This is an optimization exercise on Yosys and OpenROAD, whose aim is small area and a short achievable clock period, not a production implementation.
Function was checked by simulation only, so behaviour that the tests miss may differ from the original.
The series may have gaps, and a smaller design here may also do less where the tests do not look.
No activity file was given, so power comes from the tool's default toggle rates.

<file path="flow/design.v">
module mux_2x1 (
input logic [12:0] a,b,
input logic sel,
output logic [12:0] mux_out
);
always_comb begin
case(sel)
1'b0: mux_out = a;
1'b1: mux_out = b;
endcase
end 
endmodule
module mux_3x1 (
input logic [31:0] A,B,C,
input logic [1:0] sel,
output logic [31:0] mux3		
);
always_comb begin
case(sel)
2'b00 : mux3 = A;
2'b01 : mux3 = B;
2'b10 : mux3 = C;
2'b11 : mux3 = 0;
endcase
end
endmodule
module mux_AB_sel (
input logic [31:0] a,b,
input logic select,
output logic [31:0] result 		
);
always_comb begin
case(select)
1'b0 : result = a;
1'b1 : result = b;
endcase
end
endmodule
module next_PC_calculator (
input logic [12:0] number_a, number_b, 
output logic [12:0] sum
);
assign sum = number_a + number_b;
endmodule
module PC_adder (
input logic [31:0] a,
input logic [31:0] b,
output logic [31:0] c
);
assign c = a + b;
endmodule
module D_flipflop (
input logic [12:0] D, 
input logic clk, rst, en,
output logic [12:0] Q
);
always_ff@ (posedge clk or negedge rst) begin
if (!rst)
begin
Q <= 0;
end
else begin
if (!en)
begin
Q <= D;
end
else if (en)
begin
Q <= Q;
end 
end
end
endmodule
module program_counter (
input logic [12:0] PC_branch,
input logic clk_i,
input logic rst_ni,
input logic selPC,
input logic enable,
output reg [12:0] current_PC,
output reg [12:0] PC_plus_4
);
logic [12:0] mux_output;
logic [12:0] PC_now;
logic [12:0] PC_next;
assign current_PC = PC_now;
assign PC_plus_4 = PC_next;
next_PC_calculator next_PC(.number_a(PC_now),
.number_b(4),
.sum(PC_next)
);
 mux_2x1 PC_select (.a(PC_next), 
.b(PC_branch),
.sel(selPC),
.mux_out(mux_output)
);
D_flipflop reg_1 (.D(mux_output), 
.en(enable),
.clk(clk_i),
.rst(rst_ni),
.Q(PC_now)
);
endmodule
module fetch_cycle (
input logic clk, rst,
input logic flush,
input logic PCSrcE,
input logic StallF,
input logic StallD,
input logic [12:0] PCTargetE,
output logic [12:0] imem_addr_o,
input logic [31:0] imem_rdata_i,
output logic [31:0] InstrD,
output logic [12:0] PCD, PCPlus4D
);
logic [12:0] PCF;
logic [12:0] PCPlus4F;
reg [31:0] InstrF_reg;
reg [12:0] PCF_reg;
reg [12:0] PCPlus4F_reg; 
program_counter PC_module (.clk_i(clk),
.enable(StallF),
.rst_ni(rst),
.selPC(PCSrcE),
.PC_branch(PCTargetE),
.current_PC(PCF),
.PC_plus_4(PCPlus4F)
);
logic [31:0] InstrF;
assign imem_addr_o = PCF;
assign InstrF = imem_rdata_i;
always@ (posedge clk or negedge rst) begin
if (rst == 1'b0)
begin
InstrF_reg <= 32'h00000000;
PCF_reg <= 13'b0;
PCPlus4F_reg <= 13'b0;
end
else begin
if (flush == 1'b1)
begin
InstrF_reg <= 32'h00000000;
PCF_reg <= 13'b0;
PCPlus4F_reg <= 13'b0;
end
else if (StallD == 1'b0)
begin
InstrF_reg <= InstrF;
PCF_reg <= PCF;
PCPlus4F_reg <= PCPlus4F;
end
end
end
assign InstrD = InstrF_reg;
assign PCD = PCF_reg;
assign PCPlus4D = PCPlus4F_reg;
endmodule
module alu_dec(
    input logic [6:0] func7,
    input logic [2:0] func3,
    input logic instr30,
    output logic [3:0] alucontrol
	);
    always_comb begin
	 alucontrol = 4'b0000;
	 if(func7 == 7'b1100011 && func3 == 3'b001)  
	 begin
	 alucontrol = 4'b0001;  
	 end
	 else if(func7 == 7'b1100011 && func3 == 3'b000)  
	 begin
	 alucontrol = 4'b0001;  
	 end
	 else if(func7 == 7'b1100011 && func3 == 3'b100)  
	 begin
	 alucontrol = 4'b0010;  
	 end
	 else if(func7 == 7'b1100011 && func3 == 3'b110)  
	 begin
	 alucontrol = 4'b0011;  
	 end
	 else if (func7 == 7'b1101111 || func7 == 7'b0010111 || func7 == 7'b0100011 || func7 == 7'b0110111 ) 
	 begin
	 alucontrol = 4'b0000;  
	 end
	 else if (func7 == 7'b0010011)
	 begin
	 case(func3)
	 3'b000 : alucontrol = 4'b0000;  
	 3'b010 : alucontrol = 4'b0010;  
	 3'b011 : alucontrol = 4'b0011;  
	 3'b100 : alucontrol = 4'b0100;  
	 3'b110 : alucontrol = 4'b0101;  
	 3'b111 : alucontrol = 4'b0110;  
	 3'b001 : alucontrol = 4'b0111;  
	 3'b101 : case(instr30)
	        1'b0 : alucontrol = 4'b1000;  
			  1'b1 : alucontrol = 4'b1001;  
			  endcase
	 endcase
	 end
	 else if (func7 == 7'b0110011)
	 begin
	 case(func3)
	 3'b000 : case(instr30)
	        1'b0 : alucontrol = 4'b0000;  
			  1'b1 : alucontrol = 4'b0001;  
			  endcase
	 3'b001 : alucontrol = 4'b0111;  
	 3'b010 : alucontrol = 4'b0010;  
	 3'b011 : alucontrol = 4'b0011;  
	 3'b100 : alucontrol = 4'b0100;  
	 3'b101 : case(instr30)
	        1'b0 : alucontrol = 4'b1000;  
			  1'b1 : alucontrol = 4'b1001;  
			  endcase
	 3'b110 : alucontrol = 4'b0101;  
	 3'b111 : alucontrol = 4'b0110;  
	 endcase
	 end
	 else if (func7 == 7'b0000011 || func7 == 7'b1100111)
	 begin
	 alucontrol = 4'b0000;  
	 end
	 end
	 endmodule
module ctrl_unit (
   input logic [6:0] funct7,
   input logic [2:0] funct3,
	input logic inst30,
   output logic jump_sel,
   output logic br_sel,
   output logic rd_wren,
	output logic mem_wren,
	output logic op_b_sel,
	output logic [1:0] op_a_sel,
	output logic [6:0] imm_sel,
	output logic [1:0] wb_sel,
   output logic [3:0] alu_sel
	);
	alu_dec alu_decoder0 (.func7(funct7), .func3(funct3), .instr30(inst30),
	.alucontrol(alu_sel)
	);
	always_comb begin
	wb_sel = 2'b00;
	imm_sel = 7'b0000000;
	br_sel = 0;
	jump_sel = 0;
	op_b_sel = 0;
	op_a_sel = 2'b00;  
	mem_wren = 0;
	rd_wren = 0;
	if (funct7 == 7'b0110011)  
   begin
	wb_sel = 2'b00;
	br_sel = 0;
	jump_sel = 0;
	op_b_sel = 0;
	mem_wren = 0;
	rd_wren = 1;
	end
	else if (funct7 == 7'b0010011)  
	begin
	wb_sel = 2'b00;
	imm_sel = funct7;
	br_sel = 0;
	jump_sel = 0;
	op_b_sel = 1;
	mem_wren = 0;
	rd_wren = 1;
	end
	else if (funct7 == 7'b0000011)
	begin
	wb_sel = 2'b01;
	imm_sel = funct7;
	br_sel = 0;
	jump_sel = 0;
	op_b_sel = 1;
	mem_wren = 0;
	rd_wren = 1;
	end
	else if(funct7 == 7'b0100011)
	begin
	imm_sel = funct7;
	br_sel = 0;
	jump_sel = 0;
	op_b_sel = 1;
	mem_wren = 1;
	rd_wren = 0;
	end
	else if(funct7 == 7'b1100011 && funct3 == 3'b001)  
	begin
	imm_sel = funct7;
	br_sel = 1;
	jump_sel = 0;
	op_b_sel = 0;
	mem_wren = 0;
	rd_wren = 0;
	end
	else if(funct7 == 7'b1100011 && funct3 == 3'b000)  
	begin
	imm_sel = funct7;
	br_sel = 1;
	jump_sel = 0;
	op_b_sel = 0;
	mem_wren = 0;
	rd_wren = 0;
	end
	else if(funct7 == 7'b1100011 && funct3 == 3'b100)  
	begin
	imm_sel = funct7;
	br_sel = 1;
	jump_sel = 0;
	op_b_sel = 0;
	mem_wren = 0;
	rd_wren = 0;
	end
	else if(funct7 == 7'b1100011 && funct3 == 3'b110)  
	begin
	imm_sel = funct7;
	br_sel = 1;
	jump_sel = 0;
	op_b_sel = 0;
	mem_wren = 0;
	rd_wren = 0;
	end
	else if (funct7 == 7'b1101111)  
	begin
	imm_sel = funct7;
	wb_sel = 2'b10;
	br_sel = 1;
	jump_sel = 1;
	op_b_sel = 1;
	mem_wren = 0;
	rd_wren = 1;
	end
	else if (funct7 == 7'b1100111)  
	begin
	imm_sel = 7'b0010011;
	wb_sel = 2'b10;
	br_sel = 1;
	jump_sel = 1;
	op_b_sel = 1;
	mem_wren = 0;
	rd_wren = 1;
	end
	else if (funct7 == 7'b0010111)  
	begin 
	imm_sel = funct7;
	wb_sel = 2'b00;
	br_sel = 0;
	jump_sel = 0;
	op_b_sel = 1;
	op_a_sel = 2'b01;
	mem_wren = 0;
	rd_wren = 1;
	end
	else if (funct7 == 7'b0110111)  
	begin
	imm_sel = 7'b0010111;  
	wb_sel = 2'b00;
	op_a_sel = 2'b10;
	br_sel = 0;
	jump_sel = 0;
	op_b_sel = 1;
	mem_wren = 0;
	rd_wren = 1;
	end
end
	endmodule
module immediate_generator (
   input logic [31:0] instruction,
   output logic [31:0] immOut,
   input logic [6:0] opcode
	);
   always_comb 
   case (opcode)
        7'b0010011: immOut  = { {21{instruction[31]}}, instruction[30:25], instruction[24:21], instruction[20]};    
        7'b0100011: immOut  = { {21{instruction[31]}}, instruction[30:25], instruction[11:8], instruction[7]};      
        7'b0010111: immOut  = { instruction[31], instruction[30:20], instruction[19:12], {12{1'b0}} };              
        7'b0000011: immOut  = { {21{instruction[31]}}, instruction[30:25], instruction[24:21], instruction[20]};    
        7'b1101111: immOut  = { {12{instruction[31]}}, instruction[19:12], instruction[20], instruction[30:25], instruction[24:21], {1{1'b0}}};   
        7'b1100011: immOut  = { {20{instruction[31]}}, instruction[7], instruction[30:25], instruction[11:8], {1{1'b0}}};   
        default: immOut = 32'b0;
		  endcase
		  endmodule 
module regfile (
  input logic clk_i,
  input logic rst_ni,
  input logic [4:0] rs1_addr,
  input logic [4:0] rs2_addr,
  input logic [4:0] rd_addr,
  input logic [31:0] rd_data,
  input logic rd_wren,
  output logic [31:0] rs1_data,
  output logic [31:0] rs2_data
  );
  reg [31:0] register[0:31];
  integer i;
  assign rs1_data = (rs1_addr == 0) ? 0 :
                    (rd_wren && (rd_addr == rs1_addr)) ? rd_data : register[rs1_addr];
  assign rs2_data = (rs2_addr == 0) ? 0 :
                    (rd_wren && (rd_addr == rs2_addr)) ? rd_data : register[rs2_addr];
  always@ (posedge clk_i or negedge rst_ni) begin
    if (!rst_ni) 
	 begin
      for (i=0;i<32;i=i+1) begin
	   register[i] <= 0;
	   end
	 end
    else begin
	 if (rd_wren)
	 begin
	 register[rd_addr] <= rd_data;
	 end
	 end
	 end
	 endmodule
module decode_cycle (
input logic clk, RegWriteW, rst,
input logic flush,
input logic [31:0] InstrD,
input logic [31:0] ResultW,
input logic [12:0] PCD,PCPlus4D,
input logic [4:0] rd_addr_W,
output logic [1:0] op_a_sel_E,
output logic JalrE,
output logic [2:0] funct3_E,
output logic RegWriteE,
output logic MemWriteE,
output logic BrE,
output logic JumpE,
output logic [3:0] ALUControlE,
output logic [1:0] ResultSrcE,
output logic op_b_sel_E,
output logic [31:0] rs1_E,
output logic [31:0] rs2_E,
output logic [31:0] immOut_E,
output logic [4:0] rd_addr_E,
output logic [12:0] PCE,
output logic [12:0] PCPlus4E,
output logic [4:0] rs1_addr_E,
output logic [4:0] rs2_addr_E,
output logic [4:0] rs1_addr_D_out,
output logic [4:0] rs2_addr_D_out
);
logic RegWriteD;
logic MemWriteD;
logic BrD;
logic JumpD;
logic [3:0] ALUControlD;
logic [1:0] ResultSrcD;
logic [6:0] ImmSrcD;
logic op_b_sel_D;
logic [1:0] op_a_sel_D;
logic [31:0] rs1_D;
logic [31:0] rs2_D;
logic [31:0] immOut_D;
logic [4:0] rs1_addr_D;
logic [4:0] rs2_addr_D;
assign rs1_addr_D = InstrD[19:15];
assign rs2_addr_D = InstrD[24:20];
ctrl_unit control (.funct7(InstrD[6:0]),
.funct3(InstrD[14:12]),
.inst30(InstrD[30]),
.br_sel(BrD),
.jump_sel(JumpD),
.rd_wren(RegWriteD),
.mem_wren(MemWriteD),
.op_b_sel(op_b_sel_D),
.op_a_sel(op_a_sel_D),
.imm_sel(ImmSrcD),
.wb_sel(ResultSrcD),
.alu_sel(ALUControlD)
 );
 regfile rf (.clk_i(clk),
.rst_ni(rst),
.rs1_addr(InstrD[19:15]),
.rs2_addr(InstrD[24:20]),
.rd_addr(rd_addr_W),
.rd_data(ResultW),
.rd_wren(RegWriteW),
.rs1_data(rs1_D),
.rs2_data(rs2_D)
 );
 immediate_generator imm_ext(.instruction(InstrD),
.immOut(immOut_D),
.opcode(ImmSrcD)
 );
reg RegWriteD_reg;
reg MemWriteD_reg;
reg BrD_reg;
reg JumpD_reg;
reg [3:0] ALUControlD_reg;
reg [1:0] ResultSrcD_reg;
reg op_b_sel_D_reg;
reg [1:0] op_a_sel_D_reg;
reg JalrD_reg;
reg [2:0] funct3_D_reg;
reg [31:0] rs1_D_reg;
reg [31:0] rs2_D_reg;
reg [31:0] immOut_D_reg;
reg [4:0] rd_addr_D_reg;
reg [12:0] PCD_reg;
reg [12:0] PCPlus4D_reg;
reg [4:0] rs1_addr_D_reg;
reg [4:0] rs2_addr_D_reg;
always@ (posedge clk or negedge rst) begin
if (rst == 1'b0)
begin
RegWriteD_reg <= 1'b0;
MemWriteD_reg <= 1'b0;
BrD_reg <= 1'b0;
JumpD_reg <= 1'b0;
ALUControlD_reg <= 4'b0;
ResultSrcD_reg <= 2'b0;
op_b_sel_D_reg <= 1'b0;
rs1_D_reg <= 32'b0;
rs2_D_reg <= 32'b0;
immOut_D_reg <= 32'b0;
rd_addr_D_reg <= 5'b0;
PCD_reg <= 13'b0;
PCPlus4D_reg <= 13'b0;
rs1_addr_D_reg <= 5'b0;
rs2_addr_D_reg <= 5'b0;
op_a_sel_D_reg <= 2'b0;
JalrD_reg <= 1'b0;
funct3_D_reg <= 3'b0;
end
else if (flush == 1'b1) begin
RegWriteD_reg <= 1'b0;
MemWriteD_reg <= 1'b0;
BrD_reg <= 1'b0;
JumpD_reg <= 1'b0;
ALUControlD_reg <= 4'b0;
ResultSrcD_reg <= 2'b0;
op_b_sel_D_reg <= 1'b0;
rs1_D_reg <= 32'b0;
rs2_D_reg <= 32'b0;
immOut_D_reg <= 32'b0;
rd_addr_D_reg <= 5'b0;
PCD_reg <= 13'b0;
PCPlus4D_reg <= 13'b0;
rs1_addr_D_reg <= 5'b0;
rs2_addr_D_reg <= 5'b0;
op_a_sel_D_reg <= 2'b0;
JalrD_reg <= 1'b0;
funct3_D_reg <= 3'b0;
end
else begin
op_a_sel_D_reg <= op_a_sel_D;
JalrD_reg <= (InstrD[6:0] == 7'b1100111);
funct3_D_reg <= InstrD[14:12];
RegWriteD_reg <= RegWriteD;
MemWriteD_reg <= MemWriteD;
BrD_reg <= BrD;
JumpD_reg <= JumpD;
ALUControlD_reg <= ALUControlD;
ResultSrcD_reg <= ResultSrcD;
op_b_sel_D_reg <= op_b_sel_D;
rs1_D_reg <= rs1_D;
rs2_D_reg <= rs2_D;
immOut_D_reg <= immOut_D;
rd_addr_D_reg <= InstrD[11:7];
PCD_reg <= PCD;
PCPlus4D_reg <= PCPlus4D;
rs1_addr_D_reg <= rs1_addr_D;
rs2_addr_D_reg <= rs2_addr_D;
end
end
assign op_a_sel_E = op_a_sel_D_reg;
assign JalrE = JalrD_reg;
assign funct3_E = funct3_D_reg;
assign RegWriteE = RegWriteD_reg;
assign MemWriteE = MemWriteD_reg;
assign BrE = BrD_reg;
assign JumpE = JumpD_reg;
assign ALUControlE = ALUControlD_reg;
assign ResultSrcE = ResultSrcD_reg;
assign op_b_sel_E = op_b_sel_D_reg;
assign rs1_E =  rs1_D_reg;
assign rs2_E =  rs2_D_reg;
assign immOut_E = immOut_D_reg;
assign rd_addr_E =  rd_addr_D_reg;
assign PCE = PCD_reg;
assign PCPlus4E = PCPlus4D_reg;
assign rs1_addr_E = rs1_addr_D_reg;
assign rs2_addr_E = rs2_addr_D_reg;
assign rs1_addr_D_out = rs1_addr_D;
assign rs2_addr_D_out = rs2_addr_D;
endmodule
  module alu (
  input logic [31:0] operand_a,
  input logic [31:0] operand_b,
  input logic [3:0] alu_op,
  output logic [31:0] alu_data,
  output logic br_less,
  output logic br_less_u,
  output logic br_equal
  );
  logic [31:0] a_xor_b;
  logic [31:0] a_or_b;
  logic [31:0] a_and_b;
  logic [31:0] sll;
  logic [31:0] srl;
  logic [31:0] sra;
  logic [31:0] not_b;
  logic [31:0] sum_or_sub;
  logic [31:0] mux_2x1;
  logic [32:0] compare_unsigned;
  logic slt;
  logic sltu;
  assign a_xor_b = operand_a ^ operand_b;
  assign a_or_b = operand_a | operand_b;
  assign a_and_b = operand_a & operand_b;
  assign sll = operand_a << operand_b[4:0];
  assign srl = operand_a >> operand_b[4:0];
  assign sra = $signed(operand_a) >>> operand_b[4:0];
  assign not_b = ~operand_b;
  assign mux_2x1 = (alu_op[0] == 1'b0) ? operand_b:not_b;
  assign sum_or_sub = operand_a + mux_2x1 + {31'b0,alu_op[0]};
  assign compare_unsigned = {1'b0,operand_a} + {1'b0,not_b} + 33'd1;
  assign sltu = ~compare_unsigned[32];
  assign slt = (operand_a[31] ^ operand_b[31]) ? operand_a[31] : compare_unsigned[31];
  assign br_less = slt;
  assign br_less_u = sltu;
  assign br_equal = (operand_a == operand_b) ? 1 : 0;
  always_comb begin 
  case (alu_op)
  4'b0000 : alu_data = sum_or_sub;  
  4'b0001 : alu_data = sum_or_sub;  
  4'b0010 : alu_data = {31'b0,slt};
  4'b0011 : alu_data = {31'b0,sltu};
  4'b0100 : alu_data = a_xor_b;
  4'b0101 : alu_data = a_or_b;
  4'b0110 : alu_data = a_and_b;
  4'b0111 : alu_data = sll;
  4'b1000 : alu_data = srl;
  4'b1001 : alu_data = sra;
  default : alu_data = 32'b0;
  endcase
  end
  endmodule
module execute_cycle (
input logic clk, rst,
input logic [1:0] op_a_sel_E,
input logic JalrE,
input logic [2:0] funct3_E,
input logic RegWriteE,
input logic MemWriteE,
input logic BrE,
input logic JumpE,
input logic [3:0] ALUControlE,
input logic [1:0] ResultSrcE,
input logic op_b_sel_E,
input logic [31:0] rs1_E,
input logic [31:0] rs2_E,
input logic [31:0] immOut_E,
input logic [4:0] rd_addr_E,
input logic [12:0] PCE,
input logic [12:0] PCPlus4E,
input logic [1:0] ForwardAE,
input logic [1:0] ForwardBE,
input logic [31:0] ResultW,
output logic [12:0] PCTargetE,
output logic PCSrcE,
output logic RegWriteM,
output logic MemWriteM,
output logic [1:0] ResultSrcM,
output logic [31:0] ALUResultM,
output logic [31:0] WriteDataM,
output logic [4:0] rd_addr_M,
output logic [12:0] PCPlus4M
);
logic [31:0] SrcA;
logic [31:0] SrcB;
logic [31:0] srcA_forward;
logic [31:0] srcB_forward;
logic [31:0] ResultE;
logic br_less_E;
logic br_less_u_E;
logic br_equal_E;
logic br_taken_E;
logic [31:0] PC_result;
reg RegWriteE_reg;
reg [1:0] ResultSrcE_reg;
reg MemWriteE_reg;
reg [31:0] ResultE_reg;
reg [31:0] rs2_E_reg;  
reg [4:0] rd_addr_E_reg;
reg [12:0] PCPlus4E_reg;
mux_3x1 op_A_forward (.A(rs1_E),
.B(ResultW),
.C(ALUResultM),
.sel(ForwardAE),
.mux3(srcA_forward)
);
mux_3x1 op_B_forward (.A(rs2_E),
.B(ResultW),
.C(ALUResultM),
.sel(ForwardBE),
.mux3(srcB_forward)
);
mux_3x1 alu_src_A (.A(srcA_forward),
.B({19'b0,PCE}),
.C(32'b0),
.sel(op_a_sel_E),
.mux3(SrcA)
);
mux_AB_sel alu_src_B (.a(srcB_forward),
.b(immOut_E),
.select(op_b_sel_E),
.result(SrcB)
);
alu alu_unit (.operand_a(SrcA),
.operand_b(SrcB),
.alu_op(ALUControlE),
.alu_data(ResultE),
.br_less(br_less_E),
.br_less_u(br_less_u_E),
.br_equal(br_equal_E)
);
PC_adder PC_branch_compute (.a(JalrE ? srcA_forward : {19'b0,PCE}),
.b(immOut_E),
.c(PC_result)
);
always_comb begin
case (funct3_E)
3'b000 : br_taken_E = br_equal_E;
3'b001 : br_taken_E = ~br_equal_E;
3'b100 : br_taken_E = br_less_E;
3'b110 : br_taken_E = br_less_u_E;
default : br_taken_E = 1'b0;
endcase
end
always@ (posedge clk or negedge rst) begin
if (rst == 1'b0)
begin
RegWriteE_reg <= 1'b0;
MemWriteE_reg <= 1'b0;
ResultE_reg <= 32'b0;
ResultSrcE_reg <= 2'b0;
rs2_E_reg <= 32'b0;
rd_addr_E_reg <= 5'b0;
PCPlus4E_reg <= 13'b0;
end
else begin
RegWriteE_reg <= RegWriteE;
MemWriteE_reg <= MemWriteE;
ResultE_reg <= ResultE;
ResultSrcE_reg <= ResultSrcE;
rs2_E_reg <= srcB_forward;
rd_addr_E_reg <= rd_addr_E;
PCPlus4E_reg <= PCPlus4E;
end
end
assign PCSrcE = (BrE & br_taken_E) | (JumpE); 
assign PCTargetE = {PC_result[12:1], PC_result[0] & ~JalrE};
assign RegWriteM = RegWriteE_reg;
assign MemWriteM = MemWriteE_reg;
assign ALUResultM = ResultE_reg;
assign ResultSrcM = ResultSrcE_reg;
assign WriteDataM = rs2_E_reg;
assign rd_addr_M = rd_addr_E_reg;
assign PCPlus4M = PCPlus4E_reg;
endmodule
module reg32 (
 input logic clk_reg,
 input logic rstn_reg,
 input logic reg_we,
 input logic [9:0] operand_a, operand_b,
 input logic [31:0] reg_in,
 output logic [31:0] reg_out
 );
 always_ff@(posedge clk_reg,negedge rstn_reg)
 begin
 if (!rstn_reg) 
 begin
 reg_out <= 0;
 end
 else begin
 if ((reg_we) && (operand_a >= operand_b) && ((operand_a) <= (operand_b + 9))) 
 begin
 reg_out <= reg_in;
 end
 end
 end
 endmodule
 module data_region (
 input logic clk_d,
 input logic [5:0] d_addr,
 input logic wren,
 input logic [31:0] data_in,
 output logic [31:0] data_out
 );
 reg[31:0] data_mem[0:63];
 assign data_out = (wren == 0) ? data_mem[d_addr] : 0;
 always@(posedge clk_d) begin
 if(wren)
 begin
 data_mem[d_addr] <= data_in;
 end
 end
 endmodule
 module final_mux (
 input [9:0] main_addr,
 input [31:0] a, c,
 output [31:0] mux_out
 );
 assign mux_out = (main_addr < 512) ? a :
 (main_addr > 575 && main_addr < 640) ? c : 0;
 endmodule
 module lsu (
 input logic clk_i, 
 input logic [9:0] addr,
 input logic [31:0] st_data,
 input logic st_en,
 input logic rst_ni,
 input logic [31:0] io_sw,
 output logic [31:0] ld_data,
 output logic [31:0] io_hex0,
 output logic [31:0] io_hex1,
 /*verilator lint_off unused*/
 output logic [31:0] io_hex2,
 output logic [31:0] io_hex3,
 output logic [31:0] io_hex4,
 output logic [31:0] io_hex5,
 output logic [31:0] io_hex6,
 output logic [31:0] io_hex7,
 output logic [31:0] io_ledr,
 output logic [31:0] io_ledg,
 output logic [31:0] io_lcd
 /*verilator lint_on unused*/
 );
 logic [31:0] data_region_out;
 logic data_we;
 logic [5:0] daddr;
 assign data_we = (addr < 512 && st_en) ? 1 : 0;
 assign daddr = addr[5:0];
 reg32 hex0 (.clk_reg(clk_i),
 .reg_we(st_en),
 .rstn_reg(rst_ni),
 .operand_a(addr),
 .operand_b(10'h200),
 .reg_in(st_data),
 .reg_out(io_hex0)
 );
 reg32 hex1 (.clk_reg(clk_i),
 .reg_we(st_en),
 .rstn_reg(rst_ni),
 .operand_a(addr),
 .operand_b(10'h210),
 .reg_in(st_data),
 .reg_out(io_hex1)
 );
 reg32 hex2 (.clk_reg(clk_i),
 .reg_we(st_en),
 .rstn_reg(rst_ni),
 .operand_a(addr),
 .operand_b(10'h220),
 .reg_in(st_data),
 .reg_out(io_hex2)
 );
 reg32 hex3 (.clk_reg(clk_i),
 .reg_we(st_en),
 .rstn_reg(rst_ni),
 .operand_a(addr),
 .operand_b(10'h230),
 .reg_in(st_data),
 .reg_out(io_hex3)
 );
 reg32 hex4 (.clk_reg(clk_i),
 .reg_we(st_en),
 .rstn_reg(rst_ni),
 .operand_a(addr),
 .operand_b(10'h240),
 .reg_in(st_data),
 .reg_out(io_hex4)
 );
 reg32 hex5 (.clk_reg(clk_i),
 .reg_we(st_en),
 .rstn_reg(rst_ni),
 .operand_a(addr),
 .operand_b(10'h250),
 .reg_in(st_data),
 .reg_out(io_hex5)
 );
 reg32 hex6 (.clk_reg(clk_i),
 .reg_we(st_en),
 .rstn_reg(rst_ni),
 .operand_a(addr),
 .operand_b(10'h260),
 .reg_in(st_data),
 .reg_out(io_hex6)
 );
 reg32 hex7 (.clk_reg(clk_i),
 .reg_we(st_en),
 .rstn_reg(rst_ni),
 .operand_a(addr),
 .operand_b(10'h270),
 .reg_in(st_data),
 .reg_out(io_hex7)
 );
 reg32 ledr (.clk_reg(clk_i),
 .reg_we(st_en),
 .rstn_reg(rst_ni),
 .operand_a(addr),
 .operand_b(10'h280),
 .reg_in(st_data),
 .reg_out(io_ledr)
 );
 reg32 ledg (.clk_reg(clk_i),
 .reg_we(st_en),
 .rstn_reg(rst_ni),
 .operand_a(addr),
 .operand_b(10'h290),
 .reg_in(st_data),
 .reg_out(io_ledg)
 );
 reg32 lcd (.clk_reg(clk_i),
 .reg_we(st_en),
 .rstn_reg(rst_ni),
 .operand_a(addr),
 .operand_b(10'h2A0),
 .reg_in(st_data),
 .reg_out(io_lcd)
 );
 data_region region_0 (.clk_d(clk_i),
 .d_addr(daddr),
 .wren(data_we),
 .data_in(st_data),
 .data_out(data_region_out)
 );
 final_mux output_select (.main_addr(addr),
 .a(data_region_out),
 .c(io_sw),
 .mux_out(ld_data)
 );
 endmodule
module decoder_7seg (
input logic [3:0] data,
output logic [6:0] hexcode
); 
always_comb begin
case(data)
4'b0000 : hexcode = 7'b0000001;  
4'b0001 : hexcode = 7'b1001111;  
4'b0010 : hexcode = 7'b0010010;  
4'b0011 : hexcode = 7'b0000110;  
4'b0100 : hexcode = 7'b1001100;  
4'b0101 : hexcode = 7'b0100100;  
4'b0110 : hexcode = 7'b0100000;  
4'b0111 : hexcode = 7'b0001111;  
4'b1000 : hexcode = 7'b0000000;  
4'b1001 : hexcode = 7'b0000100;  
4'b1010 : hexcode = 7'b0001000;  
4'b1011 : hexcode = 7'b1100000;  
4'b1100 : hexcode = 7'b0110001;  
4'b1101 : hexcode = 7'b1000010;  
4'b1110 : hexcode = 7'b0110000;  
4'b1111 : hexcode = 7'b0111000;  
default : hexcode = 7'b1111111;
endcase
end 
endmodule		  
module memory_cycle (
input logic clk, rst,
input logic [31:0] io_sw_M,
input logic RegWriteM,
input logic MemWriteM,
input logic [1:0] ResultSrcM,
input logic [31:0] ALUResultM,
input logic [31:0] WriteDataM,
input logic [4:0] rd_addr_M,
input logic [12:0] PCPlus4M,
output logic RegWriteW,
output logic [1:0] ResultSrcW,
output logic [31:0] ALUResultW,
output logic [31:0] ReadData_W,
output logic [4:0] rd_addr_W,
output logic [12:0] PCPlus4W,
output logic [6:0] io_hex0_M,
output logic [6:0] io_hex1_M,
output logic [31:0] io_hex2_M,
output logic [31:0] io_hex3_M,
output logic [31:0] io_hex4_M,
output logic [31:0] io_hex5_M,
output logic [31:0] io_hex6_M,
output logic [31:0] io_hex7_M, 
output logic [31:0] io_ledr_M,
output logic [31:0] io_ledg_M,
output logic [31:0] io_lcd_M
);
logic [31:0] ReadData_M;
logic [31:0] hex0_o_M;
logic [31:0] hex1_o_M;
reg RegWriteM_reg;
reg [1:0] ResultSrcM_reg;
reg [31:0] ALUResultM_reg;
reg [31:0] ReadDataM_reg;
reg [4:0] rd_addr_M_reg;
reg [12:0] PCPlus4M_reg;
lsu DMEM(.clk_i(clk), 
.addr(ALUResultM[9:0]),
.io_sw(io_sw_M),
.st_data(WriteDataM),
.st_en(MemWriteM),
.rst_ni(rst),
.ld_data(ReadData_M),
.io_hex0(hex0_o_M),
.io_hex1(hex1_o_M),
.io_hex2(io_hex2_M),
.io_hex3(io_hex3_M),
.io_hex4(io_hex4_M),
.io_hex5(io_hex5_M),
.io_hex6(io_hex6_M),
.io_hex7(io_hex7_M),
.io_ledr(io_ledr_M),
.io_ledg(io_ledg_M),
.io_lcd(io_lcd_M)
);
decoder_7seg hex0 (.data(hex0_o_M[3:0]),
.hexcode(io_hex0_M)
);
decoder_7seg hex1 (.data(hex1_o_M[3:0]),
.hexcode(io_hex1_M)
);
always @(posedge clk or negedge rst) begin
if (rst == 1'b0) 
begin
RegWriteM_reg <= 1'b0;
ResultSrcM_reg <= 2'b0;
ALUResultM_reg <= 32'b0;
ReadDataM_reg <= 32'b0;
rd_addr_M_reg <= 5'b0;
PCPlus4M_reg <= 13'b0;
end
else begin
RegWriteM_reg <= RegWriteM;
ResultSrcM_reg <= ResultSrcM;
ALUResultM_reg <= ALUResultM;
ReadDataM_reg <= ReadData_M;
rd_addr_M_reg <= rd_addr_M;
PCPlus4M_reg <= PCPlus4M;
end
end
assign RegWriteW = RegWriteM_reg;
assign ResultSrcW = ResultSrcM_reg;
assign ALUResultW = ALUResultM_reg;
assign ReadData_W = ReadDataM_reg;
assign rd_addr_W = rd_addr_M_reg;
assign PCPlus4W = PCPlus4M_reg;
endmodule
module WB_cycle (
input logic [1:0] ResultSrcW,
input logic [31:0] ALUResultW,
input logic [31:0] ReadDataW,
input logic [12:0] PCPlus4W,
output logic [31:0] ResultW
);
mux_3x1 WBselect (
.A(ALUResultW),
.B(ReadDataW),
.C({19'b0,PCPlus4W}),
.sel(ResultSrcW),
.mux3(ResultW)
);
endmodule
module hazard_unit (
input logic rst, RegWriteM, RegWriteW,
input logic PCSrcE, ResultSrcEb0,
input logic [4:0] rd_addr_M, rd_addr_W, rd_addr_E, rs1_addr_E, rs2_addr_E, rs1_addr_D, rs2_addr_D, 
output logic [1:0] ForwardAE, ForwardBE,
output logic StallF, StallD, FlushD, FlushE
);
assign ForwardAE = (rst == 1'b0) ? 2'b00 : 
((RegWriteM == 1'b1) && (rs1_addr_E != 5'b0) && (rd_addr_M == rs1_addr_E)) ? 2'b10 :
((RegWriteW == 1'b1) && (rs1_addr_E != 5'b0) && (rd_addr_W == rs1_addr_E)) ? 2'b01 : 2'b00;
assign ForwardBE = (rst == 1'b0) ? 2'b00 : 
((RegWriteM == 1'b1) && (rs2_addr_E != 5'b0) && (rd_addr_M == rs2_addr_E)) ? 2'b10 :
((RegWriteW == 1'b1) && (rs2_addr_E != 5'b0) && (rd_addr_W == rs2_addr_E)) ? 2'b01 : 2'b00;
logic lwStallD;
assign lwStallD = ResultSrcEb0 & ((rs1_addr_D == rd_addr_E) | (rs2_addr_D == rd_addr_E));
assign StallD = lwStallD;
assign StallF = lwStallD;
assign FlushD = PCSrcE;
assign FlushE = lwStallD | PCSrcE;
endmodule
module pipelined (
input logic clk_i,
input logic rst_ni,
input logic [31:0] io_sw_i,
output logic [12:0] imem_addr_o,
input logic [31:0] imem_rdata_i,
output logic [12:0] pc_debug_o,
output logic [31:0] io_lcd_o,
output logic [31:0] io_ledr_o,
output logic [31:0] io_ledg_o,
output logic [6:0] io_hex0_o,
output logic [6:0] io_hex1_o,
  /*verilator lint_off UNUSED*/
output logic [31:0] io_hex2_o,
output logic [31:0] io_hex3_o,
output logic [31:0] io_hex4_o,
output logic [31:0] io_hex5_o,
output logic [31:0] io_hex6_o,
output logic [31:0] io_hex7_o
  /*verilator lint_on UNUSED*/
);
logic PCSrcE;
logic [12:0] PCTargetE;
logic [31:0] InstrD;
logic [12:0] PCD;
logic [12:0] PCE;
logic [12:0] PCPlus4D;
logic [12:0] PCPlus4E;
logic [12:0] PCPlus4M;
logic [12:0] PCPlus4W;
logic RegWriteW;
logic [4:0] rd_addr_W;
logic [31:0] ResultW;
logic RegWriteE;
logic MemWriteE;
logic BrE;
logic JumpE;
logic [3:0] ALUControlE;
logic [1:0] op_a_sel_E;
logic JalrE;
logic [2:0] funct3_E;
logic [1:0] ResultSrcE;
logic op_b_sel_E;
logic [31:0] rs1_E;
logic [31:0] rs2_E;
logic [31:0] immOut_E;
logic [4:0] rd_addr_E;
logic RegWriteM;
logic MemWriteM;
logic [1:0] ResultSrcM;
logic [31:0] ALUResultM;
logic [31:0] WriteDataM;
logic [4:0] rd_addr_M;
logic [1:0] ResultSrcW;
logic [31:0] ALUResultW;
logic [31:0] ReadData_W;
logic [4:0] rs1_addr_E;
logic [4:0] rs2_addr_E;
logic [4:0] rs1_addr_D;
logic [4:0] rs2_addr_D;
logic [1:0] ForwardAE;
logic [1:0] ForwardBE;
logic StallF;
logic StallD;
logic FlushD;
logic FlushE;
fetch_cycle fetch (.clk(clk_i),
.rst(rst_ni),
.flush(FlushD),
.imem_addr_o(imem_addr_o),
.imem_rdata_i(imem_rdata_i),
.PCSrcE(PCSrcE),
.StallF(StallF),
.StallD(StallD),
.PCTargetE(PCTargetE),
.InstrD(InstrD),
.PCD(PCD), 
.PCPlus4D(PCPlus4D)
);
decode_cycle decode (.clk(clk_i), 
.rst(rst_ni),
.flush(FlushE),
.op_a_sel_E(op_a_sel_E),
.JalrE(JalrE),
.funct3_E(funct3_E),
.RegWriteW(RegWriteW),
.InstrD(InstrD),
.ResultW(ResultW),
.PCD(PCD),
.PCPlus4D(PCPlus4D),
.rd_addr_W(rd_addr_W),
.RegWriteE(RegWriteE),
.MemWriteE(MemWriteE),
.BrE(BrE),
.JumpE(JumpE),
.ALUControlE(ALUControlE),
.ResultSrcE(ResultSrcE),
.op_b_sel_E(op_b_sel_E),
.rs1_E(rs1_E),
.rs2_E(rs2_E),
.immOut_E(immOut_E),
.rd_addr_E(rd_addr_E),
.PCE(PCE),
.PCPlus4E(PCPlus4E),
.rs1_addr_E(rs1_addr_E),
.rs2_addr_E(rs2_addr_E),
.rs1_addr_D_out(rs1_addr_D),
.rs2_addr_D_out(rs2_addr_D)
);
execute_cycle execute (.clk(clk_i), 
.rst(rst_ni),
.op_a_sel_E(op_a_sel_E),
.JalrE(JalrE),
.funct3_E(funct3_E),
.RegWriteE(RegWriteE),
.MemWriteE(MemWriteE),
.BrE(BrE),
.JumpE(JumpE),
.ALUControlE(ALUControlE),
.ResultSrcE(ResultSrcE),
.op_b_sel_E(op_b_sel_E),
.rs1_E(rs1_E),
.rs2_E(rs2_E),
.immOut_E(immOut_E),
.rd_addr_E(rd_addr_E),
.PCE(PCE),
.PCPlus4E(PCPlus4E),
.ForwardAE(ForwardAE),
.ForwardBE(ForwardBE),
.ResultW(ResultW),
.PCTargetE(PCTargetE),
.PCSrcE(PCSrcE),
.RegWriteM(RegWriteM),
.MemWriteM(MemWriteM),
.ResultSrcM(ResultSrcM),
.ALUResultM(ALUResultM),
.WriteDataM(WriteDataM),
.rd_addr_M(rd_addr_M),
.PCPlus4M(PCPlus4M)
);
memory_cycle memory (.clk(clk_i), 
.rst(rst_ni),
.io_sw_M(io_sw_i),
.RegWriteM(RegWriteM),
.MemWriteM(MemWriteM),
.ResultSrcM(ResultSrcM),
.ALUResultM(ALUResultM),
.WriteDataM(WriteDataM),
.rd_addr_M(rd_addr_M),
.PCPlus4M(PCPlus4M),
.RegWriteW(RegWriteW),
.ResultSrcW(ResultSrcW),
.ALUResultW(ALUResultW),
.ReadData_W(ReadData_W),
.rd_addr_W(rd_addr_W),
.PCPlus4W(PCPlus4W),
.io_hex0_M(io_hex0_o),
.io_hex1_M(io_hex1_o),
.io_hex2_M(io_hex2_o),
.io_hex3_M(io_hex3_o),
.io_hex4_M(io_hex4_o),
.io_hex5_M(io_hex5_o),
.io_hex6_M(io_hex6_o),
.io_hex7_M(io_hex7_o), 
.io_ledr_M(io_ledr_o),
.io_ledg_M(io_ledg_o),
.io_lcd_M(io_lcd_o)
);
WB_cycle writeback (.ResultSrcW(ResultSrcW),
.ALUResultW(ALUResultW),
.ReadDataW(ReadData_W),
.PCPlus4W(PCPlus4W),
.ResultW(ResultW)
);
hazard_unit hazard_handler (.rst(rst_ni), 
.RegWriteM(RegWriteM), 
.RegWriteW(RegWriteW),
.ResultSrcEb0(ResultSrcE[0]),
.PCSrcE(PCSrcE),
.rd_addr_M(rd_addr_M), 
.rd_addr_W(rd_addr_W), 
.rd_addr_E(rd_addr_E),
.rs1_addr_E(rs1_addr_E), 
.rs2_addr_E(rs2_addr_E),
.rs1_addr_D(rs1_addr_D),
.rs2_addr_D(rs2_addr_D),
.ForwardAE(ForwardAE), 
.ForwardBE(ForwardBE),
.StallF(StallF),
.StallD(StallD),
.FlushD(FlushD),
.FlushE(FlushE)
);
assign pc_debug_o = PCD;
endmodule
module pipeline_top (
	input logic clk_i,
	input logic rst_ni, 
	input logic [31:0] io_sw_i,
	output logic [12:0] imem_addr_o,
	input logic [31:0] imem_rdata_i,
	output logic [12:0] pc_debug_o, 
	output logic [31:0] io_lcd_o,
	output logic [31:0] io_ledr_o,
	output logic [31:0] io_ledg_o,
	output logic [6:0] io_hex0_o,
	output logic [6:0] io_hex1_o,
	output logic [31:0] io_hex2_o,
	output logic [31:0] io_hex3_o,
	output logic [31:0] io_hex4_o,
	output logic [31:0] io_hex5_o,
	output logic [31:0] io_hex6_o,
	output logic [31:0] io_hex7_o
	);
	pipelined dut (
	.clk_i(clk_i),
	.rst_ni(rst_ni), 
	.io_sw_i(io_sw_i),
	.imem_addr_o(imem_addr_o),
	.imem_rdata_i(imem_rdata_i),
	.pc_debug_o(pc_debug_o),
	.io_lcd_o(io_lcd_o),
	.io_ledr_o(io_ledr_o),
	.io_ledg_o(io_ledg_o),
	.io_hex0_o(io_hex0_o),
	.io_hex1_o(io_hex1_o),
	.io_hex2_o(io_hex2_o),
	.io_hex3_o(io_hex3_o),
	.io_hex4_o(io_hex4_o),
	.io_hex5_o(io_hex5_o),
	.io_hex6_o(io_hex6_o),
	.io_hex7_o(io_hex7_o)
	);
endmodule
</file>
<file path="flow/run.sh">
#!/bin/bash
# synth_recipe.tcl (not shown) runs the flow's synth.tcl, then flattens the netlist and writes it again
# the make line also repeats each setting of config.mk as NAME=value (left out here)
make -C /OpenROAD-flow-scripts/flow DESIGN_CONFIG=/design/flow/config.mk WORK_HOME=/design/flow/orfs CLKGATE_MAP_FILE= SYNTH_SCRIPT=/design/flow/synth_recipe.tcl finish
</file>
<file path="flow/config.mk">
export PLATFORM = sky130hd
export DESIGN_NAME = pipeline_top
export DESIGN_NICKNAME = pipeline_top
export VERILOG_FILES = /design/flow/design.v
export SDC_FILE = /design/flow/constraint.sdc
export NUM_CORES = 4
export LEC_CHECK = 0
export CAP_MARGIN = 20
export CORE_MARGIN = 2
export CORE_UTILIZATION = 40
export SLEW_MARGIN = 20
</file>
<file path="flow/constraint.sdc">
create_clock -name core_clock -period 10.0 [get_ports {clk_i}]
set_input_delay 2.0000 -clock core_clock [delete_from_list [all_inputs] [get_ports {clk_i}]]
set_output_delay 2.0000 -clock core_clock [all_outputs]
set_load 0.01 [all_outputs]
</file>
==> results.toml, run 1 <==
[finish]
inverters = 103
multi_input_area_um2 = 54800
stdcell_count = 17451
clk_share_pct = 6.85
seq_area_um2 = 104000
nFlopsAndLatches = 3727
layout_commonest_cell = "edfxtp_1"
buffers = 771
mostFrequentLayoutCells = "edfxtp_1 (2,048), dfrtp_1 (1,637), nand2_1 (1,285), o21ai_0 (1,101), mux4_2 (670)"
multi_input_cells = 6847
largestClassByArea = "registers"

[critical_path]
crit_cells = 23
timing.reg2reg.setup_slack_ps = 2700
r2r-start = "dut.decode.rs1_addr_D_reg[2]$_DFF_PN0_"
cp-start-kind = "primary input"
r2r_end = "dut.decode.immOut_D_reg[29]$_DFF_PN0_"
crit_chain = "buf_16 > nand2_1 > or4_4 > or3_1 > o32ai_2 > o31ai_2 > ha_1 > o21a_1 > o21ai_0 > nand2b_1 > a21oi_1 > o21a_1 > o21ai_0 > a21o_1 > a21o_1 > a21oi_1 > o21ai_0 > fa_1 > nand2_1 > nor3_1 > a211oi_4 > or3_1 > a21oi_1"

[global_routing]
gr-max-usage-layer = "met2"
grt_start_max_net_pins = 171
use_met3_pct = 9.26
grt.overflow.total = 0

[clock_tree]
postCtsSetupBuffers = 0
cts_buffers = 374
cts_tree = "done"
cts-root-buf = "clkbuf_16"
htreeDepth = 5
clk_latency_ps = 990
cts.repair.resized = 0
cts_hold_buf = 0

[yosys]
synthMuxAreaShare_pct = 12.7
yosys-top-cells-area = "edfxtp_1 (38%), dfrtp_1 (26%), mux4_2 (9.4%)"
synth_most_common_cell = "edfxtp_1"
synth_edf_count = 2048
synth_seq_cells = 3727
syn_avg_cell_area_um2 = 13.9
synthSimpleGateAreaFrac_pct = 6.98
synth_xor_area_share_pct = 0.648
synth_common_cells = "edfxtp_1 (2,048), dfrtp_1 (1,679), nand2_1 (1,311)"
netlist_area_um2 = 161000
syn_inst = 11587
ys_warn_count = 20
synth_nets = 11808

[power_and_ir_drop]
powerDensity_nw_per_um2 = 190
p_leak_nw = 69.0
combPwrFrac_pct = 10.1
top_power_group = "registers"
p_seq_w = 0.0170
peakVddDrop_v = 0.000156
p_comb_w = 0.00356
p_int_w = 0.0261

[sta]
setup_viol = 0
skew_ps = 61.6
finalCritPeriodShare_pct = 77.4
worst-slew-pin-transition_ps = 1300
hold_viol = 0
rsz0062_at_grt = "no"
fmax_ghz = 0.129
relSlewSlack_pct = 13.1
min_period_ps = 7740

[place]
place_ws_ps = 1470
gp_congestion = 1.01
hpwlAfterDp_um = 373000

[floorplanning]
die_w_um = 638
dieArea_um2 = 407000
nWellTaps = 5265

[flow_run]
drv_cap = 0

[detailed_routing]
via_per_inst = 6.49
drt-initial-drc-count = 17992
route.detailed.drc = 0
wl_per_cell_um = 36.1

[min_path]
worstHoldPathType = "reg -> reg"

[outcome]
outcome = "timing/DRC/antenna clean"
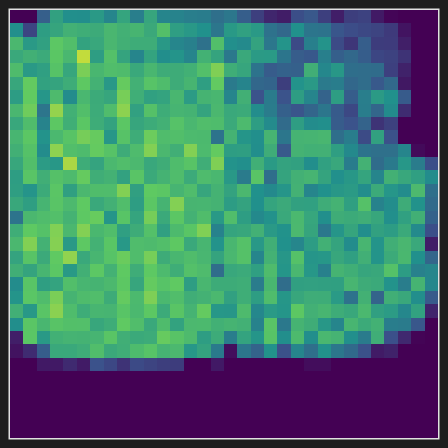
Figure 1: run 1, placement density heat map.
32 x 32 tiles, from dark purple (low) to yellow (high), 0 to 100% covered.
- emptiest ninth of the die: lower right
- nearly empty tiles: 21%
- tiles over 75% full: 4.4%
- mean over tiles: 44%
final core utilization: 46.3%
Core Footprint: 400,000 um^2
initial core utilization: 40.2%

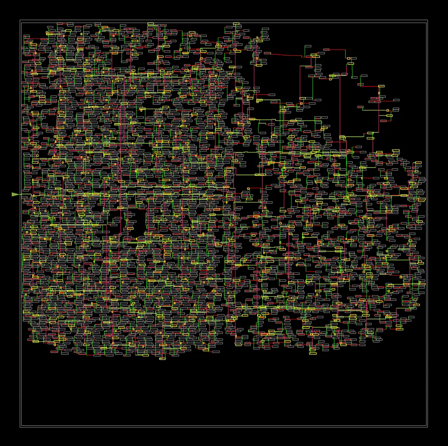
Figure 2: run 1, clock routing.
Power Clock: 0.0146 W
clkbuf count: 504
CTS sink count: 3,727

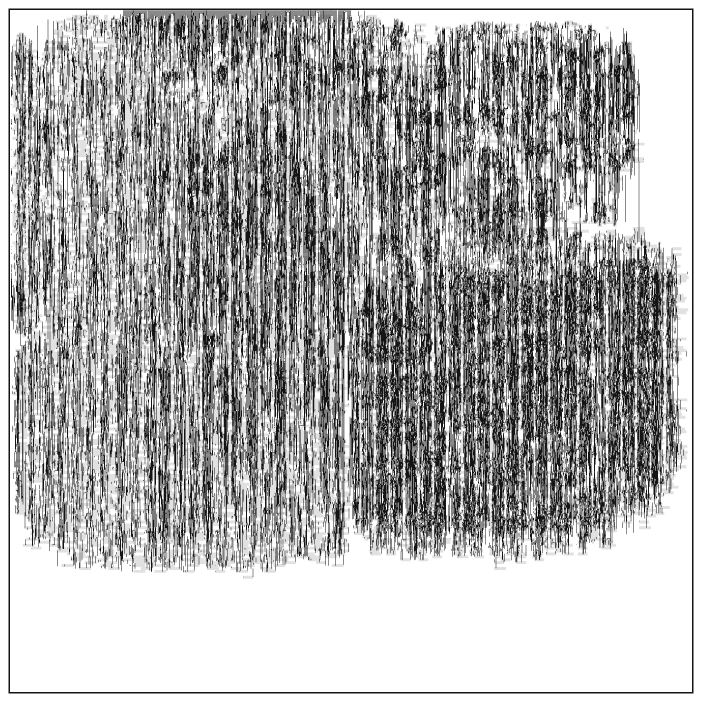
Figure 3: run 1, the metal 2 layer.
Cells faint in the background.
- main direction: vertical
- longest straight run: 329 um
GRT met2 Usage: 45.3%
Post-Route WL: 630,000 um
Vias: 113,213

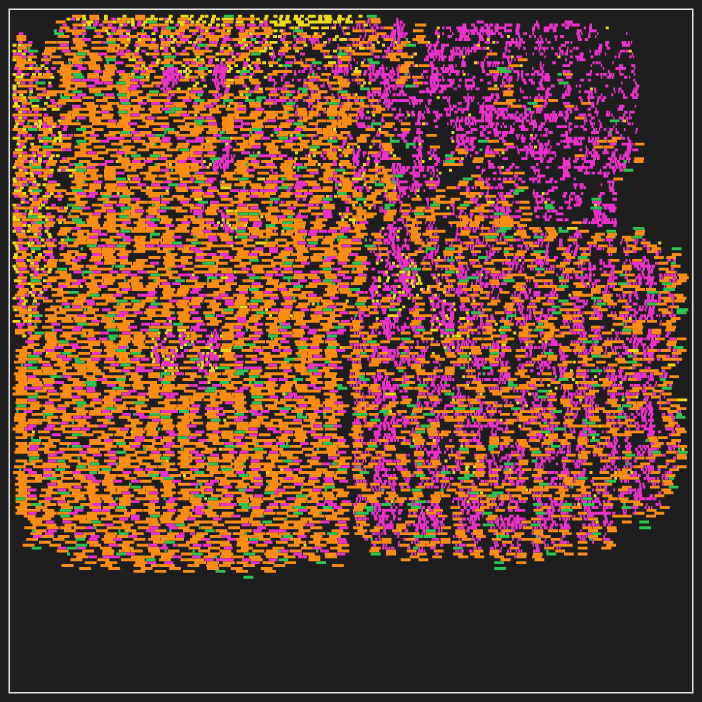
Figure 4: run 1, placed cells, one color a class.
- magenta: remaining logic cells (cells 6,950; share of their area 31%)
- yellow: remaining buffers and delay cells (cells 771; share of their area 4.0%)
- green: clock drivers and dummy loads (cells 695; share of their area 7.1%)
- orange: registers (cells 3,727; share of their area 58%)
Final Cell Area: 185,000 um^2
sequential cell area share: 55.9%
Row Count: 232

## Run 2: files that changed since run 1, shown whole
==> flow/design.v <==
module pipeline_top (
	input  logic        clk_i,
	input  logic        rst_ni,
	input  logic [31:0] io_sw_i,
	output logic [12:0] imem_addr_o,
	input  logic [31:0] imem_rdata_i,
	output logic [12:0] pc_debug_o,
	output logic [31:0] io_lcd_o,
	output logic [31:0] io_ledr_o,
	output logic [31:0] io_ledg_o,
	output logic [6:0]  io_hex0_o,
	output logic [6:0]  io_hex1_o,
	output logic [31:0] io_hex2_o,
	output logic [31:0] io_hex3_o,
	output logic [31:0] io_hex4_o,
	output logic [31:0] io_hex5_o,
	output logic [31:0] io_hex6_o,
	output logic [31:0] io_hex7_o
);
  logic [12:0] pc_q;
  logic [31:0] id_instr;
  logic [12:0] id_pc;
  logic        id_valid;
  logic        ex_regw, ex_memw, ex_load, ex_beq, ex_bne, ex_blt, ex_jump;
  logic        ex_jalr, ex_sgn, ex_sub, ex_shl, ex_sra;
  logic [31:0] ex_rs1, ex_rs2, ex_imm;
  logic [12:0] ex_pc;
  logic [4:0]  ex_rd;
  logic [3:0]  ex_asel;    
  logic [3:0]  ex_bsel;    
  logic [2:0]  ex_dsel;    
  logic [6:0]  ex_rsel;    
  logic        m_regw, m_memw;
  logic        m_load;
  logic [31:0] m_alu, m_wd;
  logic [4:0]  m_rd;
  logic        w_regw;
  logic [31:0] w_res;
  logic [4:0]  w_rd;
  logic [31:1]      rf_v;
  logic [31*32-1:0] rf_c1, rf_c2;    
  logic [31:0] dmem [0:63];
  logic [3:0]  hex0_q, hex1_q;
  logic [31:0] hex2_q, hex3_q, hex4_q, hex5_q, hex6_q, hex7_q, ledr_q, ledg_q, lcd_q;
  logic [6:0] opc;
  logic [2:0] f3;
  logic       b30;
  logic [4:0] rs1a, rs2a, rda;
  assign opc  = id_instr[6:0];
  assign f3   = id_instr[14:12];
  assign b30  = id_instr[30];
  assign rs1a = id_instr[19:15];
  assign rs2a = id_instr[24:20];
  assign rda  = id_instr[11:7];
  logic op_r, op_i, op_l, op_s, op_b, op_jal, op_jalr, op_auipc, op_lui;
  assign op_r     = (opc == 7'b0110011);
  assign op_i     = (opc == 7'b0010011);
  assign op_l     = (opc == 7'b0000011);
  assign op_s     = (opc == 7'b0100011);
  assign op_b     = (opc == 7'b1100011);
  assign op_jal   = (opc == 7'b1101111);
  assign op_jalr  = (opc == 7'b1100111);
  assign op_auipc = (opc == 7'b0010111);
  assign op_lui   = (opc == 7'b0110111);
  logic d_regw, d_memw, d_load, d_beq, d_bne, d_blt, d_jump;
  assign d_regw = id_valid & (op_r | op_i | op_l | op_jal | op_jalr | op_auipc | op_lui);
  assign d_memw = id_valid & op_s;
  assign d_load = id_valid & op_l;
  assign d_beq  = id_valid & op_b & (f3 == 3'b000);
  assign d_bne  = id_valid & op_b & (f3 == 3'b001);
  assign d_blt  = id_valid & op_b & (f3 == 3'b100 || f3 == 3'b110);
  assign d_jump = id_valid & (op_jal | op_jalr);
  logic [31:0] d_imm;
  always_comb begin
    if (op_s)
      d_imm = {{21{id_instr[31]}}, id_instr[30:25], id_instr[11:7]};
    else if (op_b)
      d_imm = {{20{id_instr[31]}}, id_instr[7], id_instr[30:25], id_instr[11:8], 1'b0};
    else if (op_jal)
      d_imm = {{12{id_instr[31]}}, id_instr[19:12], id_instr[20], id_instr[30:21], 1'b0};
    else if (op_auipc | op_lui)
      d_imm = {id_instr[31:12], 12'b0};
    else
      d_imm = {{21{id_instr[31]}}, id_instr[30:20]};
  end
  logic arith;
  assign arith = op_r | op_i;
  logic [6:0] d_rsel;
  assign d_rsel[0] = ~arith ? ~(op_jal | op_jalr) : (f3 == 3'b000);  
  assign d_rsel[1] = arith & (f3[2:1] == 2'b01);        
  assign d_rsel[2] = arith & (f3 == 3'b100);            
  assign d_rsel[3] = arith & (f3 == 3'b110);            
  assign d_rsel[4] = arith & (f3 == 3'b111);            
  assign d_rsel[5] = arith & (f3[1:0] == 2'b01);        
  assign d_rsel[6] = op_jal | op_jalr;                   
  logic d_sub, d_sgn, d_shl, d_sra;
  assign d_sub = op_r & b30;
  assign d_sgn = op_b ? ~f3[1] : ~f3[0];
  assign d_shl = ~f3[2];
  assign d_sra = b30 & f3[2];
  logic fa_m, fa_w, fb_m, fb_w;
  assign fa_m = ex_regw & (rs1a != 5'd0) & (ex_rd == rs1a);
  assign fa_w = m_regw  & (rs1a != 5'd0) & (m_rd  == rs1a);
  assign fb_m = ex_regw & (rs2a != 5'd0) & (ex_rd == rs2a);
  assign fb_w = m_regw  & (rs2a != 5'd0) & (m_rd  == rs2a);
  logic a_reg, b_imm;
  assign a_reg = ~(op_auipc | op_lui);
  assign b_imm = op_i | op_l | op_s | op_auipc | op_lui;
  logic [3:0] d_asel, d_bsel;
  logic [2:0] d_dsel;
  assign d_asel = {op_auipc, a_reg & ~fa_m & fa_w, a_reg & fa_m, a_reg & ~fa_m & ~fa_w};
  assign d_bsel = {b_imm, ~b_imm & ~fb_m & fb_w, ~b_imm & fb_m, ~b_imm & ~fb_m & ~fb_w};
  assign d_dsel = {~fb_m & fb_w, fb_m, ~fb_m & ~fb_w};
  logic [31:0] rd1, rd2;
  always_comb begin
    rd1 = 32'b0;
    rd2 = 32'b0;
    for (int i = 0; i < 31; i++) begin
      rd1 = rd1 | rf_c1[i*32 +: 32];
      rd2 = rd2 | rf_c2[i*32 +: 32];
    end
  end
  logic byp1, byp2;
  assign byp1 = w_regw & (rs1a != 5'd0) & (w_rd == rs1a);
  assign byp2 = w_regw & (rs2a != 5'd0) & (w_rd == rs2a);
  logic [31:0] d_rs1, d_rs2;
  logic [12:0] id_pc4;
  assign id_pc4 = id_pc + 13'd4;
  assign d_rs1 = byp1 ? w_res : rd1;
  assign d_rs2 = (op_jal | op_jalr) ? {19'b0, id_pc4} : byp2 ? w_res : rd2;
  logic [31:0] srca, srcb, sdata;
  assign srca = ({32{ex_asel[0]}} & ex_rs1) | ({32{ex_asel[1]}} & m_alu) |
                ({32{ex_asel[2]}} & w_res)  | ({32{ex_asel[3]}} & {19'b0, ex_pc});
  assign srcb = ({32{ex_bsel[0]}} & ex_rs2) | ({32{ex_bsel[1]}} & m_alu) |
                ({32{ex_bsel[2]}} & w_res)  | ({32{ex_bsel[3]}} & ex_imm);
  assign sdata = ({32{ex_dsel[0]}} & ex_rs2) | ({32{ex_dsel[1]}} & m_alu) |
                 ({32{ex_dsel[2]}} & w_res);
  logic [31:0] sum;
  assign sum = srca + (srcb ^ {32{ex_sub}}) + {31'b0, ex_sub};
  logic cmp, eq;
  assign cmp = {srca[31] ^ ex_sgn, srca[30:0]} < {srcb[31] ^ ex_sgn, srcb[30:0]};
  assign eq  = (srca == srcb);
  logic [31:0] sh_in, sh_rev, sh_r, sh_out;
  always_comb begin
    for (int i = 0; i < 32; i++) sh_rev[i] = srca[31-i];
  end
  assign sh_in = ex_shl ? sh_rev : srca;
  logic [32:0] sh_r33;
  assign sh_r33 = $signed({ex_sra & srca[31], sh_in}) >>> srcb[4:0];
  assign sh_r   = sh_r33[31:0];
  always_comb begin
    for (int i = 0; i < 32; i++) sh_out[i] = ex_shl ? sh_r[31-i] : sh_r[i];
  end
  logic [31:0] ex_res;
  assign ex_res = ({32{ex_rsel[0]}} & sum) |
                  ({32{ex_rsel[1]}} & {31'b0, cmp}) |
                  ({32{ex_rsel[2]}} & (srca ^ srcb)) |
                  ({32{ex_rsel[3]}} & (srca | srcb)) |
                  ({32{ex_rsel[4]}} & (srca & srcb)) |
                  ({32{ex_rsel[5]}} & sh_out) |
                  ({32{ex_rsel[6]}} & ex_rs2);
  logic pcsrc;
  assign pcsrc = ex_jump | (ex_beq & eq) | (ex_bne & ~eq) | (ex_blt & cmp);
  logic [12:0] tgt_sum, tgt;
  assign tgt_sum = (ex_jalr ? srca[12:0] : ex_pc) + ex_imm[12:0];
  assign tgt = {tgt_sum[12:1], tgt_sum[0] & ~ex_jalr};
  logic lw_stall;
  assign lw_stall = ex_load & ((ex_rd == rs1a) | (ex_rd == rs2a));
  logic [9:0] addr;
  assign addr = m_alu[9:0];
  logic [31:0] dm_rd, ld_data, m_res;
  assign dm_rd = dmem[addr[5:0]];
  assign ld_data = ~addr[9] ? dm_rd : (addr[9:6] == 4'b1001) ? io_sw_i : 32'b0;
  assign m_res = m_load ? ld_data : m_alu;
  logic io_lo;
  assign io_lo = m_memw & (addr[3:0] <= 4'd9);
  always_ff @(posedge clk_i or negedge rst_ni) begin
    if (!rst_ni) begin
      pc_q     <= 13'b0;
      id_pc    <= 13'b0;
      id_valid <= 1'b0;
    end else begin
      if (pcsrc) pc_q <= tgt;
      else if (!lw_stall) pc_q <= pc_q + 13'd4;
      if (pcsrc) begin
        id_pc    <= 13'b0;
        id_valid <= 1'b0;
      end else if (!lw_stall) begin
        id_pc    <= pc_q;
        id_valid <= 1'b1;
      end
    end
  end
  always_ff @(posedge clk_i) begin
    if (!lw_stall) id_instr <= imem_rdata_i;
  end
  always_ff @(posedge clk_i or negedge rst_ni) begin
    if (!rst_ni) begin
      ex_regw <= 1'b0; ex_memw <= 1'b0; ex_load <= 1'b0;
      ex_beq  <= 1'b0; ex_bne  <= 1'b0; ex_blt  <= 1'b0; ex_jump <= 1'b0;
    end else if (lw_stall | pcsrc) begin
      ex_regw <= 1'b0; ex_memw <= 1'b0; ex_load <= 1'b0;
      ex_beq  <= 1'b0; ex_bne  <= 1'b0; ex_blt  <= 1'b0; ex_jump <= 1'b0;
    end else begin
      ex_regw <= d_regw; ex_memw <= d_memw; ex_load <= d_load;
      ex_beq  <= d_beq;  ex_bne  <= d_bne;  ex_blt  <= d_blt; ex_jump <= d_jump;
    end
  end
  always_ff @(posedge clk_i) begin
    ex_jalr <= op_jalr;
    ex_sgn  <= d_sgn;
    ex_sub  <= d_sub;
    ex_shl  <= d_shl;
    ex_sra  <= d_sra;
    ex_rs1  <= d_rs1;
    ex_rs2  <= d_rs2;
    ex_imm  <= d_imm;
    ex_pc   <= id_pc;
    ex_rd   <= rda;
    ex_asel <= d_asel;
    ex_bsel <= d_bsel;
    ex_dsel <= d_dsel;
    ex_rsel <= d_rsel;
  end
  always_ff @(posedge clk_i or negedge rst_ni) begin
    if (!rst_ni) begin
      m_regw <= 1'b0;
      m_memw <= 1'b0;
      w_regw <= 1'b0;
    end else begin
      m_regw <= ex_regw;
      m_memw <= ex_memw;
      w_regw <= m_regw;
    end
  end
  always_ff @(posedge clk_i) begin
    m_load <= ex_load;
    m_alu  <= ex_res;
    m_wd   <= sdata;
    m_rd   <= ex_rd;
    w_res  <= m_res;
    w_rd   <= m_rd;
  end
  genvar gi;
  generate
    for (gi = 1; gi < 32; gi++) begin : g_rf
      logic we;
      logic [31:0] r;
      assign we = w_regw & (w_rd == gi);
      always_ff @(posedge clk_i) begin
        if (we) r <= w_res;
      end
      assign rf_c1[(gi-1)*32 +: 32] = {32{rf_v[gi] && rs1a == gi}} & r;
      assign rf_c2[(gi-1)*32 +: 32] = {32{rf_v[gi] && rs2a == gi}} & r;
      always_ff @(posedge clk_i or negedge rst_ni) begin
        if (!rst_ni) rf_v[gi] <= 1'b0;
        else if (we) rf_v[gi] <= 1'b1;
      end
    end
  endgenerate
  always_ff @(posedge clk_i) begin
    if (m_memw & ~addr[9]) dmem[addr[5:0]] <= m_wd;
  end
  always_ff @(posedge clk_i or negedge rst_ni) begin
    if (!rst_ni) begin
      hex0_q <= 4'b0; hex1_q <= 4'b0;
      hex2_q <= 32'b0; hex3_q <= 32'b0; hex4_q <= 32'b0; hex5_q <= 32'b0;
      hex6_q <= 32'b0; hex7_q <= 32'b0; ledr_q <= 32'b0; ledg_q <= 32'b0;
      lcd_q  <= 32'b0;
    end else if (io_lo && addr[9:7] == 3'b100) begin
      case (addr[6:4])
        3'd0: hex0_q <= m_wd[3:0];
        3'd1: hex1_q <= m_wd[3:0];
        3'd2: hex2_q <= m_wd;
        3'd3: hex3_q <= m_wd;
        3'd4: hex4_q <= m_wd;
        3'd5: hex5_q <= m_wd;
        3'd6: hex6_q <= m_wd;
        default: hex7_q <= m_wd;
      endcase
    end else if (io_lo && addr[9:6] == 4'b1010) begin
      case (addr[5:4])
        2'd0: ledr_q <= m_wd;
        2'd1: ledg_q <= m_wd;
        2'd2: lcd_q  <= m_wd;
        default: ;
      endcase
    end
  end
  function automatic logic [6:0] seg7(input logic [3:0] d);
    case (d)
      4'h0: seg7 = 7'b0000001;
      4'h1: seg7 = 7'b1001111;
      4'h2: seg7 = 7'b0010010;
      4'h3: seg7 = 7'b0000110;
      4'h4: seg7 = 7'b1001100;
      4'h5: seg7 = 7'b0100100;
      4'h6: seg7 = 7'b0100000;
      4'h7: seg7 = 7'b0001111;
      4'h8: seg7 = 7'b0000000;
      4'h9: seg7 = 7'b0000100;
      4'hA: seg7 = 7'b0001000;
      4'hB: seg7 = 7'b1100000;
      4'hC: seg7 = 7'b0110001;
      4'hD: seg7 = 7'b1000010;
      4'hE: seg7 = 7'b0110000;
      default: seg7 = 7'b0111000;
    endcase
  endfunction
  assign imem_addr_o = pc_q;
  assign pc_debug_o  = id_pc;
  assign io_hex0_o   = seg7(hex0_q);
  assign io_hex1_o   = seg7(hex1_q);
  assign io_hex2_o   = hex2_q;
  assign io_hex3_o   = hex3_q;
  assign io_hex4_o   = hex4_q;
  assign io_hex5_o   = hex5_q;
  assign io_hex6_o   = hex6_q;
  assign io_hex7_o   = hex7_q;
  assign io_ledr_o   = ledr_q;
  assign io_ledg_o   = ledg_q;
  assign io_lcd_o    = lcd_q;
endmodule
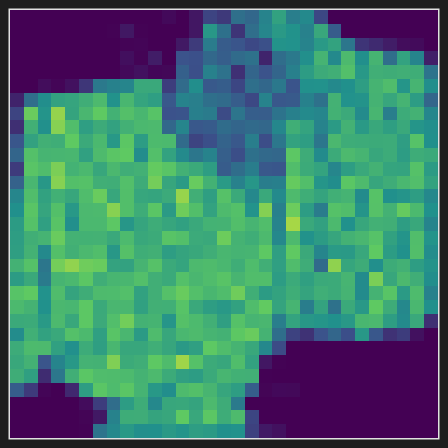
Figure 5: run 2, placement density heat map.
31 x 31 tiles, from dark purple (low) to yellow (high), 0 to 100% covered.
- mean over tiles: 44%
- emptiest ninth of the die: lower right
- nearly empty tiles: 19%
final core utilization: 46.7%
Core Footprint: 376,000 um^2
initial core utilization: 40.2%

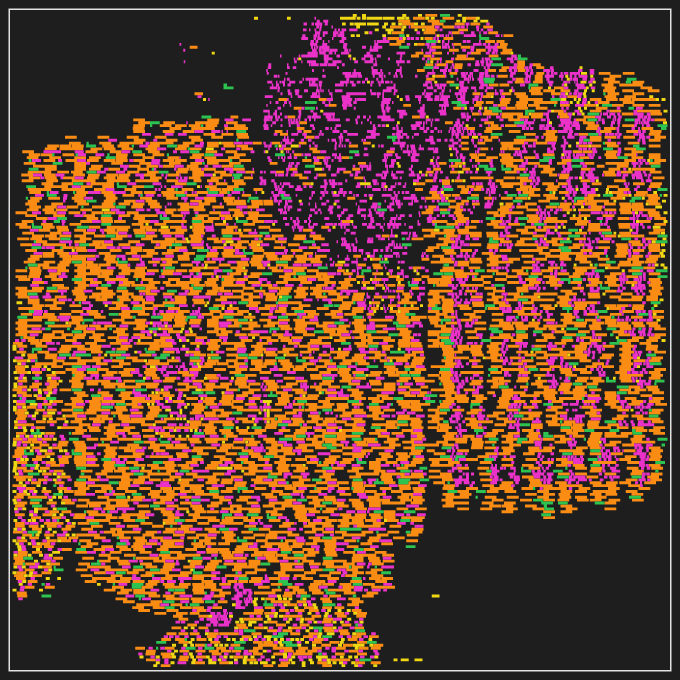
Figure 6: run 2, placed cells, one color a class.
- magenta: remaining logic cells (cells 4,675; share of their area 26%)
- green: clock drivers and dummy loads (cells 711; share of their area 7.6%)
- yellow: remaining buffers and delay cells (cells 718; share of their area 3.9%)
- orange: registers (cells 3,680; share of their area 63%)
sequential cell area share: 60.6%
Row Count: 225

==> run 2 against run 1 <==
Against the previous run:
- setup slack gained 1300 ps
- final cell count shrank 15%
- sequential share of layout area grew 4.7 points
- area after synthesis shrank 6.2%
- power grew 2.7%
- die area shrank 6.1%
- fmax grew 20%
- largest cell class unchanged
- flip-flop and latch count shrank 47
- sequential power grew 3%
- synthesized cell count shrank 22%
==> results.toml, run 2 <==
[place]
hpwlAfterDp_um = 366000
place_ws_ps = 3430
gp_congestion = 0.987

[sta]
fmax_ghz = 0.156
rsz0062_at_grt = "no"
hold_viol = 0
min_period_ps = 6430
finalCritPeriodShare_pct = 64.3
skew_ps = 49.9
worst-slew-pin-transition_ps = 1380

[finish]
multi_input_area_um2 = 43000
n_antenna_cell = 62
stdcell_count = 14840
n_clock_buffer = 485
fin_area_um2 = 176000
clk_share_pct = 7.30
largestClassByArea = "registers"
inverters = 131
layout_commonest_cell = "edfxtp_1"

[yosys]
syn_avg_cell_area_um2 = 16.8
synth_common_cells = "edfxtp_1 (3,072), a22oi_1 (579), mux4_2 (548)"
synth_nets = 9207
ys_warn_count = 1
synth_edf_count = 3072
yosys-top-cells-area = "edfxtp_1 (61%), mux4_2 (8.2%), dfrtp_1 (6.0%)"
syn_inst = 8987
synthMuxAreaShare_pct = 12.7
netlist_area_um2 = 151000
synth_seq_cells = 3680
synth_xor_area_share_pct = 0.690
synthSimpleGateAreaFrac_pct = 3.91

[clock_tree]
cts.repair.resized = 0
clock_sinks = 3680
cts_hold_buf = 0
htreeDepth = 5
cts-root-buf = "clkbuf_16"
cts_buffers = 384
cts_tree = "done"

[detailed_routing]
top_layer = "met5"
routed_wl_um = 617000
via_per_inst = 6.76
drt-initial-drc-count = 18706
route.detailed.drc = 0
vias = 100276

[critical_path]
r2r_end = "w_res[5]$_DFF_P_"
r2r-start = "m_alu[0]$_DFF_P_"
crit_chain = "buf_12 > buf_4 > buf_4 > buf_4 > mux4_2 > mux2i_1 > o22ai_1 > nor4_1 > nor2_1 > a21oi_1 > a21oi_1"
crit_arrival_ps = 7260
slowest_stage = "mux2i_1"

[power_and_ir_drop]
peakVddDrop_v = 0.000154
p_leak_nw = 60.3
combPwrFrac_pct = 10.9
top_power_group = "registers"
p_seq_w = 0.0175
powerDensity_nw_per_um2 = 206
pg_clk_w = 0.0147

[floorplanning]
dieArea_um2 = 382000
die_w_um = 618
nWellTaps = 4994

[global_routing]
use_met3_pct = 9.26
gr-max-usage-layer = "met2"
grt_start_max_net_pins = 150

[outcome]
outcome = "timing/DRC/antenna clean"

[min_path]
worstHoldPathType = "reg -> reg"
==> run 3, diff against run 2 <==
--- a/flow/design.v
+++ b/flow/design.v
@@ -42,4 +42,24 @@
   logic [31:0] dmem [0:63];
-  logic [3:0]  hex0_q, hex1_q;
+  logic [6:0]  hex0_q, hex1_q;    
   logic [31:0] hex2_q, hex3_q, hex4_q, hex5_q, hex6_q, hex7_q, ledr_q, ledg_q, lcd_q;
+  function automatic logic [6:0] seg7(input logic [3:0] d);
+    case (d)
+      4'h0: seg7 = 7'b0000001;
+      4'h1: seg7 = 7'b1001111;
+      4'h2: seg7 = 7'b0010010;
+      4'h3: seg7 = 7'b0000110;
+      4'h4: seg7 = 7'b1001100;
+      4'h5: seg7 = 7'b0100100;
+      4'h6: seg7 = 7'b0100000;
+      4'h7: seg7 = 7'b0001111;
+      4'h8: seg7 = 7'b0000000;
+      4'h9: seg7 = 7'b0000100;
+      4'hA: seg7 = 7'b0001000;
+      4'hB: seg7 = 7'b1100000;
+      4'hC: seg7 = 7'b0110001;
+      4'hD: seg7 = 7'b1000010;
+      4'hE: seg7 = 7'b0110000;
+      default: seg7 = 7'b0111000;
+    endcase
+  endfunction
   logic [6:0] opc;
@@ -171,3 +191,6 @@
   logic [31:0] dm_rd, ld_data, m_res;
-  assign dm_rd = dmem[addr[5:0]];
+  always_comb begin
+    dm_rd = 32'b0;
+    for (int i = 0; i < 64; i++) dm_rd = dm_rd | ({32{addr[5:0] == i}} & dmem[i]);
+  end
   assign ld_data = ~addr[9] ? dm_rd : (addr[9:6] == 4'b1001) ? io_sw_i : 32'b0;
@@ -265,3 +288,3 @@
     if (!rst_ni) begin
-      hex0_q <= 4'b0; hex1_q <= 4'b0;
+      hex0_q <= 7'b0000001; hex1_q <= 7'b0000001;
       hex2_q <= 32'b0; hex3_q <= 32'b0; hex4_q <= 32'b0; hex5_q <= 32'b0;
@@ -271,4 +294,4 @@
       case (addr[6:4])
-        3'd0: hex0_q <= m_wd[3:0];
-        3'd1: hex1_q <= m_wd[3:0];
+        3'd0: hex0_q <= seg7(m_wd[3:0]);
+        3'd1: hex1_q <= seg7(m_wd[3:0]);
         3'd2: hex2_q <= m_wd;
@@ -289,26 +312,6 @@
   end
-  function automatic logic [6:0] seg7(input logic [3:0] d);
-    case (d)
-      4'h0: seg7 = 7'b0000001;
-      4'h1: seg7 = 7'b1001111;
-      4'h2: seg7 = 7'b0010010;
-      4'h3: seg7 = 7'b0000110;
-      4'h4: seg7 = 7'b1001100;
-      4'h5: seg7 = 7'b0100100;
-      4'h6: seg7 = 7'b0100000;
-      4'h7: seg7 = 7'b0001111;
-      4'h8: seg7 = 7'b0000000;
-      4'h9: seg7 = 7'b0000100;
-      4'hA: seg7 = 7'b0001000;
-      4'hB: seg7 = 7'b1100000;
-      4'hC: seg7 = 7'b0110001;
-      4'hD: seg7 = 7'b1000010;
-      4'hE: seg7 = 7'b0110000;
-      default: seg7 = 7'b0111000;
-    endcase
-  endfunction
   assign imem_addr_o = pc_q;
   assign pc_debug_o  = id_pc;
-  assign io_hex0_o   = seg7(hex0_q);
-  assign io_hex1_o   = seg7(hex1_q);
+  assign io_hex0_o   = hex0_q;
+  assign io_hex1_o   = hex1_q;
   assign io_hex2_o   = hex2_q;
==> flow/flow/run.sh (new file) <==
#!/bin/bash
set -euo pipefail
bash standard.sh SETUP_SLACK_MARGIN=${MARGIN:-6.2} finish > standard.log 2>&1
==> flow/standard.sh (new file) <==
#!/bin/bash
# synth_recipe.tcl (not shown) runs the flow's synth.tcl, then flattens the netlist and writes it again
# the make line also repeats each setting of config.mk as NAME=value (left out here)
make -C /OpenROAD-flow-scripts/flow DESIGN_CONFIG=/design/flow/config.mk WORK_HOME=/design/flow/orfs CLKGATE_MAP_FILE= SYNTH_SCRIPT=/design/flow/synth_recipe.tcl "${@:-finish}"
removed: flow/run.sh
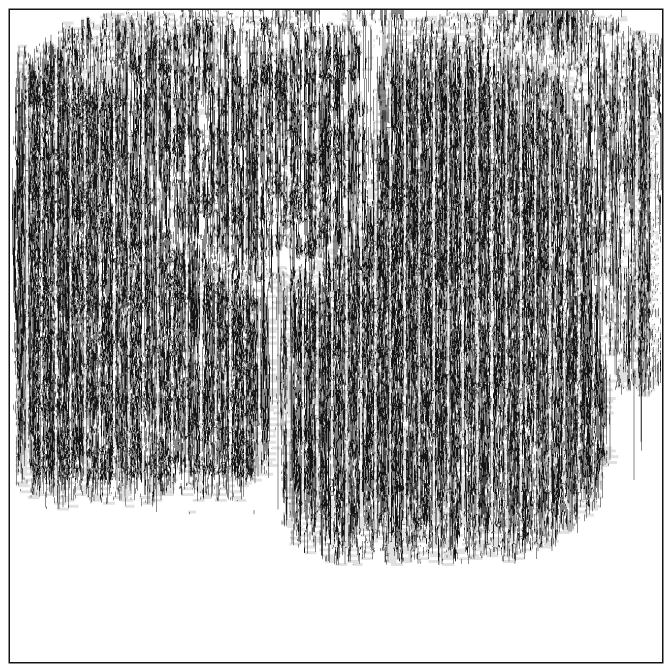
Figure 7: run 3, the metal 2 layer.
Cells faint in the background.
- longest straight run: 310 um
- main direction: vertical
- wire length on this layer: 299 mm
Vias: 110,733
Post-Route WL: 714,000 um
GRT met2 Usage: 54.2%

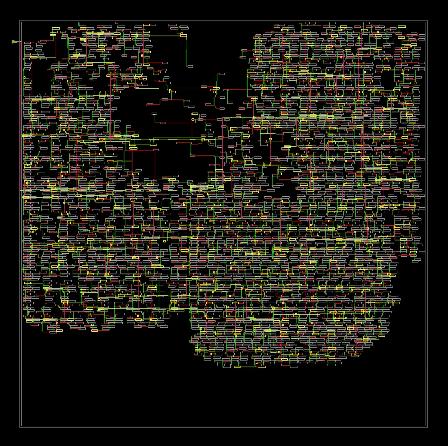
Figure 8: run 3, clock routing.
CTS sink count: 3,686
Final Skew: 88.2 ps

==> run 3 against run 2 <==
Against the previous run:
- combinational power fell by 15%
- fmax rose by 62%
- non-clock buffer count rose by 299
- wire length rose by 16%
- setup slack improved by 2500 ps
- register-to-register slack improved by 2500 ps
- flip-flop and latch count rose by 6
- sequential share of layout area rose by 0.64 points
- synthesized cell count rose by 4.3%
- sequential power barely moved
- critical path type unchanged
==> results.toml, run 3 <==
[outcome]
outcome = "timing/DRC/antenna clean"

[clock_tree]
cts.repair.resized = 636
cts-root-buf = "clkbuf_16"
htreeDepth = 5
cts_hold_buf = 0
cts_buffers = 367
cts_tree = "done"

[floorplanning]
die_w_um = 609
initial_core_util_pct = 40.1
dieArea_um2 = 371000
io_pins = 394
fp-row-count = 222
core_region_area_um2 = 365000

[global_routing]
use_met3_pct = 13.6
gr-max-usage-layer = "met2"
grt_start_max_net_pins = 134

[min_path]
worstHoldPathType = "reg -> reg"

[finish]
n_clock_buffer = 489
inverters = 130
n_antenna_cell = 40
stdcell_count = 15260
multi_input_area_um2 = 39800
layout_commonest_cell = "edfxtp_1"
largestClassByArea = "registers"
fin_area_um2 = 174000
clk_share_pct = 6.89
seq_area_share_pct = 61.2

[detailed_routing]
route.detailed.drc = 0
via_per_inst = 7.26
top_layer = "met5"
drt-initial-drc-count = 24763

[power_and_ir_drop]
combPwrFrac_pct = 9.7
p_seq_w = 0.0173
powerDensity_nw_per_um2 = 200
total_power_w = 0.0347
top_power_group = "registers"
p_leak_nw = 62.4
peakVddDrop_v = 0.000162

[sta]
fmax_ghz = 0.252
finalCritPeriodShare_pct = 39.8
worst-slew-pin-transition_ps = 1370

[yosys]
yosys-top-cells-area = "edfxtp_1 (63%), dfrtp_1 (6.3%), a22oi_1 (4.7%)"
synth_xor_area_share_pct = 0.688
synth_seq_cells = 3686
syn_avg_cell_area_um2 = 15.6
synth_common_cells = "edfxtp_1 (3,072), a22oi_1 (913), a221oi_1 (573)"
synthSimpleGateAreaFrac_pct = 5.04
synth_edf_count = 3072
synth_most_common_cell = "edfxtp_1"
synth_nets = 9587
synthMuxAreaShare_pct = 3.44
synth_top_area_share_pct = 63.0
syn_inst = 9373
ys_warn_count = 1

[critical_path]
r2r-start = "m_alu[5]$_DFF_P_"
cpLargestDelayFamily = "buffers and inverters"
crit_chain = "or3b_2 > buf_8 > nor2_4 > buf_4 > buf_4 > a22o_1 > a221oi_1 > nand3_1 > nor4_4 > a2bb2oi_1 > a21oi_1"
slowest_stage = "a21oi_1"
cp-start-kind = "flop"
crit_arrival_ps = 4790

[place]
place_ws_ps = 4440
gp_congestion = 0.985
hpwlAfterDp_um = 407000
==> run 4, diff against run 3 <==
==> flow/flow/run.sh (replaced) <==
#!/bin/bash
set -euo pipefail
bash standard.sh SETUP_SLACK_MARGIN=${MARGIN:-6.4} \
  "BUFFER_PORTS_ARGS=-buffer_cell sky130_fd_sc_hd__buf_2" finish > standard.log 2>&1
--- a/flow/config.mk
+++ b/flow/config.mk
@@ -10,2 +10,5 @@
 export CORE_UTILIZATION = 40
+export CTS_CLUSTER_DIAMETER = 70
+export CTS_CLUSTER_SIZE = 25
 export SLEW_MARGIN = 20
+export TNS_END_PERCENT = 5
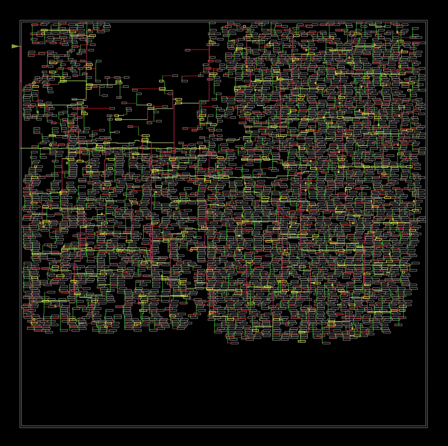
Figure 9: run 4, clock routing.
FFs & Latches: 3,686
worst skew pair latency: 960 ps
Final Skew: 84.4 ps

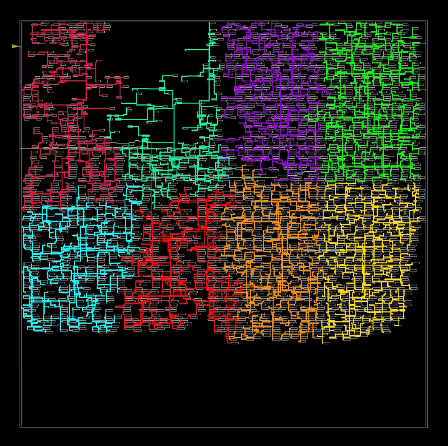
Figure 10: run 4, the clock tree on the layout.
root buf cell: clkbuf_16
CTS Buf Count: 193

==> run 4 against run 3 <==
Against the previous run:
- worst hold slack better by 7.7 ps
- final cell count down 2.1%
- setup slack worse by 75 ps
- clock skew down 3.8 ps
- highest routed layer unchanged
- utilization down 1.8 points
- die area unchanged
- sequential share of layout area up 2.5 points
- critical path type unchanged
- global-route usage down 0.43 points
- count of clock-buffer cells in the layout down 232
- wire length down 1.0%
- fmax down 1.8%
==> results.toml, run 4 <==
[sta]
drv_slew = 0
setup_viol = 0
whs_ps = 398
fmax_ghz = 0.247
finalCritPeriodShare_pct = 40.5
relSlewSlack_pct = 8.54
rsz0062_at_grt = "yes"
worst-slew-pin-transition_ps = 1370

[detailed_routing]
drt-initial-drc-count = 25997
wl_met1_um = 235000
wl_per_cell_um = 47.3
via_per_inst = 7.37
route.detailed.drc = 0
routed_wl_um = 707000
vias = 110019
top_layer = "met5"
ant_nets = 0

[global_routing]
use_met2_pct = 52.6
use_met3_pct = 14.5
gr-max-usage-layer = "met2"
grt_start_max_net_pins = 116
grt.overflow.total = 0
met1_usage_pct = 46.2
grt_pass1_vias = 100841

[place]
place_ws_ps = 4500
hpwlAfterDp_um = 394000
dp.cells = 14349
place_area_um2 = 157000
gp_congestion = 0.972

[clock_tree]
postCtsSetupBuffers = 91
htreeDepth = 4
clk_pin_slew_worst_paths_ps = 100
cts_buffer_depth = 4
cts_tree = "done"
cts_hold_buf = 0
clock_sinks = 3686
cts.repair.resized = 293

[yosys]
async_reset_ff_share_pct = 10.0
ys_types = 89
synth_top_area_share_pct = 63.0
synth_xor_area_share_pct = 0.688
synthSimpleGateAreaFrac_pct = 5.04
syn_inst = 9373
synth_seq_cells = 3686
syn_avg_cell_area_um2 = 15.6
synth_top_family_by_area = "compound AO/OA/AOI/OAI gates"
ys_warn_count = 1
synthMuxAreaShare_pct = 3.44
synth_edf_count = 3072
synth_most_common_cell = "edfxtp_1"
synth_common_cells = "edfxtp_1 (3,072), a22oi_1 (913), a221oi_1 (573)"
synth_nets = 9587
yosys-top-cells-area = "edfxtp_1 (63%), dfrtp_1 (6.3%), a22oi_1 (4.7%)"

[critical_path]
end_kind = "flop"
crit_buf_inv = 4
cp-start-kind = "flop"
crit_arrival_ps = 4860
crit_fanout = 17
critPathMaxStageDelay_ps = 820
r2r_end = "w_res[16]$_DFF_P_"
startpoint = "m_alu[5]$_DFF_P_"
crit_chain = "buf_12 > or3_4 > buf_12 > nor2_4 > buf_4 > a22o_1 > a221oi_1 > nand3_1 > nor4_1 > a21oi_1 > buf_4 > a21oi_1 > a21oi_1"
cpLargestDelayFamily = "simple AND/OR/NAND/NOR gates"
slowest_stage = "nor2_4"
r2r-start = "m_alu[5]$_DFF_P_"

[finish]
clk_share_pct = 3.61
n_antenna_cell = 37
inverters = 129
buffer_area_share_pct = 4.97
seq_area_um2 = 107000
final_nets = 10172
buffers = 1054
fin_area_um2 = 167000
stdcell_count = 14937
layout_commonest_cell = "edfxtp_1"
largestClassByArea = "registers"
multi_input_area_um2 = 39800
seq_area_share_pct = 63.7
n_clock_buffer = 257

[power_and_ir_drop]
p_leak_nw = 58.9
combPwrFrac_pct = 11.3
total_power_w = 0.0299
p_seq_w = 0.0173
p_sw_w = 0.00795
peakVddDrop_v = 0.000138
top_power_group = "registers"
p_int_w = 0.0220
powerDensity_nw_per_um2 = 179

[floorplanning]
die_h_um = 609
dieArea_um2 = 371000
core_region_area_um2 = 365000
fp-row-count = 222
initial_core_util_pct = 40.1
die_w_um = 609
io_pins = 394

[min_path]
worstHoldPathType = "reg -> reg"
hp-start = "id_instr[11]$_DFFE_PN_"
holdPathStages = 0

[flow_run]
drv_cap = 0

[outcome]
outcome = "timing/DRC/antenna clean"
==> run 5, diff against run 4 <==
--- a/flow/design.v
+++ b/flow/design.v
@@ -25,6 +25,7 @@
   logic        ex_jalr, ex_sgn, ex_sub, ex_shl, ex_sra;
-  logic [31:0] ex_rs1, ex_rs2, ex_imm;
+  logic [31:0] ex_rs1, ex_rs2;
+  logic [12:0] ex_imm;      
   logic [12:0] ex_pc;
   logic [4:0]  ex_rd;
-  logic [3:0]  ex_asel;    
+  logic [2:0]  ex_asel;    
   logic [3:0]  ex_bsel;    
@@ -41,3 +42,6 @@
   logic [31*32-1:0] rf_c1, rf_c2;    
-  logic [31:0] dmem [0:63];
+  logic [64*32-1:0] dm_c;             
+  logic [3:0]  id_r1hi, id_r2hi;      
+  logic [7:0]  id_r1lo, id_r2lo;      
+  logic [7:0]  m_dhi, m_dlo;          
   logic [6:0]  hex0_q, hex1_q;    
@@ -92,15 +96,16 @@
   assign d_jump = id_valid & (op_jal | op_jalr);
-  logic [31:0] d_imm;
+  logic [12:0] d_imm;
   always_comb begin
     if (op_s)
-      d_imm = {{21{id_instr[31]}}, id_instr[30:25], id_instr[11:7]};
+      d_imm = {{2{id_instr[31]}}, id_instr[30:25], id_instr[11:7]};
     else if (op_b)
-      d_imm = {{20{id_instr[31]}}, id_instr[7], id_instr[30:25], id_instr[11:8], 1'b0};
+      d_imm = {id_instr[31], id_instr[7], id_instr[30:25], id_instr[11:8], 1'b0};
     else if (op_jal)
-      d_imm = {{12{id_instr[31]}}, id_instr[19:12], id_instr[20], id_instr[30:21], 1'b0};
-    else if (op_auipc | op_lui)
-      d_imm = {id_instr[31:12], 12'b0};
+      d_imm = {id_instr[12], id_instr[20], id_instr[30:21], 1'b0};
     else
-      d_imm = {{21{id_instr[31]}}, id_instr[30:20]};
+      d_imm = {{2{id_instr[31]}}, id_instr[30:20]};
   end
+  logic [31:0] d_ures;
+  assign d_ures = {id_instr[31:12] + {19'b0, op_auipc & id_pc[12]},
+                   op_auipc ? id_pc[11:0] : 12'b0};
   logic arith;
@@ -108,3 +113,5 @@
   logic [6:0] d_rsel;
-  assign d_rsel[0] = ~arith ? ~(op_jal | op_jalr) : (f3 == 3'b000);  
+  logic pass;
+  assign pass = op_jal | op_jalr | op_lui | op_auipc;
+  assign d_rsel[0] = ~arith ? ~pass : (f3 == 3'b000);  
   assign d_rsel[1] = arith & (f3[2:1] == 2'b01);        
@@ -114,3 +121,3 @@
   assign d_rsel[5] = arith & (f3[1:0] == 2'b01);        
-  assign d_rsel[6] = op_jal | op_jalr;                   
+  assign d_rsel[6] = pass;                               
   logic d_sub, d_sgn, d_shl, d_sra;
@@ -125,8 +132,7 @@
   assign fb_w = m_regw  & (rs2a != 5'd0) & (m_rd  == rs2a);
-  logic a_reg, b_imm;
-  assign a_reg = ~(op_auipc | op_lui);
-  assign b_imm = op_i | op_l | op_s | op_auipc | op_lui;
-  logic [3:0] d_asel, d_bsel;
-  logic [2:0] d_dsel;
-  assign d_asel = {op_auipc, a_reg & ~fa_m & fa_w, a_reg & fa_m, a_reg & ~fa_m & ~fa_w};
+  logic b_imm;
+  assign b_imm = op_i | op_l | op_s;
+  logic [2:0] d_asel, d_dsel;
+  logic [3:0] d_bsel;
+  assign d_asel = {~fa_m & fa_w, fa_m, ~fa_m & ~fa_w};
   assign d_bsel = {b_imm, ~b_imm & ~fb_m & fb_w, ~b_imm & fb_m, ~b_imm & ~fb_m & ~fb_w};
@@ -149,8 +155,9 @@
   assign d_rs1 = byp1 ? w_res : rd1;
-  assign d_rs2 = (op_jal | op_jalr) ? {19'b0, id_pc4} : byp2 ? w_res : rd2;
+  assign d_rs2 = (op_jal | op_jalr) ? {19'b0, id_pc4} : (op_lui | op_auipc) ? d_ures :
+                 byp2 ? w_res : rd2;
   logic [31:0] srca, srcb, sdata;
   assign srca = ({32{ex_asel[0]}} & ex_rs1) | ({32{ex_asel[1]}} & m_alu) |
-                ({32{ex_asel[2]}} & w_res)  | ({32{ex_asel[3]}} & {19'b0, ex_pc});
+                ({32{ex_asel[2]}} & w_res);
   assign srcb = ({32{ex_bsel[0]}} & ex_rs2) | ({32{ex_bsel[1]}} & m_alu) |
-                ({32{ex_bsel[2]}} & w_res)  | ({32{ex_bsel[3]}} & ex_imm);
+                ({32{ex_bsel[2]}} & w_res)  | ({32{ex_bsel[3]}} & {{19{ex_imm[12]}}, ex_imm});
   assign sdata = ({32{ex_dsel[0]}} & ex_rs2) | ({32{ex_dsel[1]}} & m_alu) |
@@ -184,3 +191,3 @@
   logic [12:0] tgt_sum, tgt;
-  assign tgt_sum = (ex_jalr ? srca[12:0] : ex_pc) + ex_imm[12:0];
+  assign tgt_sum = (ex_jalr ? srca[12:0] : ex_pc) + ex_imm;
   assign tgt = {tgt_sum[12:1], tgt_sum[0] & ~ex_jalr};
@@ -193,3 +200,3 @@
     dm_rd = 32'b0;
-    for (int i = 0; i < 64; i++) dm_rd = dm_rd | ({32{addr[5:0] == i}} & dmem[i]);
+    for (int i = 0; i < 64; i++) dm_rd = dm_rd | dm_c[i*32 +: 32];
   end
@@ -202,3 +209,2 @@
       pc_q     <= 13'b0;
-      id_pc    <= 13'b0;
       id_valid <= 1'b0;
@@ -207,9 +213,4 @@
       else if (!lw_stall) pc_q <= pc_q + 13'd4;
-      if (pcsrc) begin
-        id_pc    <= 13'b0;
-        id_valid <= 1'b0;
-      end else if (!lw_stall) begin
-        id_pc    <= pc_q;
-        id_valid <= 1'b1;
-      end
+      if (pcsrc) id_valid <= 1'b0;
+      else if (!lw_stall) id_valid <= 1'b1;
     end
@@ -217,3 +218,10 @@
   always_ff @(posedge clk_i) begin
-    if (!lw_stall) id_instr <= imem_rdata_i;
+    if (!lw_stall) begin
+      id_instr <= imem_rdata_i;
+      id_r1hi  <= 4'b1 << imem_rdata_i[19:18];
+      id_r1lo  <= 8'b1 << imem_rdata_i[17:15];
+      id_r2hi  <= 4'b1 << imem_rdata_i[24:23];
+      id_r2lo  <= 8'b1 << imem_rdata_i[22:20];
+      id_pc    <= pc_q;
+    end
   end
@@ -260,2 +268,4 @@
     m_load <= ex_load;
+    m_dhi  <= 8'b1 << sum[5:3];
+    m_dlo  <= 8'b1 << sum[2:0];
     m_alu  <= ex_res;
@@ -275,4 +285,4 @@
       end
-      assign rf_c1[(gi-1)*32 +: 32] = {32{rf_v[gi] && rs1a == gi}} & r;
-      assign rf_c2[(gi-1)*32 +: 32] = {32{rf_v[gi] && rs2a == gi}} & r;
+      assign rf_c1[(gi-1)*32 +: 32] = {32{rf_v[gi] & id_r1hi[gi/8] & id_r1lo[gi%8]}} & r;
+      assign rf_c2[(gi-1)*32 +: 32] = {32{rf_v[gi] & id_r2hi[gi/8] & id_r2lo[gi%8]}} & r;
       always_ff @(posedge clk_i or negedge rst_ni) begin
@@ -283,5 +293,15 @@
   endgenerate
-  always_ff @(posedge clk_i) begin
-    if (m_memw & ~addr[9]) dmem[addr[5:0]] <= m_wd;
-  end
+  logic dm_we;
+  assign dm_we = m_memw & ~addr[9];
+  generate
+    for (gi = 0; gi < 64; gi++) begin : g_dm
+      logic sel;
+      logic [31:0] w;
+      assign sel = m_dhi[gi/8] & m_dlo[gi%8];
+      always_ff @(posedge clk_i) begin
+        if (dm_we & sel) w <= m_wd;
+      end
+      assign dm_c[gi*32 +: 32] = {32{sel}} & w;
+    end
+  endgenerate
   always_ff @(posedge clk_i or negedge rst_ni) begin
@@ -313,3 +333,3 @@
   assign imem_addr_o = pc_q;
-  assign pc_debug_o  = id_pc;
+  assign pc_debug_o  = id_pc & {13{id_valid}};
   assign io_hex0_o   = hex0_q;
--- a/flow/config.mk
+++ b/flow/config.mk
@@ -12,3 +12,3 @@
 export CTS_CLUSTER_SIZE = 25
-export SLEW_MARGIN = 20
+export SLEW_MARGIN = 25
 export TNS_END_PERCENT = 5
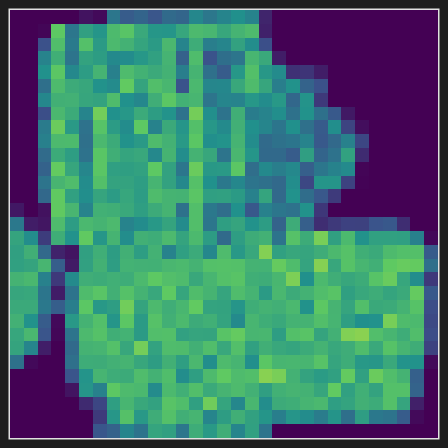
Figure 11: run 5, placement density heat map.
31 x 31 tiles, from dark purple (low) to yellow (high), 0 to 100% covered.
- emptiest ninth of the die: upper right
- tiles over 75% full: 3.3%
- fullest tile: 82%
- nearly empty tiles: 21%
- mean over tiles: 43%
Core Footprint: 366,000 um^2
initial core utilization: 40.2%
final core utilization: 45.3%

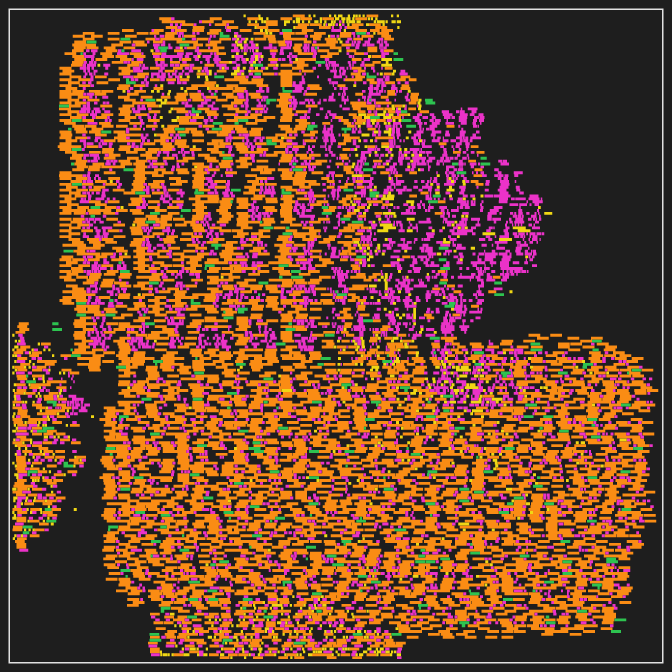
Figure 12: run 5, placed cells, one color a class.
- green: clock drivers and dummy loads (cells 345; share of their area 4.1%)
- yellow: remaining buffers and delay cells (cells 890; share of their area 4.0%)
- magenta: remaining logic cells (cells 5,060; share of their area 25%)
- orange: registers (cells 3,706; share of their area 67%)
sequential cell area share: 64.6%
Row Count: 222
Final Cell Area: 166,000 um^2

==> run 5 against run 4 <==
Against the previous run:
- worst hold slack worse by 6.6 ps
- first-iteration DRC count is 7.2% lower
- setup slack worse by 27 ps
- register-to-register slack worse by 30 ps
- design area is 0.85% lower
- sequential power is 2% higher
- critical path type unchanged
==> results.toml, run 5 <==
[finish]
n_antenna_cell = 40
inverters = 129
seq_area_um2 = 107000
stdcell_count = 14857
clk_share_pct = 3.96
nFlopsAndLatches = 3706
multi_input_area_um2 = 38900
n_clock_buffer = 250
buffer_area_share_pct = 3.89
final_nets = 10075
largestClassByArea = "registers"
buffers = 890
layout_commonest_cell = "edfxtp_1"

[yosys]
syn_inst = 9486
syn_avg_cell_area_um2 = 15.5
synth_edf_count = 3109
ys_types = 81
synthSimpleGateAreaFrac_pct = 5.31
synth_xor_area_share_pct = 0.779
synth_common_cells = "edfxtp_1 (3,109), a22oi_1 (943), clkbuf_1 (617)"
synthMuxAreaShare_pct = 3.43
async_reset_ff_share_pct = 9.63
yosys-top-cells-area = "edfxtp_1 (63%), dfrtp_1 (6.0%), a22oi_1 (4.8%)"
synth_nets = 9702
synth_most_common_cell = "edfxtp_1"
ys_warn_count = 1
synth_top_area_share_pct = 63.4
synth_top_family_by_area = "compound AO/OA/AOI/OAI gates"
synth_seq_cells = 3706

[flow_run]
drv_cap = 0

[detailed_routing]
wl_per_cell_um = 46.4
via_per_inst = 7.33
wl_met1_um = 230000
top_layer = "met5"
route.detailed.drc = 0
routed_wl_um = 689000
drt-initial-drc-count = 24119
vias = 108938

[global_routing]
met1_usage_pct = 45.2
use_met2_pct = 50.8
grt_start_max_net_pins = 83
gr-max-usage-layer = "met2"
grt_pass1_vias = 100265
use_met3_pct = 14.5
grt.overflow.total = 0

[sta]
rsz0062_at_grt = "yes"
skew_ps = 123
finalCritPeriodShare_pct = 40.8
final.setup.worst_slack_ps = 5920
whs_ps = 392
worst-slew-pin-transition_ps = 1360
drv_slew = 0
fmax_ghz = 0.245
setup_viol = 0
relSlewSlack_pct = 8.51

[place]
place_area_um2 = 157000
dp.cells = 14362
hpwlAfterDp_um = 376000
place_ws_ps = 4990
gp_congestion = 0.964

[power_and_ir_drop]
total_power_w = 0.0313
p_seq_w = 0.0177
top_power_group = "registers"
powerDensity_nw_per_um2 = 189
peakVddDrop_v = 0.000162
p_leak_nw = 57.6
combPwrFrac_pct = 12.6
p_int_w = 0.0224

[outcome]
outcome = "timing/DRC/antenna clean"

[critical_path]
cp-start-kind = "flop"
crit_buf_inv = 2
crit_fanout = 64
end_kind = "flop"
r2r-start = "id_instr[24]$_DFFE_PN_"
critPathMaxStageDelay_ps = 1010
crit_chain = "buf_4 > or4_1 > nor2_1 > or4_2 > buf_4 > nor3b_1 > nor3_1 > a221o_1"
r2r_end = "ex_rs2[9]$_DFF_P_"
crit_arrival_ps = 4900
slowest_stage = "nor3b_1"
startpoint = "id_instr[24]$_DFFE_PN_"

[clock_tree]
htreeDepth = 4
postCtsSetupBuffers = 82
clk_latency_ps = 1030
clock_sinks = 3706
cts_buffers = 201
cts_hold_buf = 0
cts-root-buf = "clkbuf_16"
cts_tree = "done"
cts.repair.resized = 164
clk_pin_slew_worst_paths_ps = 100

[floorplanning]
die_w_um = 611
io_pins = 394
dieArea_um2 = 373000

[min_path]
holdPathEnd = "m_rd[4]$_DFF_P_"
holdPathStages = 0
hp-start = "ex_rd[4]$_DFF_P_"
worstHoldPathType = "reg -> reg"
==> run 6, diff against run 5 <==
--- a/flow/design.v
+++ b/flow/design.v
@@ -209,2 +209,3 @@
       pc_q     <= 13'b0;
+      id_pc    <= 13'b0;
       id_valid <= 1'b0;
@@ -213,4 +214,9 @@
       else if (!lw_stall) pc_q <= pc_q + 13'd4;
-      if (pcsrc) id_valid <= 1'b0;
-      else if (!lw_stall) id_valid <= 1'b1;
+      if (pcsrc) begin
+        id_pc    <= 13'b0;
+        id_valid <= 1'b0;
+      end else if (!lw_stall) begin
+        id_pc    <= pc_q;
+        id_valid <= 1'b1;
+      end
     end
@@ -224,3 +230,2 @@
       id_r2lo  <= 8'b1 << imem_rdata_i[22:20];
-      id_pc    <= pc_q;
     end
@@ -333,3 +338,3 @@
   assign imem_addr_o = pc_q;
-  assign pc_debug_o  = id_pc & {13{id_valid}};
+  assign pc_debug_o  = id_pc;
   assign io_hex0_o   = hex0_q;
==> flow/flow/run.sh (replaced) <==
#!/bin/bash
set -euo pipefail
bash standard.sh SETUP_SLACK_MARGIN=${MARGIN:-6.6} \
  "BUFFER_PORTS_ARGS=-buffer_cell sky130_fd_sc_hd__buf_2" finish > standard.log 2>&1
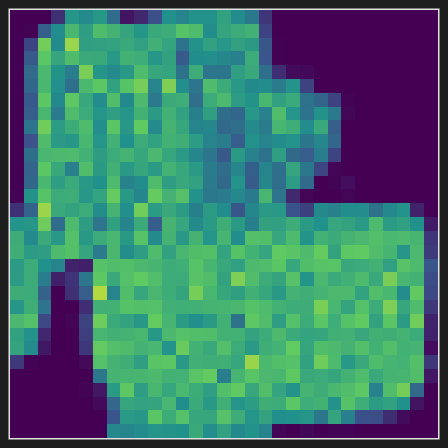
Figure 13: run 6, placement density heat map.
31 x 31 tiles, from dark purple (low) to yellow (high), 0 to 100% covered.
- densest ninth of the die: bottom center
- fullest tile: 88%
- nearly empty tiles: 21%
- mean over tiles: 43%
- tiles over 75% full: 3.6%
initial core utilization: 40.2%
final core utilization: 45.7%
Core Footprint: 366,000 um^2

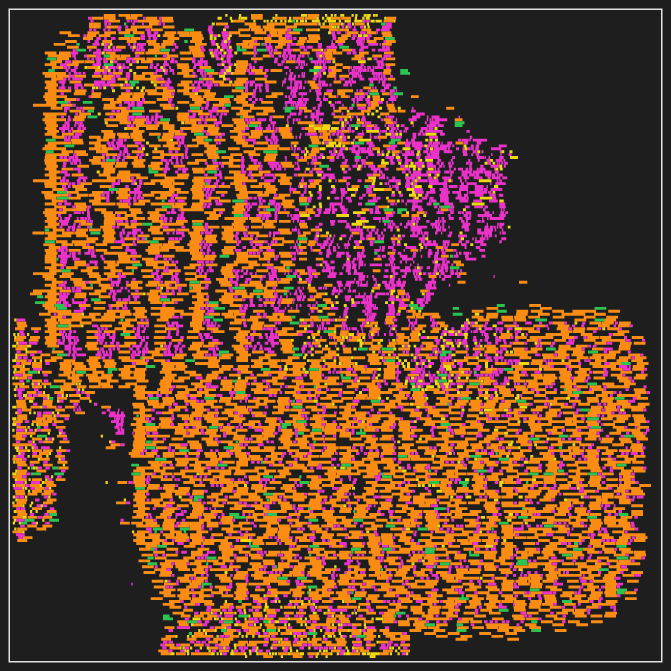
Figure 14: run 6, placed cells, one color a class.
- magenta: remaining logic cells (cells 5,071; share of their area 25%)
- yellow: remaining buffers and delay cells (cells 926; share of their area 4.2%)
- green: clock drivers and dummy loads (cells 356; share of their area 4.2%)
- orange: registers (cells 3,706; share of their area 67%)
sequential cell area share: 64.2%
Final Cell Area: 167,000 um^2

==> run 6 against run 5 <==
Against the previous run:
- final cell count grew 0.31%
- sequential share of layout area is 0.48 points lower
- critical path depth up 5
- area after synthesis decreased by 0.18%
- power grew 0.58%
- clock power is 2.2% higher
- wire length up 0.39%
- die area is 0.18% lower
- fmax increased by 1.7%
- design area grew 0.69%
- global-route usage increased by 0.22 points
- critical path type unchanged
==> results.toml, run 6 <==
[outcome]
outcome = "timing/DRC/antenna clean"

[sta]
drv_slew = 0
fmax_ghz = 0.249
finalCritPeriodShare_pct = 40.1
whs_ps = 365
final.setup.worst_slack_ps = 5990
rsz0062_at_grt = "yes"
skew_ps = 147
relSlewSlack_pct = 12.3

[flow_run]
drv_cap = 0

[floorplanning]
dieArea_um2 = 372000
fp-row-count = 222
io_pins = 394
die_w_um = 610

[critical_path]
crit_buf_inv = 3
end_kind = "flop"
cpLargestDelayFamily = "compound AO/OA/AOI/OAI gates"
endpoint = "pc_q[0]$_DFFE_PN0P_"
crit_fanout = 16
startpoint = "ex_asel[1]$_DFF_P_"
slowest_stage = "and3_1"
critPathMaxStageDelay_ps = 560
r2r-start = "ex_asel[1]$_DFF_P_"
r2r_end = "pc_q[0]$_DFFE_PN0P_"
cp-start-kind = "flop"
timing.reg2reg.setup_slack_ps = 5990

[place]
dp.cells = 14348
hpwlAfterDp_um = 378000
place_area_um2 = 156000
gp_congestion = 0.973

[yosys]
synth_nets = 9701
synth_edf_count = 3096
synth_common_cells = "edfxtp_1 (3,096), a22oi_1 (924), clkbuf_1 (623)"
async_reset_ff_share_pct = 9.98
syn_avg_cell_area_um2 = 15.5
yosys-top-cells-area = "edfxtp_1 (63%), dfrtp_1 (6.3%), a22oi_1 (4.7%)"
synth_xor_area_share_pct = 0.804
synth_top_family_by_area = "compound AO/OA/AOI/OAI gates"
netlist_area_um2 = 147000
synth_most_common_cell = "edfxtp_1"
synth.largest_area_cell = "edfxtp_1"
synth_seq_cells = 3706
ys_types = 85
ys_warn_count = 1

[finish]
multi_input_area_um2 = 39600
buffers = 926
n_antenna_cell = 28
seq_area_um2 = 107000
final_nets = 10125
layout_commonest_cell = "edfxtp_1"
nFlopsAndLatches = 3706
n_clock_buffer = 251
clk_share_pct = 4.06

[power_and_ir_drop]
combPwrFrac_pct = 12.5
p_seq_w = 0.0177
p_int_w = 0.0226
peakVddDrop_v = 0.000167
powerDensity_nw_per_um2 = 189
p_clk_share_pct = 31.3
total_power_w = 0.0315

[detailed_routing]
routed_wl_um = 691000
route.detailed.drc = 0
top_layer = "met5"
vias = 109104
drt-initial-drc-count = 25132
wl_met1_um = 230000

[global_routing]
gr-max-usage-layer = "met2"
grt.overflow.total = 0
grt_start_max_net_pins = 149
use_met2_pct = 51.5
met1_usage_pct = 45.3
use_met3_pct = 13.6

[min_path]
worstHoldPathType = "reg -> reg"
holdPathEnd = "m_memw$_DFF_PN0_"

[clock_tree]
clk_pin_slew_worst_paths_ps = 100
clk_latency_ps = 1030
cts_hold_buf = 0
htreeDepth = 4
clock_sinks = 3706
cts_tree = "done"
postCtsSetupBuffers = 125
==> run 7, diff against run 6 <==
--- a/flow/config.mk
+++ b/flow/config.mk
@@ -9,5 +9,6 @@
 export CORE_MARGIN = 2
-export CORE_UTILIZATION = 40
+export CORE_UTILIZATION = 50
 export CTS_CLUSTER_DIAMETER = 70
 export CTS_CLUSTER_SIZE = 25
+export PLACE_DENSITY = 0.7
 export SLEW_MARGIN = 25
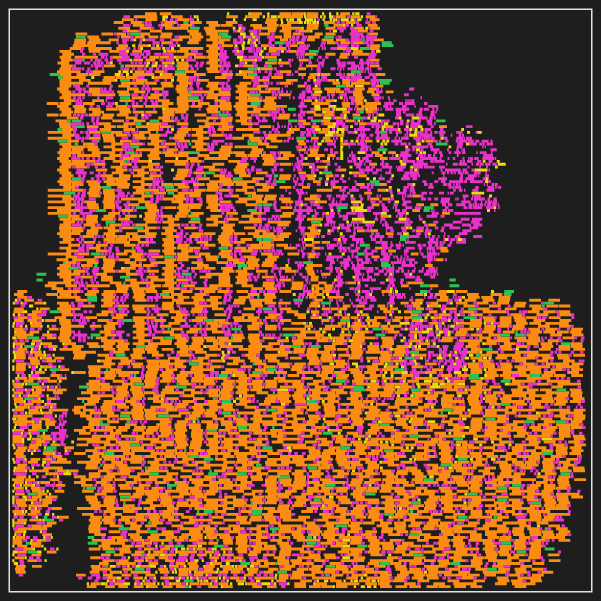
Figure 15: run 7, placed cells, one color a class.
- orange: registers (cells 3,706; share of their area 67%)
- green: clock drivers and dummy loads (cells 332; share of their area 3.9%)
- magenta: remaining logic cells (cells 5,070; share of their area 25%)
- yellow: remaining buffers and delay cells (cells 889; share of their area 4.0%)
sequential cell area share: 65.1%
final core utilization: 56.1%
Core Footprint: 293,000 um^2

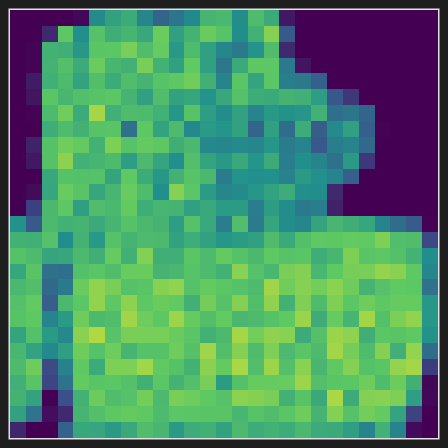
Figure 16: run 7, placement density heat map.
27 x 27 tiles, from dark purple (low) to yellow (high), 0 to 100% covered.
- densest ninth of the die: bottom center
- nearly empty tiles: 15%
- emptiest ninth of the die: upper right
initial core utilization: 50.1%

==> run 7 against run 6 <==
Against the previous run:
- first-iteration DRC count grew 1.8%
- non-clock buffer count shrank 37
- area after synthesis stayed put
- power down 2.3%
- flip-flop and latch count did not move
- synthesized cell count unchanged
- still clean on timing, DRC and antenna
- largest cell class unchanged
- die area is 20% lower
==> results.toml, run 7 <==
[critical_path]
r2r_end = "m_alu[0]$_DFF_P_"
cp-start-kind = "flop"
startpoint = "ex_asel[1]$_DFF_P_"
crit_fanout = 8
end_kind = "flop"
cpLargestDelayFamily = "compound AO/OA/AOI/OAI gates"
slowest_stage = "mux4_2"
r2r-start = "ex_asel[1]$_DFF_P_"
critPathMaxStageDelay_ps = 580
crit_buf_inv = 6
endpoint = "m_alu[0]$_DFF_P_"
crit_arrival_ps = 4710
timing.reg2reg.setup_slack_ps = 6050

[finish]
n_fill_cell = 22664
layout_commonest_cell = "edfxtp_1"
multi_input_area_um2 = 39300
n_antenna_cell = 36
multi_input_cells = 4939
inverters = 131
area.growth.synth_to_final_pct = 12.0
clk_share_pct = 3.78
n_clock_buffer = 269
nFlopsAndLatches = 3706
seq_area_um2 = 107000
fin_area_um2 = 165000
buffers = 889
stdcell_count = 13952
final_nets = 10075

[detailed_routing]
dr.pass1.iters = 12
vias = 108953
wl_per_cell_um = 46.4
route.detailed.drc = 0
wl_met1_um = 203000
top_layer = "met5"
drt-initial-drc-count = 25591
via_per_inst = 7.81
routed_wl_um = 647000

[yosys]
synth_nets = 9701
syn_avg_cell_area_um2 = 15.5
synth.largest_area_cell = "edfxtp_1"
synth_seq_cells = 3706
synth_common_cells = "edfxtp_1 (3,096), a22oi_1 (924), clkbuf_1 (623)"
yosys-top-cells-area = "edfxtp_1 (63%), dfrtp_1 (6.3%), a22oi_1 (4.7%)"
syn_inst = 9485
synth_xor_area_share_pct = 0.804
synth_edf_count = 3096
async_reset_ff_share_pct = 9.98
ys_types = 85
netlist_area_um2 = 147000
ys_warn_count = 1
synth_top_family_by_area = "compound AO/OA/AOI/OAI gates"
synth_most_common_cell = "edfxtp_1"

[power_and_ir_drop]
combPwrFrac_pct = 12.4
p_seq_w = 0.0177
powerDensity_nw_per_um2 = 187
pg_clk_w = 0.00931
p_clk_share_pct = 30.2
p_leak_nw = 57.6
p_int_w = 0.0223
peakVddDrop_v = 0.000174
total_power_w = 0.0308

[sta]
hold_viol = 0
final.setup.worst_slack_ps = 6050
drv_slew = 0
skew_ps = 110
rsz0062_at_grt = "yes"
whs_ps = 356
finalCritPeriodShare_pct = 39.5
fmax_ghz = 0.253
relSlewSlack_pct = 10.0

[global_routing]
grt.overflow.total = 0
gr-max-usage-layer = "met2"
use_met2_pct = 57.6
use_met3_pct = 19.7
met1_usage_pct = 52.6
grt_start_max_net_pins = 152

[floorplanning]
io_pins = 394
die_h_um = 546
fp-row-count = 199
dieArea_um2 = 298000
die_w_um = 546

[place]
hpwlAfterDp_um = 352000
gp_congestion = 0.972
dp.cells = 13433
place_area_um2 = 155000

[outcome]
outcome = "timing/DRC/antenna clean"

[clock_tree]
clk_latency_ps = 1010
cts_hold_buf = 0
clk_pin_slew_worst_paths_ps = 110
clock_sinks = 3706
cts_tree = "done"
postCtsSetupBuffers = 112
htreeDepth = 4

[min_path]
holdPathStages = 0
holdPathEnd = "m_memw$_DFF_PN0_"
worstHoldPathType = "reg -> reg"

[flow_run]
drv_cap = 0

==> static timing again, ports no longer ideal <==
How much do the figures lean on ideal ports? The routed layouts below were timed once more, with nothing changed but the port constraints.
Step 1: set_driving_cell puts a clkbuf_16 on clk_i and a buf_2 on each other input, an assumption about the parent block.
Step 2 also shifts input and output timing later by t, the mid clock arrival at the registers, as if the neighbouring blocks saw the same clock.
Slacks: no drivers / after step 1 / after step 2; pairs: no drivers / after step 1.
run	t (ns)	setup slack, ns	slew at the worst register clock pin (ns)	cell pins on the clock port's net
run 1	1.052	2.257 / 2.256 / 1.203	0.07 / 0.07	1
run 2	1.078	3.571 / 3.571 / 3.571	0.07 / 0.07	1
run 3	1.106	6.024 / 6.024 / 6.024	0.08 / 0.08	1
run 4	1.019	5.950 / 5.950 / 5.950	0.11 / 0.11	1
run 5	1.093	5.923 / 5.923 / 5.923	0.11 / 0.11	1
run 6	1.058	5.989 / 5.989 / 5.989	0.11 / 0.11	1
run 7	1.055	6.053 / 6.053 / 5.891	0.11 / 0.11	1
After both steps setup and hold are still met in every run listed. For run 1, which loses most, drivers alone change the setup slack by -0.001 ns; drivers and shift together by -1.054 ns. Setup slack includes reset recovery checks.
